Source: an optimization exercise on an open RTL-to-GDS flow (aim: small area, a short achievable clock period and few clock cycles). Production flows keep margins and buffers that such runs may drop. Where RTL was checked, it was by simulation tests only, not by an equivalence proof against the original. Not every run is shown, and edits may drop behaviour that the tests do not exercise. The RTL of runs 2 to 4 was laid out without a check of its function. Power figures rest on the tool's default switching activity, not on a simulated workload.

[flow/design.v]
`timescale 1ns / 1ps
module ControlUnit (
    input  logic        clk,
    input  logic        reset,
    input  logic [31:0] instrCode,
    output logic        PCEn,
    output logic        regFileWe,
    output logic [ 3:0] aluControl,
    output logic        aluSrcMuxSel,
    output logic        busWe,
    output logic [ 2:0] RFWDSrcMuxSel,
    output logic        branch,
    output logic        jal,
    output logic        jalr,
    output logic        transfer,
    input  logic        ready
);
    wire  [ 6:0] opcode = instrCode[6:0];
    wire  [ 3:0] operator = {instrCode[30], instrCode[14:12]};
    logic [10:0] signals;
    assign {PCEn, regFileWe, aluSrcMuxSel, busWe, RFWDSrcMuxSel, branch, jal, jalr, transfer} = signals;
    typedef enum {
        FETCH,
        DECODE,
        R_EXE,
        I_EXE,
        B_EXE,
        LU_EXE,
        AU_EXE,
        J_EXE,
        JL_EXE,
        S_EXE,
        S_MEM,
        L_EXE,
        L_MEM,
        L_WB
    } state_e;
    state_e state, next_state;
    always_ff @(posedge clk, posedge reset) begin
        if (reset) begin
            state <= FETCH;
        end else begin
            state <= next_state;
        end
    end
    always_comb begin
        next_state = state;
        case (state)
            FETCH:  next_state = DECODE;
            DECODE: begin
                case (opcode)
                    7'b0110011:  next_state = R_EXE;
                    7'b0010011:  next_state = I_EXE;
                    7'b1100011:  next_state = B_EXE;
                    7'b0110111: next_state = LU_EXE;
                    7'b0010111: next_state = AU_EXE;
                    7'b1101111:  next_state = J_EXE;
                    7'b1100111: next_state = JL_EXE;
                    7'b0100011:  next_state = S_EXE;
                    7'b0000011:  next_state = L_EXE;
                endcase
            end
            R_EXE:  next_state = FETCH;
            I_EXE:  next_state = FETCH;
            B_EXE:  next_state = FETCH;
            LU_EXE: next_state = FETCH;
            AU_EXE: next_state = FETCH;
            J_EXE:  next_state = FETCH;
            JL_EXE: next_state = FETCH;
            S_EXE:  next_state = S_MEM;
            S_MEM:  if (ready) next_state = FETCH;
            L_EXE:  next_state = L_MEM;
            L_MEM:  if (ready) next_state = L_WB;
            L_WB:   next_state = FETCH;
        endcase
    end
    always_comb begin
        signals = 11'b0;
        aluControl = 4'b0000;
        case (state)
            FETCH:  signals = 11'b1_0_0_0_000_0_0_0_0;
            DECODE: signals = 11'b0_0_0_0_000_0_0_0_0;
            R_EXE: begin
                signals = 11'b0_1_0_0_000_0_0_0_0;
                aluControl = operator;
            end
            I_EXE: begin
                signals = 11'b0_1_1_0_000_0_0_0_0;
                if (operator == 4'b1101) aluControl = operator;
                else aluControl = {1'b0, operator[2:0]};
            end
            B_EXE: begin
                signals = 11'b0_0_0_0_000_1_0_0_0;
                aluControl = operator;
            end
            LU_EXE: signals = 11'b0_1_0_0_010_0_0_0_0;
            AU_EXE: signals = 11'b0_1_0_0_011_0_0_0_0;
            J_EXE:  signals = 11'b0_1_0_0_100_0_1_0_0;
            JL_EXE: signals = 11'b0_1_0_0_100_0_1_1_0;
            S_EXE:  signals = 11'b0_0_1_0_000_0_0_0_0;
            S_MEM:  signals = 11'b0_0_1_1_000_0_0_0_1;
            L_EXE:  signals = 11'b0_0_1_0_001_0_0_0_0;
            L_MEM:  signals = 11'b0_0_1_0_001_0_0_0_1;
            L_WB:   signals = 11'b0_1_1_0_001_0_0_0_0;
        endcase
    end
endmodule
`timescale 1ns / 1ps
module DataPath (
    input  logic        clk,
    input  logic        reset,
    input  logic [31:0] instrCode,
    output logic [31:0] instrMemAddr,
    input  logic        PCEn,
    input  logic        regFileWe,
    input  logic [ 3:0] aluControl,
    input  logic        aluSrcMuxSel,
    input  logic [ 2:0] RFWDSrcMuxSel,
    input  logic        branch,
    input  logic        jal,
    input  logic        jalr,
    output logic [31:0] busAddr,
    output logic [31:0] busWData,
    input  logic [31:0] busRData
);
    logic [31:0] aluResult, ExeReg_aluResult;
    logic [31:0] RFData1, RFData2, DecReg_RFData1, DecReg_RFData2, ExeReg_RFData2;
    logic [31:0] PCSrcData, PCOutData, PC_Imm_AdderSrcMuxOut;
    logic [31:0] aluSrcMuxOut, immExt, DecReg_immExt, RFWDSrcMuxOut;
    logic [31:0] PC_4_AdderResult, PC_Imm_AdderResult, PCSrcMuxOut, ExeReg_PCSrcMuxOut;
    logic [31:0] MemAccReg_busRData;
    logic PCSrcMuxSel;
    logic btaken;
    assign instrMemAddr = PCOutData;
    assign busAddr = ExeReg_aluResult;
    assign busWData = ExeReg_RFData2;
    RegisterFile U_RegFile (
        .clk(clk),
        .we (regFileWe),
        .RA1(instrCode[19:15]),
        .RA2(instrCode[24:20]),
        .WA (instrCode[11:7]),
        .WD (RFWDSrcMuxOut),
        .RD1(RFData1),
        .RD2(RFData2)
    );
    register U_DecReg_RFRD1 (
        .clk  (clk),
        .reset(reset),
        .d    (RFData1),
        .q    (DecReg_RFData1)
    );
    register U_DecReg_RFRD2 (
        .clk  (clk),
        .reset(reset),
        .d    (RFData2),
        .q    (DecReg_RFData2)
    );
    register U_ExeReg_RFRD2 (
        .clk  (clk),
        .reset(reset),
        .d    (DecReg_RFData2),
        .q    (ExeReg_RFData2)
    );
    mux_2x1 U_AluSrcMux (
        .sel(aluSrcMuxSel),
        .x0 (DecReg_RFData2),
        .x1 (DecReg_immExt),
        .y  (aluSrcMuxOut)
    );
    register U_MemAccReg_ReadData (
        .clk  (clk),
        .reset(reset),
        .d    (busRData),
        .q    (MemAccReg_busRData)
    );
    mux_5x1 U_RFWDSrcMux (
        .sel(RFWDSrcMuxSel),
        .x0 (aluResult),
        .x1 (MemAccReg_busRData),
        .x2 (DecReg_immExt),
        .x3 (PC_Imm_AdderResult),
        .x4 (PC_4_AdderResult),
        .y  (RFWDSrcMuxOut)
    );
    alu U_ALU (
        .aluControl(aluControl),
        .a         (DecReg_RFData1),
        .b         (aluSrcMuxOut),
        .result    (aluResult),
        .btaken    (btaken)
    );
    register U_ExeReg_ALU (
        .clk  (clk),
        .reset(reset),
        .d    (aluResult),
        .q    (ExeReg_aluResult)
    );
    immExtend U_ImmExtend (
        .instrCode(instrCode),
        .immExt   (immExt)
    );
    register U_DecReg_ImmExtend (
        .clk  (clk),
        .reset(reset),
        .d    (immExt),
        .q    (DecReg_immExt)
    );
    mux_2x1 U_PC_Imm_AdderSrcMux (
        .sel(jalr),
        .x0 (PCOutData),
        .x1 (DecReg_RFData1),
        .y  (PC_Imm_AdderSrcMuxOut)
    );
    adder U_PC_Imm_Adder (
        .a(DecReg_immExt),
        .b(PC_Imm_AdderSrcMuxOut),
        .y(PC_Imm_AdderResult)
    );
    adder U_PC_4_Adder (
        .a(32'd4),
        .b(PCOutData),
        .y(PC_4_AdderResult)
    );
    assign PCSrcMuxSel = jal | (btaken & branch);
    mux_2x1 U_PCSrcMux (
        .sel(PCSrcMuxSel),
        .x0 (PC_4_AdderResult),
        .x1 (PC_Imm_AdderResult),
        .y  (PCSrcMuxOut)
    );
    register U_ExeReg_PCSrcMux (
        .clk  (clk),
        .reset(reset),
        .d    (PCSrcMuxOut),
        .q    (ExeReg_PCSrcMuxOut)
    );
    registerEn U_PC (
        .clk  (clk),
        .reset(reset),
        .en   (PCEn),
        .d    (ExeReg_PCSrcMuxOut),
        .q    (PCOutData)
    );
endmodule
module alu (
    input  logic [ 3:0] aluControl,
    input  logic [31:0] a,
    input  logic [31:0] b,
    output logic [31:0] result,
    output logic        btaken
);
    always_comb begin
        result = 32'bx;
        case (aluControl)
            4'b0000:  result = a + b;
            4'b1000:  result = a - b;
            4'b0001:  result = a << b[4:0];
            4'b0101:  result = a >> b[4:0];
            4'b1101:  result = $signed(a) >>> b[4:0];
            4'b0010:  result = ($signed(a) < $signed(b)) ? 1 : 0;
            4'b0011: result = (a < b) ? 1 : 0;
            4'b0100:  result = a ^ b;
            4'b0110:   result = a | b;
            4'b0111:  result = a & b;
        endcase
    end
    always_comb begin : branch
        btaken = 1'b0;
        case (aluControl[2:0])
            3'b000:  btaken = (a == b);
            3'b001:  btaken = (a != b);
            3'b100:  btaken = ($signed(a) < $signed(b));
            3'b101:  btaken = ($signed(a) >= $signed(b));
            3'b110: btaken = (a < b);
            3'b111: btaken = (a >= b);
        endcase
    end
endmodule
module RegisterFile (
    input  logic        clk,
    input  logic        we,
    input  logic [ 4:0] RA1,
    input  logic [ 4:0] RA2,
    input  logic [ 4:0] WA,
    input  logic [31:0] WD,
    output logic [31:0] RD1,
    output logic [31:0] RD2
);
    logic [31:0] mem[0:2**5-1];
    always_ff @(posedge clk) begin
        if (we) mem[WA] <= WD;
    end
    assign RD1 = (RA1 != 0) ? mem[RA1] : 32'b0;
    assign RD2 = (RA2 != 0) ? mem[RA2] : 32'b0;
endmodule
module registerEn (
    input  logic        clk,
    input  logic        reset,
    input  logic        en,
    input  logic [31:0] d,
    output logic [31:0] q
);
    always_ff @(posedge clk, posedge reset) begin
        if (reset) begin
            q <= 0;
        end else begin
            if (en) q <= d;
        end
    end
endmodule
module register (
    input  logic        clk,
    input  logic        reset,
    input  logic [31:0] d,
    output logic [31:0] q
);
    always_ff @(posedge clk, posedge reset) begin
        if (reset) begin
            q <= 0;
        end else begin
            q <= d;
        end
    end
endmodule
module adder (
    input  logic [31:0] a,
    input  logic [31:0] b,
    output logic [31:0] y
);
    assign y = a + b;
endmodule
module mux_2x1 (
    input  logic        sel,
    input  logic [31:0] x0,
    input  logic [31:0] x1,
    output logic [31:0] y
);
    always_comb begin
        y = 32'bx;
        case (sel)
            1'b0: y = x0;
            1'b1: y = x1;
        endcase
    end
endmodule
module mux_5x1 (
    input  logic [ 2:0] sel,
    input  logic [31:0] x0,
    input  logic [31:0] x1,
    input  logic [31:0] x2,
    input  logic [31:0] x3,
    input  logic [31:0] x4,
    output logic [31:0] y
);
    always_comb begin
        y = 32'bx;
        case (sel)
            3'b000: y = x0;
            3'b001: y = x1;
            3'b010: y = x2;
            3'b011: y = x3;
            3'b100: y = x4;
        endcase
    end
endmodule
module immExtend (
    input  logic [31:0] instrCode,
    output logic [31:0] immExt
);
    wire [6:0] opcode = instrCode[6:0];
    wire [2:0] func3 = instrCode[14:12];
    always_comb begin
        immExt = 32'bx;
        case (opcode)
            7'b0110011: immExt = 32'bx;   
            7'b0000011: immExt = {{20{instrCode[31]}}, instrCode[31:20]};
            7'b0100011:
            immExt = {
                {20{instrCode[31]}}, instrCode[31:25], instrCode[11:7]
            };   
            7'b0010011: begin
                case (func3)
                    3'b001:  immExt = {27'b0, instrCode[24:20]};   
                    3'b101:  immExt = {27'b0, instrCode[24:20]};   
                    3'b011:  immExt = {{20{instrCode[31]}}, instrCode[31:20]};   
                    default: immExt = {{20{instrCode[31]}}, instrCode[31:20]};
                endcase
            end
            7'b1100011:
            immExt = {
                {20{instrCode[31]}},
                instrCode[7],
                instrCode[30:25],
                instrCode[11:8],
                1'b0
            };
            7'b0110111: immExt = {instrCode[31:12], 12'b0};
            7'b0010111: immExt = {instrCode[31:12], 12'b0};
            7'b1101111:
            immExt = {
                {12{instrCode[31]}},
                instrCode[19:12],
                instrCode[20],
                instrCode[30:21],
                1'b0
            };
            7'b1100111: immExt = {{20{instrCode[31]}}, instrCode[31:20]};
        endcase
    end
endmodule
`timescale 1ns / 1ps
module CPU_RV32I (
    input  logic        clk,
    input  logic        reset,
    input  logic [31:0] instrCode,
    output logic [31:0] instrMemAddr,
    output logic        busWe,
    output logic [31:0] busAddr,
    output logic [31:0] busWData,
    input  logic [31:0] busRData,
    output logic        transfer,
    input  logic        ready
);
    logic       PCEn;
    logic       regFileWe;
    logic [3:0] aluControl;
    logic       aluSrcMuxSel;
    logic [2:0] RFWDSrcMuxSel;
    logic       branch;
    logic       jal;
    logic       jalr;
    ControlUnit U_ControlUnit (.*);
    DataPath U_DataPath (.*);
endmodule
[flow/run.sh]
#!/bin/bash
# synth_recipe.tcl (not shown) runs the flow's synth.tcl, then flattens the netlist and writes it again
# the make line also repeats each setting of config.mk as NAME=value (left out here)
make -C /OpenROAD-flow-scripts/flow DESIGN_CONFIG=/design/flow/config.mk WORK_HOME=/design/flow/orfs CLKGATE_MAP_FILE= SYNTH_SCRIPT=/design/flow/synth_recipe.tcl finish
[flow/config.mk]
export PLATFORM = sky130hd
export DESIGN_NAME = CPU_RV32I
export DESIGN_NICKNAME = CPU_RV32I
export VERILOG_FILES = /design/flow/design.v
export SDC_FILE = /design/flow/constraint.sdc
export NUM_CORES = 4
export LEC_CHECK = 0
export CAP_MARGIN = 20
export CORE_MARGIN = 2
export CORE_UTILIZATION = 45
export PLACE_DENSITY = 0.6
export SLEW_MARGIN = 20
[flow/constraint.sdc]
create_clock -name core_clock -period 10.0 [get_ports {clk}]
set_input_delay 2.0000 -clock core_clock [delete_from_list [all_inputs] [get_ports {clk}]]
set_output_delay 2.0000 -clock core_clock [all_outputs]
set_load 0.01 [all_outputs]
==> flow_metrics.py, run 1 <==
metrics = {
    "sta": {
        "timing.slew.headroom": 0.2432,
        "clock_skew_ps": 43.79,
        "finalSetupTns_ps": 0,
        "fin_hold_ws_ps": 415.9,
        "tightestPinTransition_ps": 1123,
        "max_freq_mhz": 126.3,
    },
    "worst_setup_path": {
        "required_ps": 10360,
        "critPathKind": "flip-flop to flip-flop",
    },
    "logic_synthesis": {
        "async_flop_share": 0.2025,
        "synth_cell_types": 98,
        "yosysTopAreaCell": "edfxtp_1",
        "yosysMostFrequentCell": "edfxtp_1",
    },
    "detailed_routing": {
        "drt-initial-drc-count": 5949,
        "wl_met3_um": 25370,
        "wl_per_cell_um": 38.60,
    },
    "global_routing": {
        "grt_max_degree": 128,
        "antenna_found_initial": 30,
        "grt.busiest_layer": "met2",
        "grt_overflow_total": 0,
    },
    "pwr": {
        "clkPwrFrac": 0.252,
        "swShare": 0.3863,
        "p_int_w": 0.01296,
        "maxPowerGroup": "sequential cells",
        "p_leak_nw": 26.45,
        "p_comb_w": 0.00773,
    },
    "job": {
        "drv_cap": 0,
    },
    "clock_tree": {
        "insertion_delay_ps": 800,
        "clkTransAtPathRegs_ps": 60,
        "clockBufferDepth": 3,
    },
    "hold_path": {
        "hold_path_class": "flip-flop to flip-flop",
        "holdPathStages": 0,
    },
    "floorplan": {
        "core_mm2": 0.1501,
        "start_util": 0.4537,
    },
    "finish": {
        "clock_area_frac": 0.06098,
        "largestClassByArea": "sequential cells",
        "inv_count": 126,
        "seq_area_mm2": 0.03726,
        "buf_share": 0.03622,
        "final_cell_area_mm2": 0.07727,
        "nClkBuffers": 183,
        "diodes": 12,
    },
    "outcome": {
        "status": "complete, no violations",
    },
    "placed_design": {
        "gp_congestion": 1.057,
    },
}
Testbench counts for the RTL of run 1, summed over its fixed seeds: cycles 80,180.
run 1: logic make-up (layout without fill, tap and decap cells):
| logic type | count (synthesis) | count (layout) | share of synthesized area |
|---|---|---|---|
| AOI/OAI and AO/OA | 933 | 933 | 0.09263 |
| muxes | 857 | 857 | 0.2454 |
| xor gates and xnor gates | 70 | 70 | 0.009002 |
| other | 0 | 12 | 0 |
| adders and majority gates | 124 | 124 | 0.02300 |
| buffers and inverters | 459 | 685 | 0.02627 |
| and+or+nand+nor | 830 | 830 | 0.05667 |
| DFF | 1284 | 1284 | 0.5470 |
run 1: state kept, by name, summed over array words and instances, names as in the netlist:
name and count:
U_ControlUnit.state 4, U_DataPath.U_ExeReg_RFRD2.q 32, U_DataPath.U_RegFile.mem 1024, U_DataPath.U_DecReg_RFRD2.q 32
U_DataPath.U_MemAccReg_ReadData.q 32, U_DataPath.U_ExeReg_PCSrcMux.q 32, U_DataPath.U_DecReg_RFRD1.q 32, U_DataPath.U_DecReg_ImmExtend.q 32
U_DataPath.U_ExeReg_ALU.q 32, U_DataPath.U_PC.q 32
run 1: worst paths after layout:
path,from,endpoint,slack (ps)
max reg2reg,U_ControlUnit.state[1],U_DataPath.U_RegFile.mem[24][26],2080
max,U_ControlUnit.state[1],U_DataPath.U_RegFile.mem[24][26],2080
min in group asynchronous,reset,U_DataPath.U_ExeReg_RFRD2.q[0],1710
min reg2reg,U_DataPath.U_DecReg_RFRD2.q[22],U_DataPath.U_ExeReg_RFRD2.q[22],420
min,U_DataPath.U_DecReg_RFRD2.q[22],U_DataPath.U_ExeReg_RFRD2.q[22],420
max in group asynchronous,reset,U_DataPath.U_ExeReg_ALU.q[14],6920
run 1: critical path: stages, from the launching register on:
cell and delay (ps):
dfrtp_1 870, nor2_2 280, a2111oi_4 400, or2_2 420, inv_2 370, fa_1 500, a21o_1 190, a21oi_1 360
o21ai_0 300, a2111oi_0 740, buf_4 260, o211ai_1 200, a221oi_1 670, o21ai_0 180, o32ai_1 470, o2111ai_1 610
o21a_1 680
run 1: placed cells by master, fill, tap and decap left out, types with 120 or more instances in the layout:
master	synthesis	layout
edfxtp_1	1024	1024
dfrtp_1	260	260
a21oi_1	224	223
o21ai_0	187	186
nand2_1	175	175
clkbuf_16	0	142
mux4_2	640	640
clkdlybuf4s50_1	0	154
ha_1	122	122
buf_4	3	126
nor2_1	318	282
mux2i_1	120	120
Figure 1. Placed standard cells (run 1).
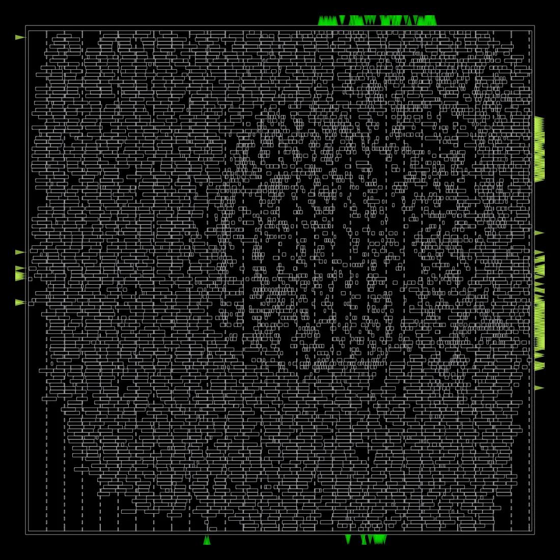
Layout fillers: 12360
Seq cells: 1284
fin cells: 6811
Std-Cell Rows: 142

Figure 2. Wiring heat map (run 1).
Drawn at 1 px/µm. The die is cut into 39 by 39 equal tiles; white is low, dark blue is high, scaled to the fullest tile. Values are wire area over tile area, all layers added.
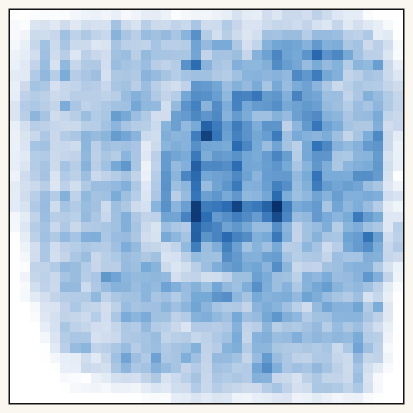
densest ninth of the die	middle
tiles over half the peak	17%
nearly empty tiles	5.3%
fullest tile	0.84

Figure 3. Placed cells, one colour a class (run 1).
Drawn at 1 px/µm. Fill, decap, tap and diode cells in grey.
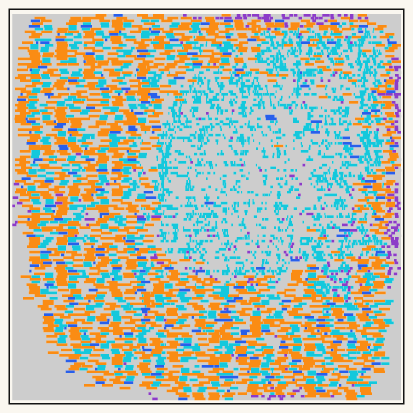
colour	class	cells	share of their area
cyan	all other logic	2940	40%
orange	flip-flops	1284	50%
purple	other buffers and delay cells	298	3.7%
blue	clock drivers and dummy loads	261	6.3%

--- run 2 (changed files replaced; the others as in run 1) ---
==> flow/design.v <==
`timescale 1ns / 1ps
module ControlUnit (
    input  logic        clk,
    input  logic [31:0] instrCode,
    input  logic [31:0] pc,
    input  logic        ex_fwdEn,
    input  logic [ 4:0] ex_rd,
    input  logic [31:0] ex_result,
    input  logic        rf_we,
    output logic [31:0] a,
    output logic [31:0] b,
    output logic [31:0] c,
    output logic        cin,
    output logic [ 2:0] op,
    output logic        sra,
    output logic        predTaken,
    output logic        wr,
    output logic        isL,
    output logic        isS,
    output logic        isB,
    output logic        isJALR,
    output logic        link,
    output logic [31:0] nextPc
);
    wire [6:0] opcode = instrCode[6:0];
    wire [2:0] f3     = instrCode[14:12];
    wire [4:0] rs1    = instrCode[19:15];
    wire [4:0] rs2    = instrCode[24:20];
    wire [4:0] rd     = instrCode[11:7];
    wire isR   = (opcode == 7'b0110011);
    wire isI   = (opcode == 7'b0010011);
    wire isLUI = (opcode == 7'b0110111);
    wire isAUI = (opcode == 7'b0010111);
    wire isJAL = (opcode == 7'b1101111);
    assign isL    = (opcode == 7'b0000011);
    assign isS    = (opcode == 7'b0100011);
    assign isB    = (opcode == 7'b1100011);
    assign isJALR = (opcode == 7'b1100111);
    assign link   = isJAL | isJALR;
    assign wr     = (isR | isI | isL | isLUI | isAUI | isJAL | isJALR) & (rd != 5'd0);
    wire [31:0] immI = {{20{instrCode[31]}}, instrCode[31:20]};
    wire [31:0] immS = {{20{instrCode[31]}}, instrCode[31:25], instrCode[11:7]};
    wire [31:0] immB = {{20{instrCode[31]}}, instrCode[7], instrCode[30:25], instrCode[11:8], 1'b0};
    wire [31:0] immU = {instrCode[31:12], 12'b0};
    wire [31:0] immJ = {{12{instrCode[31]}}, instrCode[19:12], instrCode[20], instrCode[30:21], 1'b0};
    wire [31:0] pcImm = pc + (isJAL ? immJ : (isB ? immB : immU));
    wire [31:0] pc4   = pc + 32'd4;
    assign predTaken = isJAL | (isB & instrCode[31]);
    assign nextPc    = predTaken ? pcImm : pc4;
    logic [31:0] rd1, rd2, v1, v2;
    RegisterFile U_RegFile (
        .clk(clk),
        .we (rf_we),
        .RA1(rs1),
        .RA2(rs2),
        .WA (ex_rd),
        .WD (ex_result),
        .RD1(rd1),
        .RD2(rd2)
    );
    assign v1 = (ex_fwdEn && ex_rd == rs1) ? ex_result : rd1;
    assign v2 = (ex_fwdEn && ex_rd == rs2) ? ex_result : rd2;
    wire isSltx = (f3 == 3'b010) | (f3 == 3'b011);
    assign cin = isB | (isR & ((f3 == 3'b000) & instrCode[30] | isSltx)) | (isI & isSltx);
    logic [31:0] bsel;
    always_comb begin
        if (isR | isB) bsel = v2;
        else if (isLUI) bsel = immU;
        else if (isAUI) bsel = pcImm;
        else if (isS) bsel = immS;
        else bsel = immI;
    end
    assign b   = bsel ^ {32{cin}};
    assign a   = (isLUI | isAUI) ? 32'd0 : v1;
    assign c   = isS ? v2 : ((predTaken | isJALR) ? pc4 : pcImm);
    assign op  = (isR | isI) ? f3 : 3'd0;
    assign sra = instrCode[30];
endmodule
`timescale 1ns / 1ps
module DataPath (
    input  logic        valid,
    input  logic [31:0] a,
    input  logic [31:0] b,
    input  logic [31:0] c,
    input  logic        cin,
    input  logic [ 2:0] op,
    input  logic        sra,
    input  logic [ 2:0] f3,
    input  logic        isL,
    input  logic        isB,
    input  logic        isJALR,
    input  logic        link,
    input  logic        predTaken,
    input  logic [31:0] busRData,
    output logic [31:0] sum,
    output logic [31:0] result,
    output logic        redirect,
    output logic [31:0] target
);
    logic        cout;
    assign {cout, sum} = {1'b0, a} + {1'b0, b} + {32'd0, cin};
    wire lt  = (a[31] == b[31]) ? a[31] : sum[31];
    wire ltu = ~cout;
    wire eq  = &(a ^ b);
    logic [31:0] alu, srl, sra_r;
    assign srl   = a >> b[4:0];
    assign sra_r = $signed(a) >>> b[4:0];
    always_comb begin
        case (op)
            3'd0:  alu = sum;
            3'd1:  alu = a << b[4:0];
            3'd2:  alu = {31'd0, lt};
            3'd3: alu = {31'd0, ltu};
            3'd4:  alu = a ^ b;
            3'd5:   alu = sra ? sra_r : srl;
            3'd6:   alu = a | b;
            default: alu = a & b;
        endcase
    end
    assign result = isL ? busRData : (link ? c : alu);
    logic taken;
    always_comb begin
        case (f3)
            3'b000:    taken = eq;
            3'b001:    taken = ~eq;
            3'b100:    taken = lt;
            3'b101:    taken = ~lt;
            3'b110:   taken = ltu;
            3'b111:   taken = ~ltu;
            default: taken = 1'b0;
        endcase
    end
    assign redirect = valid & (isJALR | (isB & (taken != predTaken)));
    assign target   = isJALR ? sum : c;
endmodule
module RegisterFile (
    input  logic        clk,
    input  logic        we,
    input  logic [ 4:0] RA1,
    input  logic [ 4:0] RA2,
    input  logic [ 4:0] WA,
    input  logic [31:0] WD,
    output logic [31:0] RD1,
    output logic [31:0] RD2
);
    logic [31:0] mem[1:31];
    always_ff @(posedge clk) begin
        if (we && WA != 5'd0) mem[WA] <= WD;
    end
    always_comb begin
        RD1 = 32'd0;
        RD2 = 32'd0;
        for (int i = 1; i < 32; i++) begin
            RD1 = RD1 | (mem[i] & {32{RA1 == 5'(i)}});
            RD2 = RD2 | (mem[i] & {32{RA2 == 5'(i)}});
        end
    end
endmodule
`timescale 1ns / 1ps
module CPU_RV32I (
    input  logic        clk,
    input  logic        reset,
    input  logic [31:0] instrCode,
    output logic [31:0] instrMemAddr,
    output logic        busWe,
    output logic [31:0] busAddr,
    output logic [31:0] busWData,
    input  logic [31:0] busRData,
    output logic        transfer,
    input  logic        ready
);
    logic [31:0] pc;
    logic [31:0] id_a, id_b, id_c;
    logic        id_cin, id_predTaken, id_wr, id_isL, id_isS, id_isB, id_isJALR, id_link, id_sra;
    logic [ 2:0] id_op;
    logic [31:0] id_nextPc;
    logic        ex_valid;
    logic [31:0] ex_a, ex_b, ex_c;
    logic        ex_cin, ex_predTaken, ex_wr, ex_isL, ex_isS, ex_isB, ex_isJALR, ex_link, ex_sra;
    logic [ 2:0] ex_op, ex_f3;
    logic [ 4:0] ex_rd;
    logic [31:0] ex_result, ex_sum, ex_target;
    logic        ex_redirect, stall, rf_we;
    ControlUnit U_ControlUnit (
        .instrCode  (instrCode),
        .pc         (pc),
        .ex_fwdEn   (ex_valid & ex_wr),
        .ex_rd      (ex_rd),
        .ex_result  (ex_result),
        .rf_we      (rf_we),
        .clk        (clk),
        .a          (id_a),
        .b          (id_b),
        .c          (id_c),
        .cin        (id_cin),
        .op         (id_op),
        .sra        (id_sra),
        .predTaken  (id_predTaken),
        .wr         (id_wr),
        .isL        (id_isL),
        .isS        (id_isS),
        .isB        (id_isB),
        .isJALR     (id_isJALR),
        .link       (id_link),
        .nextPc     (id_nextPc)
    );
    always_ff @(posedge clk, posedge reset) begin
        if (reset) begin
            pc       <= 32'd0;
            ex_valid <= 1'b0;
        end else if (ex_redirect) begin
            pc       <= ex_target;
            ex_valid <= 1'b0;
        end else if (!stall) begin
            pc       <= id_nextPc;
            ex_valid <= 1'b1;
        end
    end
    always_ff @(posedge clk) begin
        if (!stall) begin
            ex_a         <= id_a;
            ex_b         <= id_b;
            ex_c         <= id_c;
            ex_cin       <= id_cin;
            ex_op        <= id_op;
            ex_f3        <= instrCode[14:12];
            ex_sra       <= id_sra;
            ex_rd        <= instrCode[11:7];
            ex_predTaken <= id_predTaken;
            ex_wr        <= id_wr;
            ex_isL       <= id_isL;
            ex_isS       <= id_isS;
            ex_isB       <= id_isB;
            ex_isJALR    <= id_isJALR;
            ex_link      <= id_link;
        end
    end
    assign instrMemAddr = pc;
    DataPath U_DataPath (
        .valid     (ex_valid),
        .a         (ex_a),
        .b         (ex_b),
        .c         (ex_c),
        .cin       (ex_cin),
        .op        (ex_op),
        .sra       (ex_sra),
        .f3        (ex_f3),
        .isL       (ex_isL),
        .isB       (ex_isB),
        .isJALR    (ex_isJALR),
        .link      (ex_link),
        .predTaken (ex_predTaken),
        .busRData  (busRData),
        .sum       (ex_sum),
        .result    (ex_result),
        .redirect  (ex_redirect),
        .target    (ex_target)
    );
    assign transfer = ex_valid & (ex_isL | ex_isS);
    assign busWe    = ex_isS;
    assign busAddr  = ex_sum;
    assign busWData = ex_c;
    assign stall    = transfer & ~ready;
    assign rf_we    = ex_valid & ex_wr & ~stall;
endmodule
Figure 4. Wiring heat map (run 2).
Drawn at 1 px/µm. The die is cut into 37 by 37 equal tiles; white is low, dark blue is high, scaled to the fullest tile. Values are wire area over tile area, all layers added.
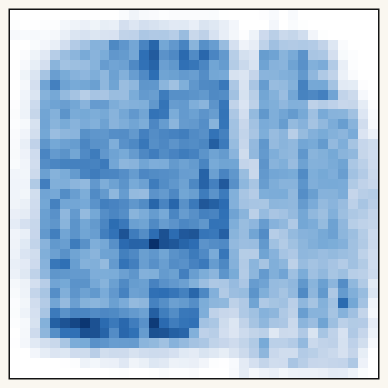
mean over tiles	0.45
fullest tile	1.1
tiles over half the peak	37%
densest ninth of the die	middle
nearly empty tiles	8.2%
GRT Total Usage: 0.4502
vias after detailed routing: 54920
drt total wl: 315000 µm

Figure 5. Logic cells by family (run 2).
Drawn at 1.5 px/µm.
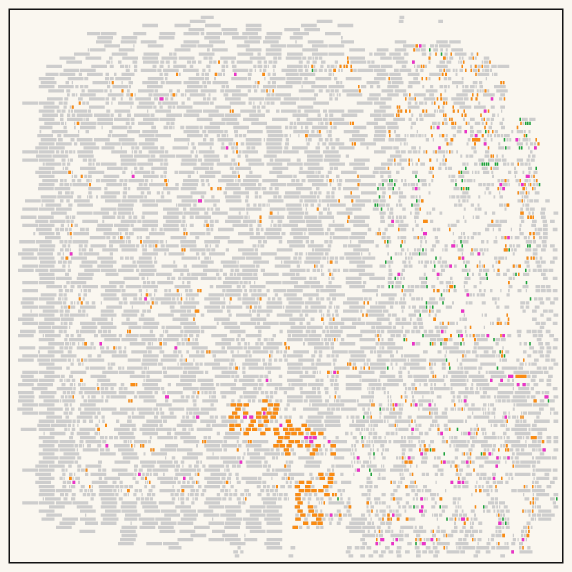
colour	family	cells
orange	NOR gates	535
green	inverters	110
magenta	AND and OR gates	103
fin cells: 6972
most common cell after layout, fill and taps aside: edfxtp_1
multi-input combinational area share: 0.3586

==> run 2 against run 1 <==
Net effect: non-clock buffer count increased by 77; critical endpoint is now busAddr[31]; combinational power decreased by 31%; still clean; cell count grew 2.4%; clock power down 17%; clock skew grew 23 ps.
==> flow_metrics.py, run 2 <==
metrics = {
    "job": {
        "drv_cap": 0,
    },
    "finish": {
        "final_cell_area_mm2": 0.06827,
        "synthToLayoutAreaGrowth_pct": 14.50,
        "top_register": "U_ControlUnit.U_RegFile.mem",
        "nNetsFinal": 5277,
        "layout_common_cells": "edfxtp_1 (1108), a22oi_1 (566), nand2_1 (356)",
        "largest_reg_flops": 992,
    },
    "sta": {
        "clock_skew_ps": 66.71,
        "rsz0062_at_grt": "false",
        "tightestPinTransition_ps": 1284,
        "fin_hold_ws_ps": 638.8,
        "max_freq_mhz": 121.4,
        "timing.slew.headroom": 0.1352,
        "finalSetupTns_ps": 0,
    },
    "placed_design": {
        "pre_cts_ws_ps": 1790,
        "gp_congestion": 1.032,
        "place_hpwl_um": 188700,
    },
    "worst_setup_path": {
        "critPathBufInv": 3,
        "critPathKind": "flip-flop to output port",
        "cp_slowest_stage_delay_ps": 680,
        "cp_common_cell": "a21o_1",
        "crit_path_end_kind": "output port",
        "path_cells": "buf_4, inv_1, ha_1, a21o_1, a221o_1, o31ai_1, a21o_1, nor4b_1, nor2_1, a21oi_1, nor2b_1, o21ai_0, nand2b_1, fa_1, clkdlybuf4s50_1",
        "cp.depth": 15,
        "critical-path-top-delay-family": "compound AO/OA/AOI/OAI gates",
        "required_ps": 8000,
        "slowest_stage": "fa_1",
    },
    "logic_synthesis": {
        "synthesis.area_mm2": 0.05963,
        "synth.top_cell.area_share": 0.5580,
        "mappedNetlistNets": 5169,
        "synth_cell_types": 84,
        "yosysTopAreaCell": "edfxtp_1",
        "async_flop_share": 0.02892,
        "yosysMostFrequentCell": "edfxtp_1",
    },
    "detailed_routing": {
        "wl_per_cell_um": 45.19,
        "ant_nets": 0,
        "drt-initial-drc-count": 11720,
    },
    "clock_tree": {
        "insertion_delay_ps": 780,
        "clockBufferDepth": 3,
        "clkTransAtPathRegs_ps": 70,
        "cts_setup_buffers": 0,
        "htree_levels": 3,
    },
    "outcome": {
        "status": "complete, no violations",
    },
    "floorplan": {
        "boundaryPins": 165,
        "rows": 133,
        "start_util": 0.4536,
        "core_mm2": 0.1315,
    },
    "global_routing": {
        "grt_max_degree": 68,
        "grt_overflow_total": 0,
        "antenna_found_initial": 20,
    },
    "hold_path": {
        "hold_path_class": "flip-flop to flip-flop",
        "holdPathStages": 2,
    },
    "pwr": {
        "p_leak_nw": 23.19,
        "clkPwrFrac": 0.266,
        "power.switching_w": 0.006098,
        "p_int_w": 0.01055,
        "swShare": 0.3662,
    },
}
Figure 6. Placed cells, one colour a class (run 2).
Drawn at 1 px/µm. Fill, decap, tap and diode cells in grey.
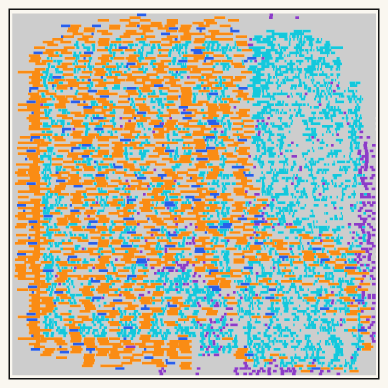
colour	class	cells	share of their area
purple	other buffers and delay cells	375	5.0%
orange	flip-flops	1141	52%
blue	clock drivers and dummy loads	216	5.7%
cyan	all other logic	3476	38%

==> run 2: power by group through the flow <==
| stage | sequential, W | clock, W | combinational, W |
|---|---|---|---|
| after floorplan | 0.00681 | 0 | 0.00265 |
| final | 0.00690 | 0.00443 | 0.00532 |
| after global placement | 0.00698 | 0 | 0.00507 |
| after CTS | 0.00688 | 0.00440 | 0.00510 |
| after global routing | 0.00690 | 0.00459 | 0.00550 |
| after detailed placement | 0.00698 | 0 | 0.00509 |
==> run 2: area by class of cell <==
type | count | area, µm²
clock inverters | 80 | 812.0
inverters | 110 | 412.9
clock buffers | 136 | 2978
fillers | 11390 | 63190
flip-flops and latches | 1141 | 34100
diodes | 9 | 22.52
multi-input cells | 3366 | 24480
well taps | 1755 | 2196
repair buffers | 375 | 3271
==> run 2: path summary, 6_finish.rpt <==
check	start	endpoint	slack (ps)
max	ex_b[1]	busAddr[31]	1760
min	pc[6]	pc[6]	640
max reg2reg	ex_b[1]	ex_b[31]	2380
min reg2reg	pc[6]	pc[6]	640
max in group asynchronous	reset	pc[1]	7880
min in group asynchronous	reset	pc[23]	1670
==> run 2: logic make-up after synthesis <==
group	Yosys count	share of synthesized area
AO/OA/AOI/OAI	1718	0.2131
AND/OR/NAND/NOR	1254	0.09894
flip-flops	1141	0.5718
buffers and inverters	495	0.03234
multiplexers	168	0.04383
XOR/XNOR	126	0.01851
adder cells (fa/ha/maj)	100	0.02149
==> run 2: metal layers <==
| layer | vias to the layer above | part of all wire | GRT usage |
|---|---|---|---|
| met3 | 1878 | 0.17 | 0.1898 |
| met5 | - | 0.0015 | 0.009615 |
| met2 | 6087 | 0.40 | 0.6441 |
| met4 | 36 | 0.099 | 0.3251 |
| met1 | 26430 | 0.32 | 0.5431 |
| li1 | 20490 | - | - |
==> run 2: worst reg2reg max path, cell delays in order, from the launching register on <==
cell and delay, ps:
edfxtp_1 320, buf_4 460, inv_1 300, ha_1 400
a21o_1 200, a221o_1 370, o31ai_1 620, a21o_1 360
nor4b_1 520, nor2_1 100, a21oi_1 240, nor2b_1 70
o21ai_0 160, nand2b_1 90, fa_1 590, mux2_2 320
a21oi_1 270, o221ai_1 210, a31oi_1 520, o21ai_2 130
buf_4 270, o21ai_0 560, o22ai_1 180, xnor2_1 150
==> run 2 -> run 3 <==
--- a/flow/config.mk
+++ b/flow/config.mk
@@ -5,8 +5,10 @@
 export SDC_FILE = /design/flow/constraint.sdc
 export NUM_CORES = 4
 export LEC_CHECK = 0
+export ABC_CLOCK_PERIOD_IN_PS = 5000
 export CAP_MARGIN = 20
 export CORE_MARGIN = 2
 export CORE_UTILIZATION = 45
 export PLACE_DENSITY = 0.6
+export SETUP_SLACK_MARGIN = 5
 export SLEW_MARGIN = 20
Figure 7. Placed standard cells (run 3).
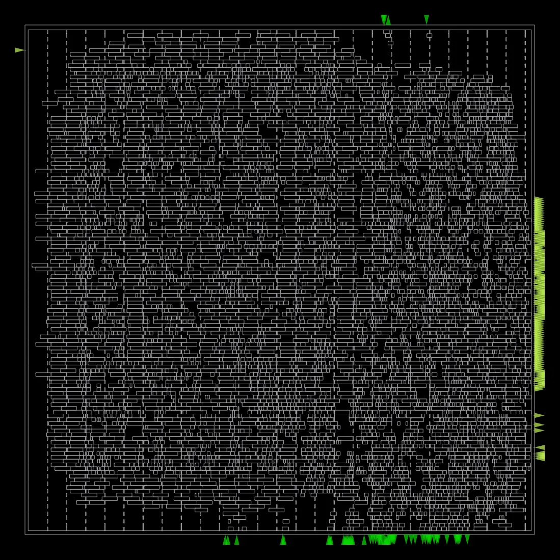
Finished Core Util: 0.5608
sequential share of cell area: 0.4625
fin cells: 7275

Figure 8. Logic cells by family (run 3).
Drawn at 1.5 px/µm.
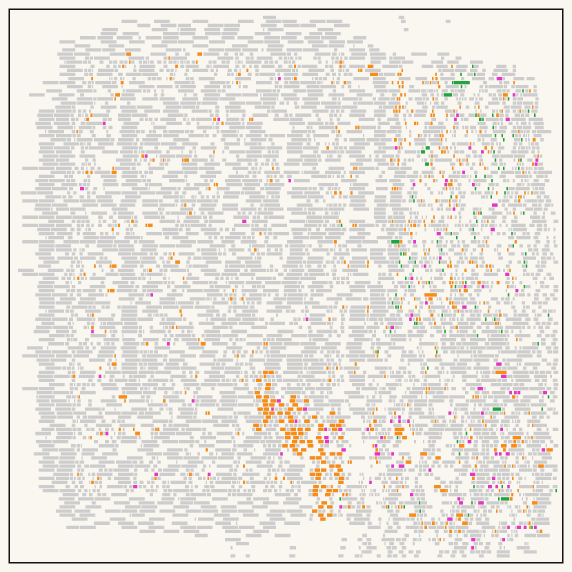
colour	family	cells
green	inverters	113
magenta	AND and OR gates	105
orange	NOR gates	535

==> run 3 against run 2 <==
Net effect: first-iteration DRC count rose by 2.0%; largest cell class unchanged; critical path type unchanged; cell count increased by 4.3%; sequential share of layout area is 3.7 points lower; die area unchanged; flip-flop and latch count unchanged; clock skew is 1.4 ps higher; critical path depth fell by 2; hold slack better by 19 ps.
==> flow_metrics.py, run 3 <==
metrics = {
    "floorplan": {
        "rows": 133,
        "boundaryPins": 165,
        "core_mm2": 0.1315,
    },
    "clock_tree": {
        "clkTransAtPathRegs_ps": 60,
        "insertion_delay_ps": 810,
        "htree_levels": 3,
    },
    "finish": {
        "seq_area_mm2": 0.03410,
        "layout_common_cells": "edfxtp_1 (1108), a22oi_1 (565), buf_4 (391)",
        "largest_reg_flops": 992,
        "top_register": "U_ControlUnit.U_RegFile.mem",
        "final_cell_area_mm2": 0.07372,
        "multi_input_area_mm2": 0.02670,
        "final_common_cell": "edfxtp_1",
    },
    "logic_synthesis": {
        "yosysTopAreaCell": "edfxtp_1",
        "synth-compound-area-share": 0.2131,
        "synth_cell_types": 84,
        "mappedNetlistNets": 5169,
        "synthesis.area_mm2": 0.05963,
        "synth-simple-area-share": 0.09894,
        "synth_top_family_by_area": "compound AO/OA/AOI/OAI gates",
        "synth.top_cell.area_share": 0.5580,
        "synth_adder_area_share": 0.02149,
        "yosysMostFrequentCell": "edfxtp_1",
    },
    "pwr": {
        "p_leak_nw": 25.62,
    },
    "global_routing": {
        "grt_overflow_total": 0,
        "antenna_found_initial": 17,
        "grt_max_degree": 77,
    },
    "placed_design": {
        "place_hpwl_um": 187000,
        "gp_congestion": 1.061,
        "pre_cts_ws_ps": 2761,
    },
    "detailed_routing": {
        "ant_nets": 0,
    },
    "outcome": {
        "status": "complete, no violations",
    },
    "sta": {
        "rsz0062_at_grt": "true",
        "fin_hold_ws_ps": 657.6,
    },
    "worst_setup_path": {
        "ff2ff_setup_slack_ps": 4450,
        "required_ps": 8000,
    },
}
Figure 9. Wiring heat map (run 3).
Drawn at 1 px/µm. The die is cut into 37 by 37 equal tiles; white is low, dark blue is high, scaled to the fullest tile. Values are wire area over tile area, all layers added.
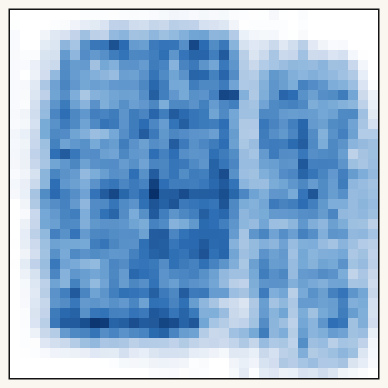
tiles over half the peak	51%
fullest tile	1.0
mean over tiles	0.47
nearly empty tiles	9.1%
GRT Total Usage: 0.4698
vias after detailed routing: 57280
Avg WL per Cell: 45.22 µm
drt total wl: 329000 µm

==> run 3: cells by family (layout without fill, tap and decap cells) <==
logic type	count (synthesis)	after routing
AOI/OAI and AO/OA	1718	1718
and+or+nand+nor	1254	1257
DFF	1141	1141
buffers and inverters	495	996
muxes	168	168
xor gates and xnor gates	126	126
adders and majority gates	100	100
other	0	14
==> run 3: through the flow <==
step	instances	total power, W	utilization
floorplan	5002	0.009554	-
global placement	6749	0.01213	0.4924
detailed placement	6749	0.01215	0.4924
CTS	7187	0.01741	0.5499
global route	7262	0.01845	0.5605
finish	7275	0.01818	0.5608
==> run 3: power breakdown <==
| group | internal, W | switching (W) | total [W] |
|---|---|---|---|
| Clock | 0.00251 | 0.00200 | 0.00452 |
| Combinational | 0.00250 | 0.00426 | 0.00676 |
| Sequential | 0.00642 | 0.000484 | 0.00690 |
==> run 3: layer usage <==
layer  wire length, µm  GRT usage
met1            104600     0.5607
met2            131400     0.6567
met3             57470     0.2080
met4             35180     0.3707
met5               351    0.01246
==> run 3: area by class of cell <==
type                    count  area share
multi-input cells        3369      0.3622
flip-flops and latches   1141      0.4625
repair inverters            3   0.0003564
inverters                 110    0.006670
diodes                     14   0.0004752
clock inverters            74     0.01108
clock buffers             143     0.04133
well taps                1755     0.02979
repair buffers            666     0.08561
==> run 3: path summary, 6_finish.rpt <==
path,from,endpoint,cells past startpoint
worst min register to register,pc[6],pc[6],2
worst min-delay path,pc[6],pc[6],2
min in group asynchronous,reset,pc[14],3
worst max-delay path,ex_cin,busAddr[31],13
max in group asynchronous,reset,pc[26],3
worst max register to register,ex_cin,ex_b[0],23
==> run 3: critical path: stages (launching register included) <==
cell and delay, ps:
edfxtp_1 580, fa_2 490, a21o_1 180, a221o_1 370
o31ai_4 340, a21o_4 210, nor4b_4 220, nor2_1 80
a21oi_2 140, nor2b_1 60, o21ai_1 110, nand2b_1 90
fa_2 660, buf_6 140
==> run 3: what timing repair did <==
item / CTS / global route
endpoints found under the hold margin: 0 / 0
cloned: 22 / 0
pin swaps: 106 / 104
endpoints found under the setup margin: 252 / 170
resized for setup: 489 / 163
setup buffers: 199 / 74
==> run 3 -> run 4 <==
--- a/flow/design.v
+++ b/flow/design.v
@@ -4,8 +4,12 @@
     input  logic [31:0] instrCode,
     input  logic [31:0] pc,
     input  logic        ex_fwdEn,
+    input  logic        ex_isL,
     input  logic [ 4:0] ex_rd,
     input  logic [31:0] ex_result,
+    input  logic        m_fwdEn,
+    input  logic [ 4:0] m_rd,
+    input  logic [31:0] m_wb,
     input  logic        rf_we,
     output logic [31:0] a,
     output logic [31:0] b,
@@ -20,6 +24,7 @@
     output logic        isB,
     output logic        isJALR,
     output logic        link,
+    output logic        hazard,
     output logic [31:0] nextPc
 );
     wire [6:0] opcode = instrCode[6:0];
@@ -53,13 +58,20 @@
         .we (rf_we),
         .RA1(rs1),
         .RA2(rs2),
-        .WA (ex_rd),
-        .WD (ex_result),
+        .WA (m_rd),
+        .WD (m_wb),
         .RD1(rd1),
         .RD2(rd2)
     );
-    assign v1 = (ex_fwdEn && ex_rd == rs1) ? ex_result : rd1;
-    assign v2 = (ex_fwdEn && ex_rd == rs2) ? ex_result : rd2;
+    wire e1 = ex_fwdEn && ex_rd == rs1;
+    wire e2 = ex_fwdEn && ex_rd == rs2;
+    wire m1 = m_fwdEn && m_rd == rs1;
+    wire m2 = m_fwdEn && m_rd == rs2;
+    assign v1 = e1 ? ex_result : (m1 ? m_wb : rd1);
+    assign v2 = e2 ? ex_result : (m2 ? m_wb : rd2);
+    wire use1 = ~(isLUI | isAUI | isJAL);
+    wire use2 = isR | isS | isB;
+    assign hazard = ex_isL & ((e1 & use1) | (e2 & use2));
     wire isSltx = (f3 == 3'b010) | (f3 == 3'b011);
     assign cin = isB | (isR & ((f3 == 3'b000) & instrCode[30] | isSltx)) | (isI & isSltx);
     logic [31:0] bsel;
@@ -86,18 +98,16 @@
     input  logic [ 2:0] op,
     input  logic        sra,
     input  logic [ 2:0] f3,
-    input  logic        isL,
     input  logic        isB,
     input  logic        isJALR,
     input  logic        link,
     input  logic        predTaken,
-    input  logic [31:0] busRData,
-    output logic [31:0] sum,
     output logic [31:0] result,
     output logic        redirect,
     output logic [31:0] target
 );
     logic        cout;
+    logic [31:0] sum;
     assign {cout, sum} = {1'b0, a} + {1'b0, b} + {32'd0, cin};
     wire lt  = (a[31] == b[31]) ? a[31] : sum[31];
     wire ltu = ~cout;
@@ -117,7 +127,7 @@
             default: alu = a & b;
         endcase
     end
-    assign result = isL ? busRData : (link ? c : alu);
+    assign result = link ? c : alu;
     logic taken;
     always_comb begin
         case (f3)
@@ -174,21 +184,34 @@
     logic        id_cin, id_predTaken, id_wr, id_isL, id_isS, id_isB, id_isJALR, id_link, id_sra;
     logic [ 2:0] id_op;
     logic [31:0] id_nextPc;
+    logic        id_hazard;
     logic        ex_valid;
     logic [31:0] ex_a, ex_b, ex_c;
     logic        ex_cin, ex_predTaken, ex_wr, ex_isL, ex_isS, ex_isB, ex_isJALR, ex_link, ex_sra;
     logic [ 2:0] ex_op, ex_f3;
     logic [ 4:0] ex_rd;
-    logic [31:0] ex_result, ex_sum, ex_target;
-    logic        ex_redirect, stall, rf_we;
+    logic [31:0] ex_result, ex_target;
+    logic        ex_redirect;
+    logic        m_valid, m_transfer, m_wr, m_isL, m_isS;
+    logic [31:0] m_result, m_data;
+    logic [ 4:0] m_rd;
+    logic [31:0] m_wb;
+    logic        stall, rf_we;
+    assign stall = m_transfer & ~ready;
+    assign m_wb  = m_isL ? busRData : m_result;
+    assign rf_we = m_valid & m_wr & ~stall;
     ControlUnit U_ControlUnit (
+        .clk        (clk),
         .instrCode  (instrCode),
         .pc         (pc),
         .ex_fwdEn   (ex_valid & ex_wr),
+        .ex_isL     (ex_isL),
         .ex_rd      (ex_rd),
         .ex_result  (ex_result),
+        .m_fwdEn    (m_valid & m_wr),
+        .m_rd       (m_rd),
+        .m_wb       (m_wb),
         .rf_we      (rf_we),
-        .clk        (clk),
         .a          (id_a),
         .b          (id_b),
         .c          (id_c),
@@ -202,18 +225,27 @@
         .isB        (id_isB),
         .isJALR     (id_isJALR),
         .link       (id_link),
+        .hazard     (id_hazard),
         .nextPc     (id_nextPc)
     );
     always_ff @(posedge clk, posedge reset) begin
         if (reset) begin
-            pc       <= 32'd0;
-            ex_valid <= 1'b0;
-        end else if (ex_redirect) begin
-            pc       <= ex_target;
-            ex_valid <= 1'b0;
+            pc         <= 32'd0;
+            ex_valid   <= 1'b0;
+            m_valid    <= 1'b0;
+            m_transfer <= 1'b0;
         end else if (!stall) begin
-            pc       <= id_nextPc;
-            ex_valid <= 1'b1;
+            m_valid    <= ex_valid;
+            m_transfer <= ex_valid & (ex_isL | ex_isS);
+            if (ex_redirect) begin
+                pc       <= ex_target;
+                ex_valid <= 1'b0;
+            end else if (id_hazard) begin
+                ex_valid <= 1'b0;
+            end else begin
+                pc       <= id_nextPc;
+                ex_valid <= 1'b1;
+            end
         end
     end
     always_ff @(posedge clk) begin
@@ -233,6 +265,12 @@
             ex_isB       <= id_isB;
             ex_isJALR    <= id_isJALR;
             ex_link      <= id_link;
+            m_result     <= ex_result;
+            m_data       <= ex_c;
+            m_rd         <= ex_rd;
+            m_wr         <= ex_wr;
+            m_isL        <= ex_isL;
+            m_isS        <= ex_isS;
         end
     end
     assign instrMemAddr = pc;
@@ -245,21 +283,16 @@
         .op        (ex_op),
         .sra       (ex_sra),
         .f3        (ex_f3),
-        .isL       (ex_isL),
         .isB       (ex_isB),
         .isJALR    (ex_isJALR),
         .link      (ex_link),
         .predTaken (ex_predTaken),
-        .busRData  (busRData),
-        .sum       (ex_sum),
         .result    (ex_result),
         .redirect  (ex_redirect),
         .target    (ex_target)
     );
-    assign transfer = ex_valid & (ex_isL | ex_isS);
-    assign busWe    = ex_isS;
-    assign busAddr  = ex_sum;
-    assign busWData = ex_c;
-    assign stall    = transfer & ~ready;
-    assign rf_we    = ex_valid & ex_wr & ~stall;
-endmodule
+    assign transfer = m_transfer;
+    assign busWe    = m_isS;
+    assign busAddr  = m_result;
+    assign busWData = m_data;
+endmodule
--- a/flow/config.mk
+++ b/flow/config.mk
@@ -5,7 +5,6 @@
 export SDC_FILE = /design/flow/constraint.sdc
 export NUM_CORES = 4
 export LEC_CHECK = 0
-export ABC_CLOCK_PERIOD_IN_PS = 5000
 export CAP_MARGIN = 20
 export CORE_MARGIN = 2
 export CORE_UTILIZATION = 45
Figure 10. Placed cells, one colour a class (run 4).
Drawn at 1 px/µm. Fill, decap, tap and diode cells in grey.
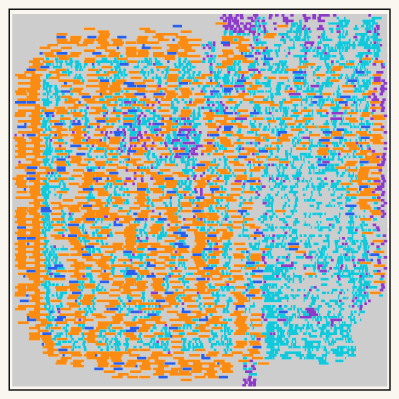
colour	class	cells	share of their area
blue	clock drivers and dummy loads	241	6.2%
cyan	all other logic	3664	37%
orange	flip-flops	1215	50%
purple	other buffers and delay cells	554	7.0%

Figure 11. Wiring heat map (run 4).
Drawn at 1 px/µm. The die is cut into 38 by 38 equal tiles; white is low, dark blue is high, scaled to the fullest tile. Values are wire area over tile area, all layers added.
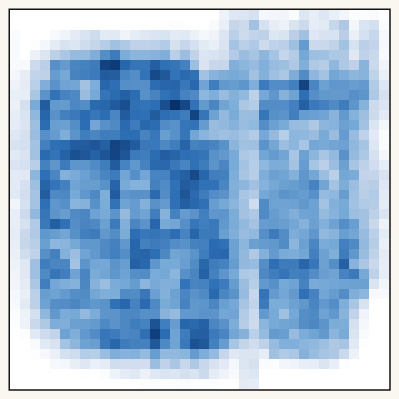
tiles over half the peak	47%
nearly empty tiles	9.8%
fullest tile	1.1
mean over tiles	0.45
drt total wl: 341400 µm
GRT Total Usage: 0.4610
Avg WL per Cell: 45.13 µm
vias after detailed routing: 59550

==> run 4 against run 3 <==
Net effect: design area rose by 2.6%; clock power rose by 16%; routed wire length rose by 3.8%; via count rose by 4.0%; core utilization fell by 1.9 points; register-to-register slack improved by 650 ps; critical endpoint is now ex_a[17].
==> flow_metrics.py, run 4 <==
metrics = {
    "logic_synthesis": {
        "mappedNetlistNets": 5458,
        "synth-compound-area-share": 0.2097,
        "synth.top_cell.area_share": 0.5589,
        "yosysTopAreaCell": "edfxtp_1",
        "async_flop_share": 0.02881,
        "synthMuxAreaShare": 0.04595,
        "synth-xor-area-share": 0.01741,
        "synth_cell_types": 92,
        "synthesis.area_mm2": 0.06340,
        "synth_adder_area_share": 0.02021,
        "yosysMostFrequentCell": "edfxtp_1",
    },
    "clock_tree": {
        "clkTransAtPathRegs_ps": 60,
    },
    "finish": {
        "nNetsFinal": 5734,
        "largest_reg_flops": 992,
        "layout_common_cells": "edfxtp_1 (1180), a22oi_1 (638), nand2_1 (341)",
        "synthToLayoutAreaGrowth_pct": 19.36,
        "final_common_cell": "edfxtp_1",
        "top_register": "U_ControlUnit.U_RegFile.mem",
    },
    "detailed_routing": {
        "drt-initial-drc-count": 13020,
        "ant_nets": 0,
    },
    "worst_setup_path": {
        "critPathKind": "input pin to flip-flop",
        "cp_slowest_stage_delay_ps": 740,
        "path_cells": "clkdlybuf4s15_1, or2_2, nor2_4, buf_4, a221oi_1, nand3_1, nor2_1, nand4_1, o221ai_1, a21oi_1",
        "slowest_stage": "buf_4",
    },
    "job": {
        "drv_cap": 0,
    },
    "floorplan": {
        "rows": 137,
        "boundaryPins": 165,
        "start_util": 0.4538,
        "core_mm2": 0.1397,
    },
    "outcome": {
        "status": "complete, no violations",
    },
    "sta": {
        "tightestPinTransition_ps": 1284,
        "fin_hold_ws_ps": 451.3,
        "rsz0062_at_grt": "true",
    },
    "global_routing": {
        "grt_overflow_total": 0,
        "grt_max_degree": 180,
    },
    "hold_path": {
        "min_from": "ex_c[5]",
    },
}
Figure 12. Logic cells by family (run 4).
Drawn at 1.5 px/µm.
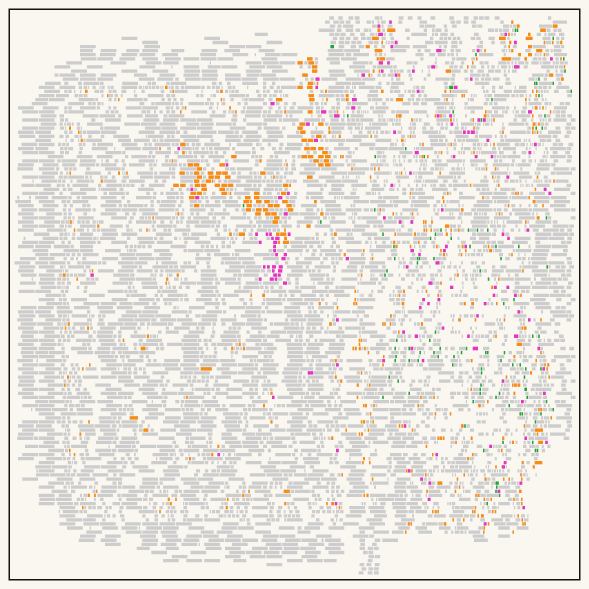
colour	family	cells
green	inverters	113
orange	NOR gates	508
magenta	AND and OR gates	150

[run 4: cell count changes after synthesis, moves of 20 or more]
cell / change
a21oi_1: +33
a221oi_1: -38
a22o_1: -35
a22oi_1: +73
a31oi_1: +33
edfxtp_1: +72
mux2_2: +34
mux2i_1: -23
nand3_1: +50
nand4_1: +20
nor3_1: -35
o21ai_0: -29
or3_1: +25
[run 4: final timing paths]
| path | depth (start not counted) | to |
|---|---|---|
| worst max-delay path | 10 | ex_a[17] |
| worst max register to register | 20 | ex_b[31] |
| worst min register to register | 0 | m_data[5] |
| min in group asynchronous | 3 | pc[11] |
| worst min-delay path | 0 | m_data[5] |
| max in group asynchronous | 3 | m_transfer |
[run 4: repair_timing]
action	in CTS	in global routing
gates resized for setup	189	157
cloned	9	5
pin swaps	63	70
endpoints found under the setup margin	131	113
buffers inserted	129	67
[run 4: per-layer routing]
layer | global-route usage | share of wire | vias to the layer above
met4 | 0.3535 | 0.11 | 27
li1 | - | - | 22040
met2 | 0.6567 | 0.40 | 6686
met3 | 0.2049 | 0.17 | 2151
met1 | 0.5430 | 0.32 | 28650
met5 | 0.01098 | 0.0011 | -
[run 4: stage by stage]
stage               power [W]  instances  setup slack (ps)  instance area [µm²]    util
finish                0.02010       7564              4768                75670  0.5416
global route          0.02041       7550              4803                75630  0.5414
CTS                   0.01935       7476              4903                74320  0.5320
detailed placement    0.01392       7097              2585                67860  0.4857
global placement      0.01390       7097              2690                67860  0.4857
floorplan             0.01084       5291              4429                63500       -
[run 4: final cells by class]
| cell class | instances | area [µm²] |
|---|---|---|
| Antenna cell | 14 | 35.03 |
| Clock buffer | 159 | 3478 |
| Fill cell | 11720 | 64030 |
| Timing Repair Buffer | 554 | 5114 |
| Sequential cell | 1215 | 36310 |
| Tap cell | 1876 | 2347 |
| Inverter | 113 | 439.2 |
| Multi-Input combinational cell | 3551 | 26850 |
| Clock inverter | 82 | 1100 |
[run 4: kinds of logic after synthesis]
group / count (synthesis)
buffers and inverters: 528
DFF: 1215
adders and majority gates: 100
and+or+nand+nor: 1336
AOI/OAI and AO/OA: 1803
muxes: 183
xor gates and xnor gates: 126
[run 4: where the power goes]
group | switching, W | leakage, nW | internal, W
Sequential | 0.000643 | 11.3 | 0.00693
Combinational | 0.00487 | 12.4 | 0.00240
Clock | 0.00223 | 2.19 | 0.00302
==> run 4 -> run 5 <==
--- a/flow/design.v
+++ b/flow/design.v
@@ -6,7 +6,6 @@
     input  logic        ex_fwdEn,
     input  logic        ex_isL,
     input  logic [ 4:0] ex_rd,
-    input  logic [31:0] ex_result,
     input  logic        m_fwdEn,
     input  logic [ 4:0] m_rd,
     input  logic [31:0] m_wb,
@@ -14,6 +13,9 @@
     output logic [31:0] a,
     output logic [31:0] b,
     output logic [31:0] c,
+    output logic        fwdA,
+    output logic        fwdB,
+    output logic        fwdC,
     output logic        cin,
     output logic [ 2:0] op,
     output logic        sra,
@@ -48,7 +50,7 @@
     wire [31:0] immB = {{20{instrCode[31]}}, instrCode[7], instrCode[30:25], instrCode[11:8], 1'b0};
     wire [31:0] immU = {instrCode[31:12], 12'b0};
     wire [31:0] immJ = {{12{instrCode[31]}}, instrCode[19:12], instrCode[20], instrCode[30:21], 1'b0};
-    wire [31:0] pcImm = pc + (isJAL ? immJ : (isB ? immB : immU));
+    wire [31:0] pcImm = pc + (instrCode[3] ? immJ : immB);
     wire [31:0] pc4   = pc + 32'd4;
     assign predTaken = isJAL | (isB & instrCode[31]);
     assign nextPc    = predTaken ? pcImm : pc4;
@@ -67,23 +69,25 @@
     wire e2 = ex_fwdEn && ex_rd == rs2;
     wire m1 = m_fwdEn && m_rd == rs1;
     wire m2 = m_fwdEn && m_rd == rs2;
-    assign v1 = e1 ? ex_result : (m1 ? m_wb : rd1);
-    assign v2 = e2 ? ex_result : (m2 ? m_wb : rd2);
+    assign v1 = m1 ? m_wb : rd1;
+    assign v2 = m2 ? m_wb : rd2;
     wire use1 = ~(isLUI | isAUI | isJAL);
     wire use2 = isR | isS | isB;
     assign hazard = ex_isL & ((e1 & use1) | (e2 & use2));
+    assign fwdA   = e1 & use1;
+    assign fwdB   = e2 & (isR | isB);
+    assign fwdC   = e2 & isS;
     wire isSltx = (f3 == 3'b010) | (f3 == 3'b011);
     assign cin = isB | (isR & ((f3 == 3'b000) & instrCode[30] | isSltx)) | (isI & isSltx);
     logic [31:0] bsel;
     always_comb begin
         if (isR | isB) bsel = v2;
-        else if (isLUI) bsel = immU;
-        else if (isAUI) bsel = pcImm;
+        else if (isLUI | isAUI) bsel = immU;
         else if (isS) bsel = immS;
         else bsel = immI;
     end
     assign b   = bsel ^ {32{cin}};
-    assign a   = (isLUI | isAUI) ? 32'd0 : v1;
+    assign a   = isAUI ? pc : (isLUI ? 32'd0 : v1);
     assign c   = isS ? v2 : ((predTaken | isJALR) ? pc4 : pcImm);
     assign op  = (isR | isI) ? f3 : 3'd0;
     assign sra = instrCode[30];
@@ -91,9 +95,13 @@
 `timescale 1ns / 1ps
 module DataPath (
     input  logic        valid,
-    input  logic [31:0] a,
-    input  logic [31:0] b,
-    input  logic [31:0] c,
+    input  logic [31:0] a_id,
+    input  logic [31:0] b_id,
+    input  logic [31:0] c_id,
+    input  logic        fwdA,
+    input  logic        fwdB,
+    input  logic        fwdC,
+    input  logic [31:0] fwdValue,
     input  logic        cin,
     input  logic [ 2:0] op,
     input  logic        sra,
@@ -103,9 +111,15 @@
     input  logic        link,
     input  logic        predTaken,
     output logic [31:0] result,
+    output logic [31:0] data,
     output logic        redirect,
     output logic [31:0] target
 );
+    logic [31:0] a, b, c;
+    assign a    = fwdA ? fwdValue : a_id;
+    assign b    = fwdB ? (fwdValue ^ {32{cin}}) : b_id;
+    assign c    = fwdC ? fwdValue : c_id;
+    assign data = c;
     logic        cout;
     logic [31:0] sum;
     assign {cout, sum} = {1'b0, a} + {1'b0, b} + {32'd0, cin};
@@ -182,15 +196,17 @@
     logic [31:0] pc;
     logic [31:0] id_a, id_b, id_c;
     logic        id_cin, id_predTaken, id_wr, id_isL, id_isS, id_isB, id_isJALR, id_link, id_sra;
+    logic        id_fwdA, id_fwdB, id_fwdC;
     logic [ 2:0] id_op;
     logic [31:0] id_nextPc;
     logic        id_hazard;
     logic        ex_valid;
     logic [31:0] ex_a, ex_b, ex_c;
     logic        ex_cin, ex_predTaken, ex_wr, ex_isL, ex_isS, ex_isB, ex_isJALR, ex_link, ex_sra;
+    logic        ex_fwdA, ex_fwdB, ex_fwdC;
     logic [ 2:0] ex_op, ex_f3;
     logic [ 4:0] ex_rd;
-    logic [31:0] ex_result, ex_target;
+    logic [31:0] ex_result, ex_target, ex_data;
     logic        ex_redirect;
     logic        m_valid, m_transfer, m_wr, m_isL, m_isS;
     logic [31:0] m_result, m_data;
@@ -207,7 +223,6 @@
         .ex_fwdEn   (ex_valid & ex_wr),
         .ex_isL     (ex_isL),
         .ex_rd      (ex_rd),
-        .ex_result  (ex_result),
         .m_fwdEn    (m_valid & m_wr),
         .m_rd       (m_rd),
         .m_wb       (m_wb),
@@ -215,6 +230,9 @@
         .a          (id_a),
         .b          (id_b),
         .c          (id_c),
+        .fwdA       (id_fwdA),
+        .fwdB       (id_fwdB),
+        .fwdC       (id_fwdC),
         .cin        (id_cin),
         .op         (id_op),
         .sra        (id_sra),
@@ -253,6 +271,9 @@
             ex_a         <= id_a;
             ex_b         <= id_b;
             ex_c         <= id_c;
+            ex_fwdA      <= id_fwdA;
+            ex_fwdB      <= id_fwdB;
+            ex_fwdC      <= id_fwdC;
             ex_cin       <= id_cin;
             ex_op        <= id_op;
             ex_f3        <= instrCode[14:12];
@@ -266,7 +287,7 @@
             ex_isJALR    <= id_isJALR;
             ex_link      <= id_link;
             m_result     <= ex_result;
-            m_data       <= ex_c;
+            m_data       <= ex_data;
             m_rd         <= ex_rd;
             m_wr         <= ex_wr;
             m_isL        <= ex_isL;
@@ -276,9 +297,13 @@
     assign instrMemAddr = pc;
     DataPath U_DataPath (
         .valid     (ex_valid),
-        .a         (ex_a),
-        .b         (ex_b),
-        .c         (ex_c),
+        .a_id      (ex_a),
+        .b_id      (ex_b),
+        .c_id      (ex_c),
+        .fwdA      (ex_fwdA),
+        .fwdB      (ex_fwdB),
+        .fwdC      (ex_fwdC),
+        .fwdValue  (m_result),
         .cin       (ex_cin),
         .op        (ex_op),
         .sra       (ex_sra),
@@ -288,6 +313,7 @@
         .link      (ex_link),
         .predTaken (ex_predTaken),
         .result    (ex_result),
+        .data      (ex_data),
         .redirect  (ex_redirect),
         .target    (ex_target)
     );
--- a/flow/config.mk
+++ b/flow/config.mk
@@ -8,6 +8,8 @@
 export CAP_MARGIN = 20
 export CORE_MARGIN = 2
 export CORE_UTILIZATION = 45
+export CTS_CLUSTER_DIAMETER = 150
+export CTS_CLUSTER_SIZE = 20
 export PLACE_DENSITY = 0.6
 export SETUP_SLACK_MARGIN = 5
 export SLEW_MARGIN = 20
Figure 13. Placed standard cells (run 5).
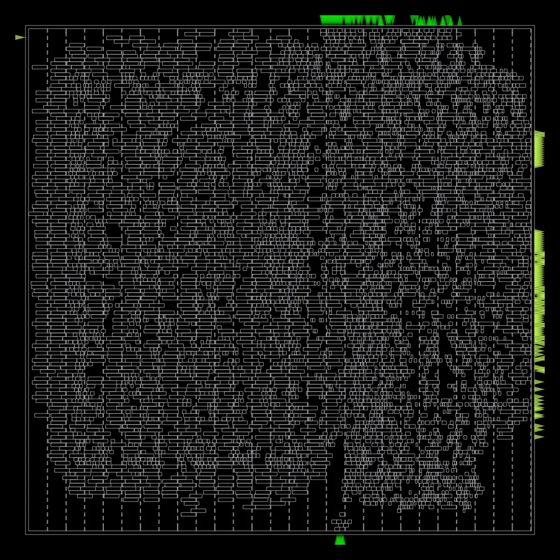
fin cells: 7340
TAP cells: 1876
Seq cells: 1218
Layout fillers: 11910

Figure 14. Wiring heat map (run 5).
Drawn at 1 px/µm. The die is cut into 38 by 38 equal tiles; white is low, dark blue is high, scaled to the fullest tile. Values are wire area over tile area, all layers added.
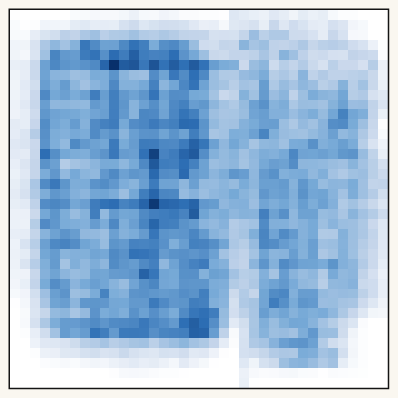
nearly empty tiles	8.2%
tiles over half the peak	34%
fullest tile	1.2
mean over tiles	0.44
densest ninth of the die	middle
GRT Total Usage: 0.4533
drt total wl: 332500 µm
vias after detailed routing: 56780

==> run 5 against run 4 <==
Net effect: fmax is 0.68% higher; count of clock-buffer cells in the layout is 82 lower; combinational power is 33% higher; critical endpoint is now pc[28]; clock power is 41% lower; still clean; setup slack better by 35 ps.
==> flow_metrics.py, run 5 <==
metrics = {
    "logic_synthesis": {
        "synthesis.area_mm2": 0.06286,
        "synth.top_cell.area_share": 0.5651,
        "mappedNetlistNets": 5430,
        "yosysTopAreaCell": "edfxtp_1",
        "async_flop_share": 0.02874,
    },
    "worst_setup_path": {
        "crit_path_end_kind": "flip-flop",
        "required_ps": 10610,
        "critPathBufInv": 6,
        "cp_common_cell": "buf_6",
        "critical-path-top-delay-family": "compound AO/OA/AOI/OAI gates",
    },
    "pwr": {
        "fin_total_pwr_w": 0.02039,
        "comb_power_share": 0.474,
        "seqPwrFrac": 0.375,
        "power.switching_w": 0.008841,
    },
    "detailed_routing": {
        "drt-initial-drc-count": 12200,
        "wl_per_cell_um": 45.30,
    },
    "finish": {
        "final_common_cell": "edfxtp_1",
        "layout_common_cells": "edfxtp_1 (1183), a22oi_1 (458), buf_4 (285)",
    },
    "placed_design": {
        "postPlaceCellArea_mm2": 0.06755,
        "dp.cells": 7087,
        "gp_congestion": 1.033,
    },
    "clock_tree": {
        "htree_levels": 3,
        "clockBufferDepth": 3,
    },
    "global_routing": {
        "antenna_found_initial": 20,
        "grt_max_degree": 77,
    },
    "sta": {
        "timing.slew.headroom": 0.2153,
        "tightestPinTransition_ps": 1177,
        "clock_skew_ps": 35.05,
        "finalWorstSetupSlack_ps": 4804,
        "finalSetupTns_ps": 0,
        "rsz0062_at_grt": "true",
    },
    "floorplan": {
        "start_util": 0.4522,
        "rows": 137,
        "boundaryPins": 165,
    },
    "hold_path": {
        "hold_path_class": "flip-flop to flip-flop",
    },
    "outcome": {
        "status": "complete, no violations",
    },
}
Testbench counts for the RTL of run 5, summed over its fixed seeds: cycles 27,384.
Figure 15. Placed cells, one colour a class (run 5).
Drawn at 1 px/µm. Fill, decap, tap and diode cells in grey.
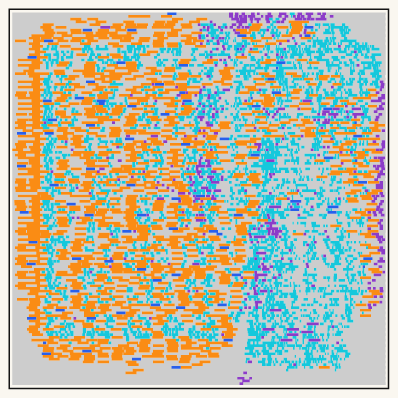
colour	class	cells	share of their area
orange	flip-flops	1218	52%
blue	clock drivers and dummy loads	85	2.8%
purple	other buffers and delay cells	509	7.1%
cyan	all other logic	3637	38%

run 5: cell types whose count changed after synthesis, sizes merged, moves of 35 or more:
cell | previous run | this run
mux2 | 59 | 97
a22oi | 639 | 459
a21oi | 228 | 297
xnor2 | 87 | 128
a211oi | 39 | 89
mux2i | 48 | 156
mux4 | 76 | 0
a22o | 152 | 246
a221oi | 143 | 251
nand2 | 348 | 284
nand3 | 174 | 139
run 5: layer usage:
| layer | vias up | track usage | wire length, µm |
|---|---|---|---|
| li1 | 21520 | - | - |
| met1 | 27330 | 0.5393 | 108500 |
| met2 | 6054 | 0.6491 | 135800 |
| met3 | 1862 | 0.1868 | 53130 |
| met4 | 22 | 0.3485 | 34660 |
| met5 | - | 0.01784 | 432 |
run 5: path summary, 6_finish.rpt:
kind                         start     end  slack [ps]  depth (start not counted)
setup / recovery           ex_fwdB  pc[28]        4800                         25
hold / removal              ex_isS   m_isS         470                          0
setup reg to reg           ex_fwdB  pc[28]        4800                         25
hold reg to reg             ex_isS   m_isS         470                          0
max in group asynchronous    reset  pc[30]        7930                          3
min in group asynchronous    reset   pc[7]        1690                          3
run 5: cell families (layout without fill, tap and decap cells):
group	Yosys count	in the layout	share of synthesized area
compound gates	1809	1809	0.2125
flops	1218	1218	0.5790
fa+ha+maj	100	100	0.02038
other cells	0	15	0
xor+xnor	172	172	0.02396
simple gates	1188	1188	0.08915
buf+inv	523	709	0.03270
mux	253	253	0.04227
run 5: repair_timing:
action | CTS | global route
pin swaps | 45 | 28
setup endpoints to repair | 154 | 95
gates cloned | 13 | 2
resized for setup | 246 | 85
buffers inserted | 97 | 40
endpoints found under the hold margin | 0 | 0
run 5: final cells by class:
| type | instances | area [µm²] | share of cell area |
|---|---|---|---|
| antenna | 15 | 37.54 | 0.0005171 |
| clock buffer | 77 | 1799 | 0.02479 |
| clock inverter | 8 | 153.9 | 0.002120 |
| inverter | 115 | 441.7 | 0.006085 |
| multi-input combinational | 3522 | 26420 | 0.3640 |
| sequential | 1218 | 36400 | 0.5015 |
| tap | 1876 | 2347 | 0.03234 |
| timing repair buffer | 509 | 4981 | 0.06862 |
run 5: power by group through the flow:
stage,clock network [W],logic [W],registers [W]
floorplan,0,0.00474,0.00742
global route,0.00323,0.00993,0.00763
finish,0.00309,0.00966,0.00764
detailed placement,0,0.00822,0.00777
CTS,0.00306,0.00906,0.00758
global placement,0,0.00824,0.00777
==> run 5 -> run 6 <==
--- a/flow/design.v
+++ b/flow/design.v
@@ -120,23 +120,58 @@
     assign b    = fwdB ? (fwdValue ^ {32{cin}}) : b_id;
     assign c    = fwdC ? fwdValue : c_id;
     assign data = c;
-    logic        cout;
     logic [31:0] sum;
-    assign {cout, sum} = {1'b0, a} + {1'b0, b} + {32'd0, cin};
-    wire lt  = (a[31] == b[31]) ? a[31] : sum[31];
-    wire ltu = ~cout;
-    wire eq  = &(a ^ b);
-    logic [31:0] alu, srl, sra_r;
-    assign srl   = a >> b[4:0];
-    assign sra_r = $signed(a) >>> b[4:0];
+    assign sum = a + b + {31'd0, cin};
+    logic [31:0] cl, ce;
+    always_comb begin
+        for (int i = 0; i < 32; i++) begin
+            cl[i] = ~a[i] & ~b[i];     
+            ce[i] = a[i] ^ b[i];       
+        end
+    end
+    logic [15:0] l1, e1;
+    logic [7:0]  l2, e2;
+    logic [3:0]  l3, e3;
+    logic [1:0]  l4, e4;
+    always_comb begin
+        for (int i = 0; i < 16; i++) begin
+            l1[i] = cl[2*i+1] | (ce[2*i+1] & cl[2*i]);
+            e1[i] = ce[2*i+1] & ce[2*i];
+        end
+        for (int i = 0; i < 8; i++) begin
+            l2[i] = l1[2*i+1] | (e1[2*i+1] & l1[2*i]);
+            e2[i] = e1[2*i+1] & e1[2*i];
+        end
+        for (int i = 0; i < 4; i++) begin
+            l3[i] = l2[2*i+1] | (e2[2*i+1] & l2[2*i]);
+            e3[i] = e2[2*i+1] & e2[2*i];
+        end
+        for (int i = 0; i < 2; i++) begin
+            l4[i] = l3[2*i+1] | (e3[2*i+1] & l3[2*i]);
+            e4[i] = e3[2*i+1] & e3[2*i];
+        end
+    end
+    wire eq  = e4[1] & e4[0];
+    wire ltu = l4[1] | (e4[1] & l4[0]);
+    wire lt  = ce[31] ? ltu : a[31];
+    logic [31:0] alu, shIn, shOut, shRev;
+    wire         isSll = (op == 3'd1);
+    always_comb begin
+        for (int i = 0; i < 32; i++) shIn[i] = isSll ? a[31-i] : a[i];
+    end
+    wire         fill = sra & a[31] & ~isSll;
+    assign shOut = 32'($signed({fill, shIn}) >>> b[4:0]);
+    always_comb begin
+        for (int i = 0; i < 32; i++) shRev[i] = shOut[31-i];
+    end
     always_comb begin
         case (op)
             3'd0:  alu = sum;
-            3'd1:  alu = a << b[4:0];
+            3'd1:  alu = shRev;
             3'd2:  alu = {31'd0, lt};
             3'd3: alu = {31'd0, ltu};
             3'd4:  alu = a ^ b;
-            3'd5:   alu = sra ? sra_r : srl;
+            3'd5:   alu = shOut;
             3'd6:   alu = a | b;
             default: alu = a & b;
         endcase
Figure 16. Placed cells, one colour a class (run 6).
Drawn at 1 px/µm. Fill, decap, tap and diode cells in grey.
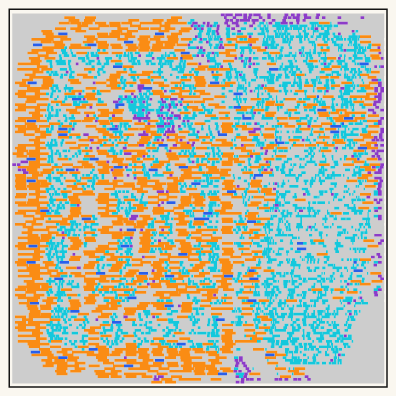
colour	class	cells	share of their area
purple	other buffers and delay cells	394	5.3%
orange	flip-flops	1218	54%
blue	clock drivers and dummy loads	88	2.9%
cyan	all other logic	3532	38%

Figure 17. Wiring heat map (run 6).
Drawn at 1 px/µm. The die is cut into 38 by 38 equal tiles; white is low, dark blue is high, scaled to the fullest tile. Values are wire area over tile area, all layers added.
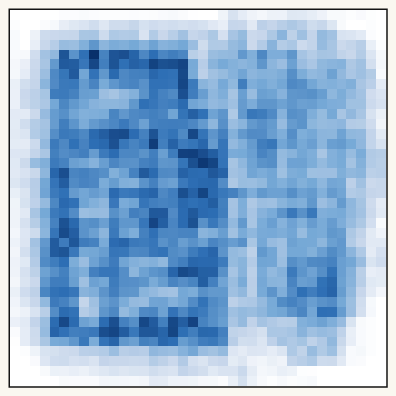
emptiest ninth of the die	bottom right
densest ninth of the die	middle
nearly empty tiles	5.2%
Avg WL per Cell: 46.34 µm
vias after detailed routing: 54340

==> run 6 against run 5 <==
Net effect: setup slack improved by 2.9 ps; first-iteration DRC count decreased by 14%; die area down 0.82%; largest power group unchanged; highest routed layer unchanged.
==> flow_metrics.py, run 6 <==
metrics = {
    "finish": {
        "synthToLayoutAreaGrowth_pct": 12.08,
        "layout_common_cells": "edfxtp_1 (1183), a22oi_1 (467), nor2_1 (288)",
        "largest_reg_flops": 992,
        "nNetsFinal": 5382,
        "top_register": "U_ControlUnit.U_RegFile.mem",
    },
    "worst_setup_path": {
        "slowest_stage": "nor2_4",
        "required_ps": 10480,
        "critPathKind": "input pin to flip-flop",
        "critPathBufInv": 3,
        "critical-path-top-delay-family": "simple AND/OR/NAND/NOR gates",
        "path_cells": "clkdlybuf4s50_1, buf_8, or3_1, nor2_4, buf_6, a22oi_1, nand3_1, nor2_1, nand4_1, o22ai_1, o21ai_0",
    },
    "placed_design": {
        "gp_congestion": 1.026,
        "place_hpwl_um": 202200,
        "dp.cells": 6889,
    },
    "clock_tree": {
        "htree_levels": 3,
        "clockBufferDepth": 3,
        "cts_setup_buffers": 32,
        "clkTransAtPathRegs_ps": 110,
    },
    "hold_path": {
        "hold_path_class": "flip-flop to flip-flop",
    },
    "sta": {
        "timing.slew.headroom": 0.1833,
    },
    "floorplan": {
        "rows": 136,
        "core_mm2": 0.1375,
    },
    "logic_synthesis": {
        "async_flop_share": 0.02874,
        "synth_cell_types": 98,
        "synth.top_cell.area_share": 0.5698,
        "yosysTopAreaCell": "edfxtp_1",
    },
    "outcome": {
        "status": "complete, no violations",
    },
    "detailed_routing": {
        "wl_um": 326200,
    },
    "pwr": {
        "p_leak_nw": 23.16,
    },
    "global_routing": {
        "grt_overflow_total": 0,
    },
}
Testbench counts for the RTL of run 6, summed over its fixed seeds: cycles 27,384.
Figure 18. Logic cells by family (run 6).
Drawn at 1.5 px/µm.
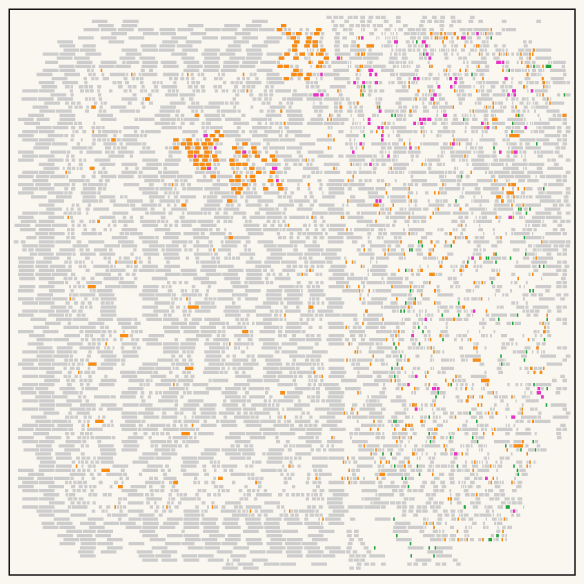
colour	family	cells
green	inverters	117
magenta	AND and OR gates	84
orange	NOR gates	505
multi-input combinational area share: 0.3605
fin cells: 7039

==> run 6: cell types whose count changed after synthesis, sizes merged, moves of 29 or more <==
cell and change:
clkbuf -52, a22o -29, nand2 -45, buf +38, a21oi -31, a211oi -57
==> run 6: cell type report <==
type,count,area share
inverter,116,0.006500
timing repair inverter,1,0.00007163
timing repair buffer,394,0.05143
multi-input combinational,3415,0.3605
sequential,1218,0.5210
clock buffer,81,0.02627
antenna,13,0.0004656
tap,1794,0.03213
clock inverter,7,0.001665
==> run 6: final timing paths <==
check	slack (ps)	cells past startpoint	to
max	4810	11	ex_a[10]
min	460	0	m_isS
max reg2reg	5010	16	pc[25]
min reg2reg	460	0	m_isS
max in group asynchronous	7910	3	pc[3]
min in group asynchronous	1700	3	pc[21]
==> run 6: per-stage QoR <==
stage	instance area [µm²]	worst slack (ps)	hold WS, ps	util	total power, W
detailed placement	66800	3017	436.8	0.4858	0.01556
finish	69870	4807	461.6	0.5082	0.01904
floorplan	62350	5021	420.7	-	0.01195
CTS	69400	4855	470.4	0.5048	0.01865
global route	69840	4917	482.3	0.5080	0.01953
global placement	66800	2777	439.2	0.4858	0.01556
==> run 6: kinds of logic after synthesis <==
kind of cell    count (synthesis)  synth area share
compound gates               1688            0.2003
flops                        1218            0.5839
simple gates                 1185           0.09154
buf+inv                       510           0.03338
mux                           272           0.04668
xor+xnor                      171           0.02414
fa+ha+maj                      98           0.02003
==> run 6: worst register-to-register path, stage by stage, from the launching register on <==
cell	delay, ps
edfxtp_1	430
buf_12	230
nor2_1	360
a21oi_4	50
buf_6	200
inv_4	420
ha_2	440
o211a_1	230
o31a_1	150
o21a_1	280
o211ai_1	440
a21oi_1	260
a31oi_1	260
xnor2_1	120
a21oi_1	700
mux2_1	240
a21oi_1	60
==> run 6: layer usage <==
metal	wire length, µm	part of all wire	vias up	global-route usage
met2	137300	0.42	5463	0.6653
met3	46570	0.14	1748	0.1551
met1	107400	0.33	26350	0.5362
met4	34700	0.11	16	0.3540
met5	104	0.00032	-	0.001029
li1	-	-	20760	-
==> run 6: power breakdown <==
| group | internal [W] | switching [W] | total, W |
|---|---|---|---|
| Sequential | 0.00696 | 0.000620 | 0.00758 |
| Clock | 0.00132 | 0.00177 | 0.00309 |
| Combinational | 0.00264 | 0.00573 | 0.00837 |
==> run 6 -> run 7 <==
==> flow/flow/run.sh (new file) <==
#!/bin/bash
set -euo pipefail
bash standard.sh SETUP_SLACK_MARGIN=5.5 finish > flow_make.log 2>&1
==> flow/standard.sh (new file) <==
#!/bin/bash
# synth_recipe.tcl (not shown) runs the flow's synth.tcl, then flattens the netlist and writes it again
# the make line also repeats each setting of config.mk as NAME=value (left out here)
make -C /OpenROAD-flow-scripts/flow DESIGN_CONFIG=/design/flow/config.mk WORK_HOME=/design/flow/orfs CLKGATE_MAP_FILE= SYNTH_SCRIPT=/design/flow/synth_recipe.tcl "${@:-finish}"
--- a/flow/config.mk
+++ b/flow/config.mk
@@ -11,5 +11,4 @@
 export CTS_CLUSTER_DIAMETER = 150
 export CTS_CLUSTER_SIZE = 20
 export PLACE_DENSITY = 0.6
-export SETUP_SLACK_MARGIN = 5
 export SLEW_MARGIN = 20
removed: flow/run.sh
Figure 19. Logic cells by family (run 7).
Drawn at 1.5 px/µm.
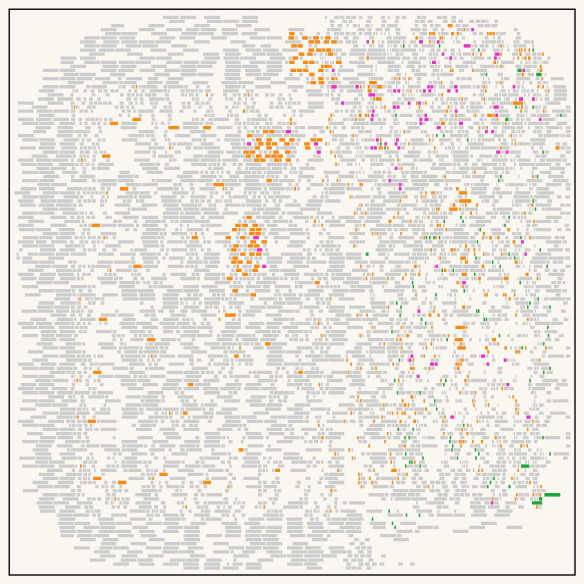
colour	family	cells
orange	NOR gates	507
green	inverters	117
magenta	AND and OR gates	84

Figure 20. Placed standard cells (run 7).
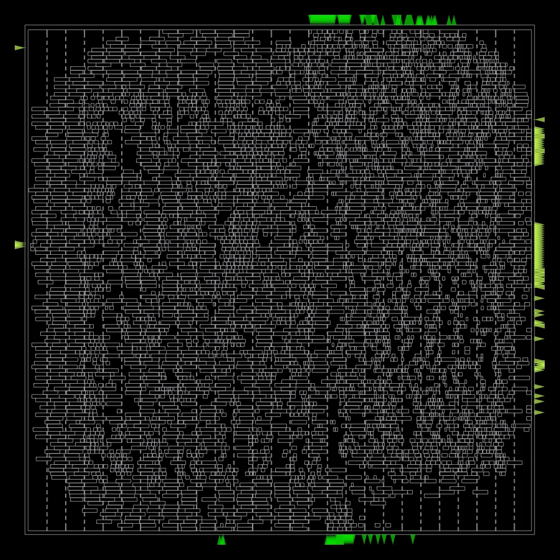
Finished Core Util: 0.5305
Layout fillers: 11670
fin cells: 7183
TAP cells: 1794
sequential share of cell area: 0.4990

==> run 7 against run 6 <==
Net effect: still clean; cell count increased by 2.0%; first-iteration DRC count increased by 4.3%; flip-flop and latch count unchanged; via count increased by 2.9%; non-clock buffer count increased by 141; fmax increased by 9.6%; routed wire length increased by 2.2%; synthesized area unchanged; global-route usage increased by 0.32 points; die area unchanged; largest power group unchanged.
==> flow_metrics.py, run 7 <==
metrics = {
    "logic_synthesis": {
        "synthesis.area_mm2": 0.06234,
        "async_flop_share": 0.02874,
        "mappedNetlistNets": 5307,
        "synth_cell_types": 98,
        "yosysMostFrequentCell": "edfxtp_1",
        "synth.top_cell.area_share": 0.5698,
        "yosysTopAreaCell": "edfxtp_1",
    },
    "sta": {
        "finalSetupTns_ps": 0,
        "clock_skew_ps": 58.51,
        "finalWorstSetupSlack_ps": 5261,
        "max_freq_mhz": 211.0,
        "tightestPinTransition_ps": 1183,
        "timing.slew.headroom": 0.2114,
    },
    "worst_setup_path": {
        "crit_path_end": "ex_a[18]",
        "startpoint": "instrCode[17]",
        "worstReg2RegEnd": "m_result[25]",
        "crit_path_end_kind": "flip-flop",
        "required_ps": 10410,
        "ff2ff_path_depth": 9,
        "critPathKind": "input pin to flip-flop",
    },
    "floorplan": {
        "rows": 136,
        "start_util": 0.4534,
    },
    "clock_tree": {
        "clkTransAtPathRegs_ps": 100,
        "insertion_delay_ps": 760,
        "clockBufferDepth": 3,
    },
    "global_routing": {
        "grt_overflow_total": 0,
    },
    "detailed_routing": {
        "drt-initial-drc-count": 10950,
        "wl_um": 333400,
        "wl_per_cell_um": 46.42,
    },
    "pwr": {
        "clkPwrFrac": 0.158,
        "swShare": 0.4241,
        "p_leak_nw": 24.41,
        "power.switching_w": 0.008436,
        "seqPwrFrac": 0.381,
        "p_int_w": 0.01146,
        "comb_power_share": 0.461,
        "fin_total_pwr_w": 0.01989,
    },
    "job": {
        "drv_cap": 0,
    },
    "finish": {
        "synthToLayoutAreaGrowth_pct": 17.01,
        "top_register": "U_ControlUnit.U_RegFile.mem",
        "largest_reg_flops": 992,
        "layout_common_cells": "edfxtp_1 (1183), a22oi_1 (467), nor2_1 (285), buf_4 (285), a221oi_1 (252)",
    },
    "outcome": {
        "status": "complete, no violations",
    },
    "placed_design": {
        "place_hpwl_um": 200900,
        "gp_congestion": 1.047,
    },
    "hold_path": {
        "min_from": "ex_isS",
    },
}
Figure 21. Placed cells, one colour a class (run 7).
Drawn at 1 px/µm. Fill, decap, tap and diode cells in grey.
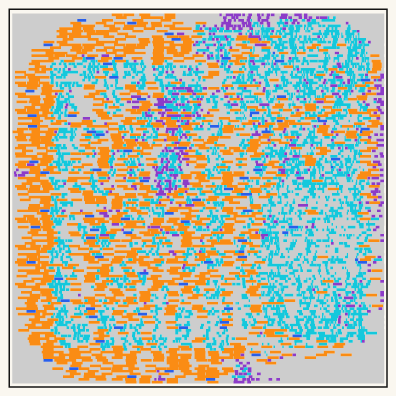
colour	class	cells	share of their area
cyan	all other logic	3535	38%
purple	other buffers and delay cells	535	7.5%
blue	clock drivers and dummy loads	87	2.8%
orange	flip-flops	1218	52%
Core Box Area: 0.1375 mm²
design area: 0.07295 mm²

[run 7: cell counts after synthesis]
No cell type changed its count.
[run 7: worst max-delay path, cell delays in order]
cell       delay [ps]
buf_2             260
bufbuf_16         320
buf_4             200
xnor2_1            90
nand4_1           100
or3_4             550
buf_6             530
nand4_1           280
o22ai_2           540
o21ai_0           180
[run 7: area by class of cell]
cell class	instances	area (µm²)	share of cell area
sequential	1218	36400	0.4990
multi-input combinational	3418	26450	0.3626
timing repair buffer	535	5313	0.07283
tap	1794	2245	0.03077
clock buffer	81	1878	0.02575
inverter	116	513.0	0.007033
clock inverter	6	107.6	0.001475
antenna	14	35.03	0.0004803
timing repair inverter	1	5.005	0.00006861
[run 7: cells by family after synthesis]
logic type,after synthesis,synth area share
AOI/OAI and AO/OA,1688,0.2003
DFF,1218,0.5839
and+or+nand+nor,1185,0.09154
buffers and inverters,510,0.03338
muxes,272,0.04668
xor gates and xnor gates,171,0.02414
adders and majority gates,98,0.02003
[run 7: timing repair]
| item | in CTS | in global routing |
|---|---|---|
| resized for setup | 314 | 209 |
| endpoints found under the setup margin | 159 | 186 |
| pin swaps | 65 | 54 |
| cloned | 11 | 7 |
| setup buffers | 126 | 68 |
[run 7: per-layer routing]
metal	vias to the layer above	GRT usage	part of all wire
met5	-	0.001372	0.0011
met4	16	0.3721	0.11
met3	2003	0.1768	0.15
met2	5758	0.6591	0.41
met1	27090	0.5296	0.32
li1	21070	-	-
[run 7: worst min-delay path by stage]
stage                     endpoint  slack, ps  cells past startpoint
final                        m_isS        450                      0
after global routing         m_isS        480                      0
after CTS                    m_isS        460                      0
after detailed placement     m_isS        440                      0
after global placement       m_isS        450                      0
after floorplan              m_isS        420                      0
[run 7: stage by stage]
step	utilization	hold WS, ps
after floorplan	-	420.7
after global placement	0.4852	445.3
after detailed placement	0.4853	436.0
after CTS	0.5182	455.8
after global routing	0.5303	484.7
final	0.5305	453.5
[run 7: power by group through the flow]
stage	registers [W]	logic (W)	clock network, W
finish	0.00759	0.00917	0.00314
global route	0.00760	0.00947	0.00327
CTS	0.00754	0.00835	0.00310
detailed placement	0.00767	0.00784	0
global placement	0.00767	0.00784	0
floorplan	0.00741	0.00458	0
==> run 7 -> run 8 <==
--- a/flow/config.mk
+++ b/flow/config.mk
@@ -10,5 +10,5 @@
 export CORE_UTILIZATION = 45
 export CTS_CLUSTER_DIAMETER = 150
 export CTS_CLUSTER_SIZE = 20
-export PLACE_DENSITY = 0.6
+export PLACE_DENSITY = 0.7
 export SLEW_MARGIN = 20
Figure 22. Logic cells by family (run 8).
Drawn at 1.5 px/µm.
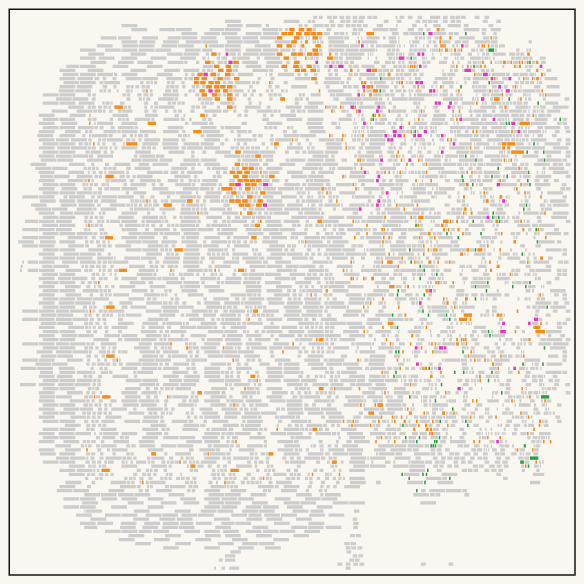
colour	family	cells
magenta	AND and OR gates	84
orange	NOR gates	507
green	inverters	117
fin cells: 7165
multi-input combinational area share: 0.3631

Figure 23. Wiring heat map (run 8).
Drawn at 1 px/µm. The die is cut into 38 by 38 equal tiles; white is low, dark blue is high, scaled to the fullest tile. Values are wire area over tile area, all layers added.
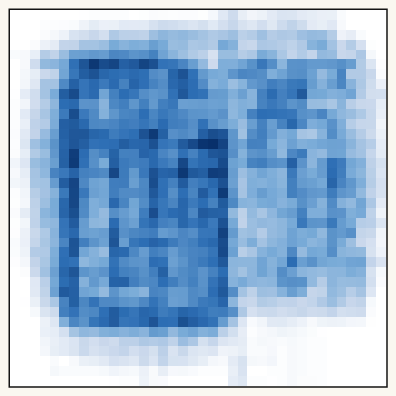
nearly empty tiles	12%
fullest tile	1.1
emptiest ninth of the die	bottom right
tiles over half the peak	44%

==> run 8 against run 7 <==
Net effect: via count up 3.4%; design area down 0.65%; combinational power down 3.7%; still clean; non-clock buffer count down 37; power down 1.2%.
==> flow_metrics.py, run 8 <==
metrics = {
    "worst_setup_path": {
        "required_ps": 10460,
        "cp_slowest_stage_delay_ps": 460,
        "path_cells": "dlygate4sd2_1, buf_12, buf_12, nor2_1, nand2_4, nor2_4, buf_6, a22oi_1, nand3_1, nor3_4, a21oi_4, a221oi_4, xnor2_1",
        "slowest_stage": "nor2_4",
        "critical-path-top-delay-family": "buffers and inverters",
        "timing.rr.start": "ex_op[0]",
        "ff2ff_path_depth": 11,
        "worstReg2RegEnd": "m_result[19]",
    },
    "sta": {
        "clock_skew_ps": 41.84,
        "rsz0062_at_grt": "true",
        "tightestPinTransition_ps": 1292,
        "finalSetupTns_ps": 0,
        "max_freq_mhz": 212.0,
    },
    "logic_synthesis": {
        "mappedNetlistNets": 5307,
        "synthesis.area_mm2": 0.06234,
        "async_flop_share": 0.02874,
        "yosysTopAreaCell": "edfxtp_1",
        "synth_cell_types": 98,
    },
    "global_routing": {
        "grt_use_met3": 0.2239,
        "antenna_found_initial": 34,
        "grt_overflow_total": 0,
        "grt.busiest_layer": "met2",
        "grt_use_total": 0.4574,
    },
    "floorplan": {
        "start_util": 0.4534,
        "boundaryPins": 165,
    },
    "detailed_routing": {
        "drt-initial-drc-count": 13360,
        "wl_met2_um": 131500,
        "wl_um": 334600,
        "wl_per_cell_um": 46.70,
        "wl_met1_um": 102900,
        "wl_met3_um": 58620,
        "highest_layer": "met5",
    },
    "finish": {
        "final_common_cell": "edfxtp_1",
        "largest_reg_flops": 992,
        "synthToLayoutAreaGrowth_pct": 16.25,
        "nNetsFinal": 5489,
        "top_register": "U_ControlUnit.U_RegFile.mem",
        "layout_common_cells": "edfxtp_1 (1183), a22oi_1 (467), nor2_1 (281)",
    },
    "placed_design": {
        "place_hpwl_um": 196400,
        "dp.cells": 6865,
        "gp_congestion": 1.088,
    },
    "hold_path": {
        "hold_path_class": "flip-flop to flip-flop",
        "min_from": "ex_isS",
    },
    "job": {
        "drv_cap": 0,
    },
    "pwr": {
        "power.switching_w": 0.008385,
        "p_leak_nw": 24.15,
        "p_int_w": 0.01127,
        "clkPwrFrac": 0.159,
        "seqPwrFrac": 0.392,
    },
    "outcome": {
        "status": "complete, no violations",
    },
    "clock_tree": {
        "insertion_delay_ps": 780,
    },
}
Figure 24. Placed standard cells (run 8).
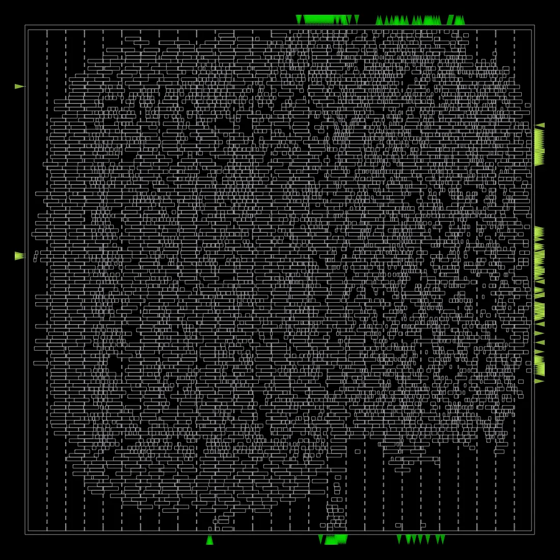
Layout fillers: 11560
Finished Core Util: 0.5271
Std-Cell Rows: 136

-- run 8: cell counts after synthesis --
No cell type changed its count.
-- run 8: kinds of logic after synthesis --
| group | Yosys count | synth area share |
|---|---|---|
| fa+ha+maj | 98 | 0.02003 |
| buf+inv | 510 | 0.03338 |
| compound gates | 1688 | 0.2003 |
| simple gates | 1185 | 0.09154 |
| flops | 1218 | 0.5839 |
| xor+xnor | 171 | 0.02414 |
| mux | 272 | 0.04668 |
-- run 8: cell type report --
| cell class | count | area, µm² |
|---|---|---|
| fill | 11560 | 65020 |
| clock inverter | 10 | 160.2 |
| inverter | 116 | 471.7 |
| timing repair buffer | 498 | 4989 |
| antenna | 30 | 75.07 |
| sequential | 1218 | 36400 |
| multi-input combinational | 3418 | 26320 |
| clock buffer | 80 | 1810 |
| timing repair inverter | 1 | 5.005 |
| tap | 1794 | 2245 |
-- run 8: worst register-to-register path, cell delays in order (launching register included) --
cell	delay (ps)
edfxtp_1	380
buf_4	430
nor3b_4	280
buf_4	510
mux2_2	430
mux2_2	310
mux2_2	280
o21ai_2	420
nor2_1	100
a211oi_2	580
o21ai_0	400
a31oi_1	300
-- run 8: worst max-delay path by stage --
stage,endpoint,slack (ps),depth (start not counted)
2_1_floorplan,ex_c[30],5290,15
3_3_place_gp,ex_b[18],2990,11
3_5_place_dp,ex_b[18],2940,11
4_1_cts,ex_b[18],5350,13
5_1_grt,ex_b[16],5430,15
6_report,ex_b[18],5280,13
-- run 8: timing repair --
item	4_1_cts	5_1_grt
resized for setup	310	182
endpoints found under the setup margin	283	153
pin swaps	77	43
cloned	10	2
setup buffers	133	35
-- run 8: power groups by stage --
stage | registers [W] | logic, W | clock network [W]
global route | 0.00768 | 0.00910 | 0.00324
floorplan | 0.00741 | 0.00458 | 0
detailed placement | 0.00773 | 0.00770 | 0
finish | 0.00769 | 0.00883 | 0.00312
global placement | 0.00773 | 0.00767 | 0
CTS | 0.00762 | 0.00813 | 0.00306
-- run 8: stage by stage --
stage          utilization  hold WS, ps  total power (W)
4_1_cts             0.5182        476.6          0.01881
2_1_floorplan            -        420.7          0.01199
6_report            0.5271        472.4          0.01965
5_1_grt             0.5266        483.6          0.02003
3_3_place_gp        0.4847        456.7          0.01540
3_5_place_dp        0.4849        454.6          0.01543
==> run 8 -> run 9 <==
==> flow/flow/run.sh (replaced) <==
#!/bin/bash
set -euo pipefail
bash standard.sh SETUP_SLACK_MARGIN=5.5 "BUFFER_PORTS_ARGS=-buffer_cell sky130_fd_sc_hd__buf_2" finish > flow_make.log 2>&1
Figure 25. Wiring heat map (run 9).
Drawn at 1 px/µm. The die is cut into 38 by 38 equal tiles; white is low, dark blue is high, scaled to the fullest tile. Values are wire area over tile area, all layers added.
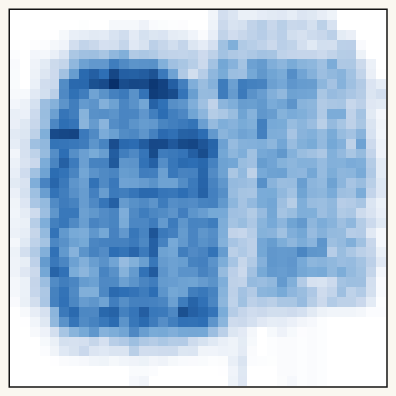
emptiest ninth of the die	bottom right
mean over tiles	0.44
nearly empty tiles	14%
densest ninth of the die	middle

Figure 26. Logic cells by family (run 9).
Drawn at 1.5 px/µm.
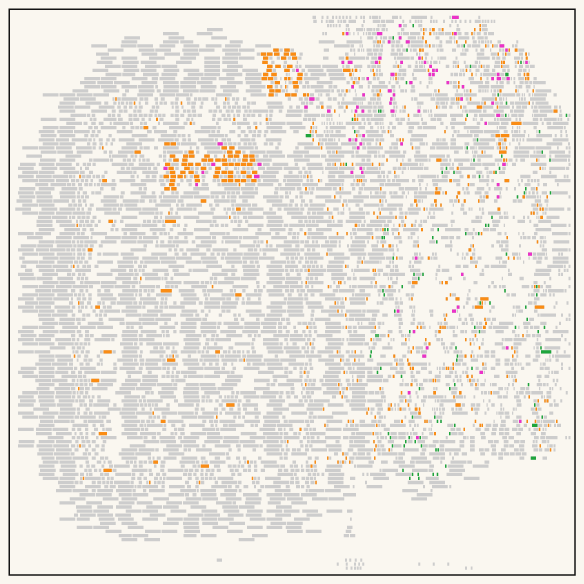
colour	family	cells
orange	NOR gates	506
green	inverters	116
magenta	AND and OR gates	84
multi-input combinational area share: 0.3693
fin cells: 7035

==> run 9 against run 8 <==
Net effect: synthesized cell count did not move; via count decreased by 2.9%; combinational power down 3.2%; critical path depth down 2; clock power barely moved; sequential share of layout area is 2.0 points higher; power fell by 2.0%; routed wire length down 4.8%; critical path type unchanged; largest cell class unchanged; largest power group unchanged.
==> flow_metrics.py, run 9 <==
metrics = {
    "detailed_routing": {
        "drt-initial-drc-count": 14100,
        "ant_nets": 0,
        "wl_um": 318700,
        "wl_per_cell_um": 45.30,
    },
    "global_routing": {
        "grt_overflow_total": 0,
        "grt_use_total": 0.4360,
        "antenna_found_initial": 28,
    },
    "finish": {
        "final_common_cell": "edfxtp_1",
        "multi_input_area_mm2": 0.02571,
        "layout_common_cells": "edfxtp_1 (1183), a22oi_1 (467), nor2_1 (287)",
        "top_register": "U_ControlUnit.U_RegFile.mem",
        "synthToLayoutAreaGrowth_pct": 11.69,
        "nNetsFinal": 5372,
        "largest_reg_flops": 992,
    },
    "clock_tree": {
        "clkTransAtPathRegs_ps": 110,
        "htree_levels": 3,
        "insertion_delay_ps": 750,
    },
    "placed_design": {
        "pre_cts_ws_ps": 3761,
        "dp.cells": 6864,
        "place_hpwl_um": 194400,
    },
    "worst_setup_path": {
        "critPathKind": "input pin to flip-flop",
        "required_ps": 10540,
        "crit_path_end_kind": "flip-flop",
    },
    "outcome": {
        "status": "complete, no violations",
    },
    "logic_synthesis": {
        "synthesis.area_mm2": 0.06234,
        "synth_cell_types": 98,
        "synth.top_cell.area_share": 0.5698,
        "mappedNetlistNets": 5307,
        "yosysTopAreaCell": "edfxtp_1",
    },
    "sta": {
        "finalWorstSetupSlack_ps": 5232,
        "timing.slew.headroom": 0.2218,
        "clock_skew_ps": 55.86,
        "tightestPinTransition_ps": 1167,
        "rsz0062_at_grt": "true",
        "max_freq_mhz": 209.7,
    },
    "pwr": {
        "p_leak_nw": 23.23,
    },
    "floorplan": {
        "rows": 136,
        "core_mm2": 0.1375,
        "start_util": 0.4534,
    },
    "job": {
        "drv_cap": 0,
    },
}
Figure 27. Placed standard cells (run 9).
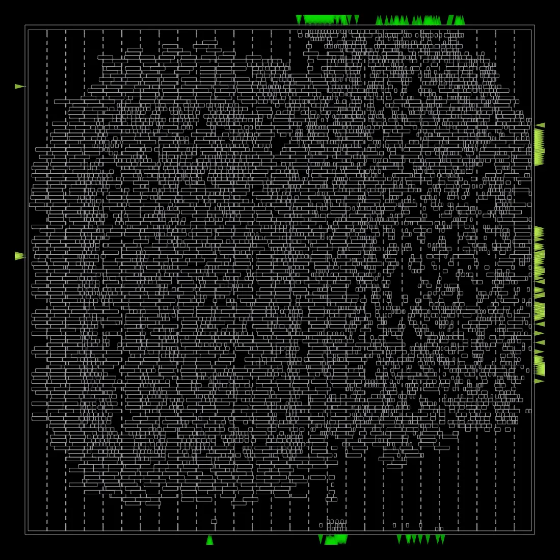
sequential share of cell area: 0.5227
Finished Core Util: 0.5064
Layout fillers: 11810

run 9: per-stage QoR:
step,hold WS (ps),area [µm²]
after global placement,461.4,65830
after global routing,501.5,69590
after CTS,483.0,68870
after detailed placement,468.3,65840
final,486.0,69630
after floorplan,420.7,62580
run 9: kinds of logic (layout without fill, tap and decap cells):
kind of cell             after synthesis  in the layout  synth area share
adder cells (fa/ha/maj)               98             98           0.02003
other                                  0             20                 0
AO/OA/AOI/OAI                       1688           1690            0.2003
AND/OR/NAND/NOR                     1185           1187           0.09154
XOR/XNOR                             171            171           0.02414
multiplexers                         272            272           0.04668
buffers and inverters                510            585           0.03338
flip-flops                          1218           1218            0.5839
run 9: where the power goes:
group	leakage, nW	switching [W]	internal (W)
combinational	10.9	0.00590	0.00266
clock	0.958	0.00176	0.00133
sequential	11.4	0.000646	0.00696
run 9: layout make-up:
cell class / instances / area share
Antenna cell: 20 / 0.0007188
Clock inverter: 7 / 0.001653
Sequential cell: 1218 / 0.5227
Multi-Input combinational cell: 3418 / 0.3693
Clock buffer: 80 / 0.02661
Inverter: 116 / 0.006864
Tap cell: 1794 / 0.03224
Timing Repair Buffer: 382 / 0.03989
run 9: metal layers:
layer  global-route usage  wire length, µm  vias to the layer above
li1                     -                -                    20780
met1               0.5085            99380                    26550
met2               0.6035           126000                     6505
met3               0.2128            55250                     2307
met4               0.3549            37400                       26
met5             0.008233              660                        -
run 9: worst paths after layout:
kind	slack, ps	start	depth (start not counted)	endpoint
worst min-delay path	490	ex_isL	0	m_isL
worst min register to register	490	ex_isL	0	m_isL
max in group asynchronous	8220	reset	3	pc[11]
worst max-delay path	5230	instrCode[17]	11	ex_a[16]
min in group asynchronous	1390	reset	3	pc[24]
worst max register to register	5470	ex_op[0]	12	m_result[14]
run 9: worst max-delay path: cells and delay by family:
family | cells | cell delay, ps
AOI/OAI and AO/OA | 4 | 790
buffers and inverters | 2 | 860
and+or+nand+nor | 5 | 1630
run 9: timing repair:
| action | 4_1_cts | 5_1_grt |
|---|---|---|
| gates cloned | 4 | 1 |
| pin swaps | 28 | 17 |
| setup buffers | 40 | 18 |
| setup endpoints to repair | 154 | 106 |
| resized for setup | 141 | 122 |
==> run 9 -> run 10 <==
--- a/flow/config.mk
+++ b/flow/config.mk
@@ -10,5 +10,5 @@
 export CORE_UTILIZATION = 45
 export CTS_CLUSTER_DIAMETER = 150
 export CTS_CLUSTER_SIZE = 20
-export PLACE_DENSITY = 0.7
+export PLACE_DENSITY = 0.6
 export SLEW_MARGIN = 20
Figure 28. Placed cells, one colour a class (run 10).
Drawn at 1 px/µm. Fill, decap, tap and diode cells in grey.
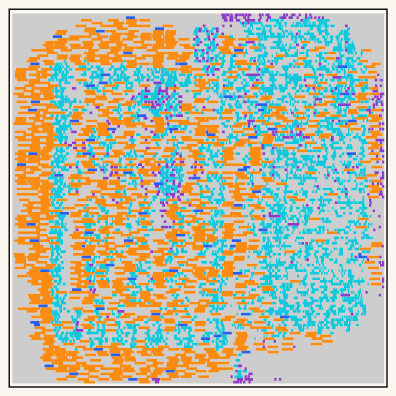
colour	class	cells	share of their area
orange	flip-flops	1218	53%
blue	clock drivers and dummy loads	91	2.9%
purple	other buffers and delay cells	434	4.9%
cyan	all other logic	3533	39%
design area: 0.07036 mm²
Finished Core Util: 0.5117
sequential share of cell area: 0.5173

Figure 29. Wiring heat map (run 10).
Drawn at 1 px/µm. The die is cut into 38 by 38 equal tiles; white is low, dark blue is high, scaled to the fullest tile. Values are wire area over tile area, all layers added.
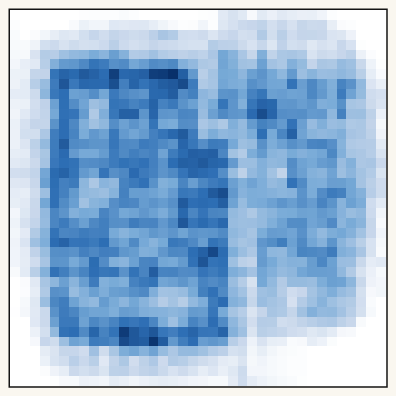
mean over tiles	0.44
nearly empty tiles	8.7%
fullest tile	1.1
densest ninth of the die	middle

==> run 10 against run 9 <==
Net effect: synthesized area unchanged; core utilization up 0.53 points; register-to-register slack worse by 20 ps; synthesized cell count unchanged; combinational power up 0.8%.
==> flow_metrics.py, run 10 <==
metrics = {
    "outcome": {
        "status": "complete, no violations",
    },
    "floorplan": {
        "rows": 136,
        "boundaryPins": 165,
        "start_util": 0.4534,
        "core_mm2": 0.1375,
    },
    "logic_synthesis": {
        "ys.flop_type": "edfxtp_1",
        "synthesis.area_mm2": 0.06234,
        "yosysTopAreaCell": "edfxtp_1",
        "ys_warn_count": 4,
        "async_flop_share": 0.02874,
        "yosysMostFrequentCell": "edfxtp_1",
        "synth.top_cell.area_share": 0.5698,
        "synthCells": 5142,
        "synth_cell_types": 98,
        "mappedNetlistNets": 5307,
    },
    "global_routing": {
        "grt_use_total": 0.4512,
        "grt_pass1_vias": 51200,
        "grt_pass1_wl_um": 435900,
        "antenna_found_initial": 20,
        "grt_overflow_total": 0,
    },
    "worst_setup_path": {
        "critPathKind": "input pin to flip-flop",
        "crit_path_end_kind": "flip-flop",
        "crit_path_end": "ex_b[19]",
        "required_ps": 10470,
        "startpoint": "instrCode[23]",
        "timing.rr.start": "m_result[28]",
        "ff2ff_setup_slack_ps": 5450,
        "worstReg2RegEnd": "pc[12]",
        "ff2ff_path_depth": 15,
    },
    "finish": {
        "top_register": "U_ControlUnit.U_RegFile.mem",
        "largest_reg_flops": 992,
        "layout_common_cells": "edfxtp_1 (1183), a22oi_1 (467), nor2_1 (287)",
        "synthToLayoutAreaGrowth_pct": 12.86,
        "nNetsFinal": 5423,
        "final_common_cell": "edfxtp_1",
    },
    "sta": {
        "timing.slew.headroom": 0.1260,
        "clock_skew_ps": 51.91,
        "finalSetupTns_ps": 0,
        "tightestPinTransition_ps": 1308,
        "max_freq_mhz": 209.7,
        "finalWorstSetupSlack_ps": 5232,
    },
    "detailed_routing": {
        "wl_um": 330000,
        "ant_nets": 0,
        "drc": 0,
        "wl_per_cell_um": 46.59,
        "drt-initial-drc-count": 12620,
    },
    "pwr": {
        "p_leak_nw": 23.55,
        "fin_total_pwr_w": 0.01938,
    },
    "clock_tree": {
        "htree_levels": 3,
        "clockBufferDepth": 3,
        "insertion_delay_ps": 730,
    },
    "job": {
        "drv_cap": 0,
    },
    "placed_design": {
        "pre_cts_ws_ps": 3478,
        "gp_congestion": 1.060,
        "place_hpwl_um": 196500,
        "postPlaceCellArea_mm2": 0.06578,
    },
    "hold_path": {
        "hold_path_class": "flip-flop to flip-flop",
    },
}
Figure 30. Logic cells by family (run 10).
Drawn at 1.5 px/µm.
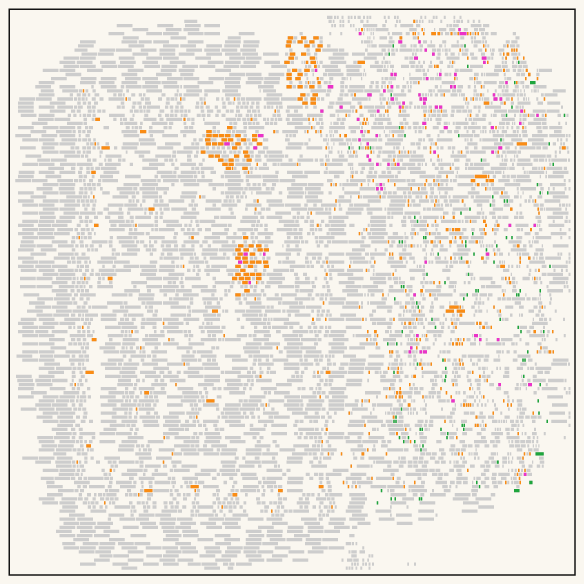
colour	family	cells
orange	NOR gates	505
magenta	AND and OR gates	84
green	inverters	117
multi-input combinational area share: 0.3684
fin cells: 7083

## run 10: through the flow
step,instances,hold WS [ps]
after floorplan,5142,420.7
after global placement,6858,454.7
after detailed placement,6858,469.0
after CTS,7011,487.7
after global routing,7070,501.2
final,7083,499.5
## run 10: cells by family after synthesis
group                      Yosys count  synth area share
adders and majority gates           98           0.02003
AOI/OAI and AO/OA                 1688            0.2003
and+or+nand+nor                   1185           0.09154
buffers and inverters              510           0.03338
xor gates and xnor gates           171           0.02414
muxes                              272           0.04668
DFF                               1218            0.5839
## run 10: worst min-delay path by stage
| stage | slack [ps] | from | end | cells past startpoint |
|---|---|---|---|---|
| after floorplan | 420 | ex_isS | m_isS | 0 |
| after global placement | 450 | ex_isL | m_isL | 0 |
| after detailed placement | 470 | ex_isL | m_isL | 0 |
| after CTS | 490 | ex_isL | m_isL | 0 |
| after global routing | 500 | ex_isL | m_isL | 0 |
| final | 500 | ex_isL | m_isL | 0 |
## run 10: repair_timing
item	CTS	global route
buffers inserted	57	54
endpoints found under the hold margin	0	0
setup endpoints to repair	155	117
resized for setup	139	174
pin swaps	25	40
cloned	5	5
## run 10: area by class of cell
type | instances | area, µm²
clock buffer | 84 | 1868
inverter | 116 | 466.7
multi-input combinational | 3416 | 25920
timing repair buffer | 434 | 3318
timing repair inverter | 1 | 5.005
clock inverter | 7 | 106.4
tap | 1794 | 2245
fill | 11880 | 67130
antenna | 13 | 32.53
sequential | 1218 | 36400
## run 10: routing by layer
metal  global-route usage  wire length, µm  up-vias
met5             0.002401              227        -
met4               0.3768            36650       22
met3               0.1882            53960     1980
met2               0.6328           132300     6095
met1               0.5368           106900    26700
li1                     -                -    20860
## run 10: worst max-delay path: stages
cell and delay [ps]:
buf_6 150, nand3b_1 250, buf_12 180, nor2_4 480, buf_8 440, a22o_1 290
a221oi_1 70, nand3_1 180, nor3_4 70, a21oi_2 470, a221oi_4 180, xnor2_1 380
## run 10: where the power goes
part	switching (W)	total (W)	internal, W
Clock	0.00179	0.00313	0.00134
Combinational	0.00587	0.00862	0.00275
Sequential	0.000667	0.00763	0.00696
Total	0.00833	0.0194	0.0111

-- static timing again, ports no longer ideal --
No port has a modelled driver above. Below, the same layouts with a new extraction and two added sets of constraints.
Step 1, drivers: a clkbuf_16 drives clk and a buf_2 each remaining input, both assumed.
Step 2 moves the port delays by t, midway between the first and last clock arrival at a register: inputs arrive t later, outputs are due t later. That takes back most of the time a late clock gives input paths.
a / b / c = ideal / step 1 / step 2; a / b = the first two.
run | t, ns | slack for setup (ns) | worst slew at a driven data input, ns
run 1 | 0.857 | 2.080 / 2.080 / 2.080 | 0.08
run 2 | 0.833 | 1.762 / 1.679 / 1.604 | 0.22
run 3 | 0.852 | 3.509 / 3.432 / 3.911 | 0.06
run 4 | 0.872 | 4.768 / 4.812 / 3.940 | 0.05
run 5 | 0.792 | 4.804 / 4.804 / 4.131 | 0.06
run 6 | 0.800 | 4.807 / 4.858 / 4.058 | 0.06
run 7 | 0.809 | 5.261 / 5.327 / 4.517 | 0.06
run 8 | 0.843 | 5.282 / 5.349 / 4.506 | 0.08
run 9 | 0.800 | 5.232 / 5.254 / 4.454 | 0.15
run 10 | 0.787 | 5.232 / 5.217 / 4.430 | 0.15
After both steps every run listed still meets setup and hold. The setup slack of run 4, which loses most, moves by +0.044 ns with the drivers and by -0.828 ns with both steps.
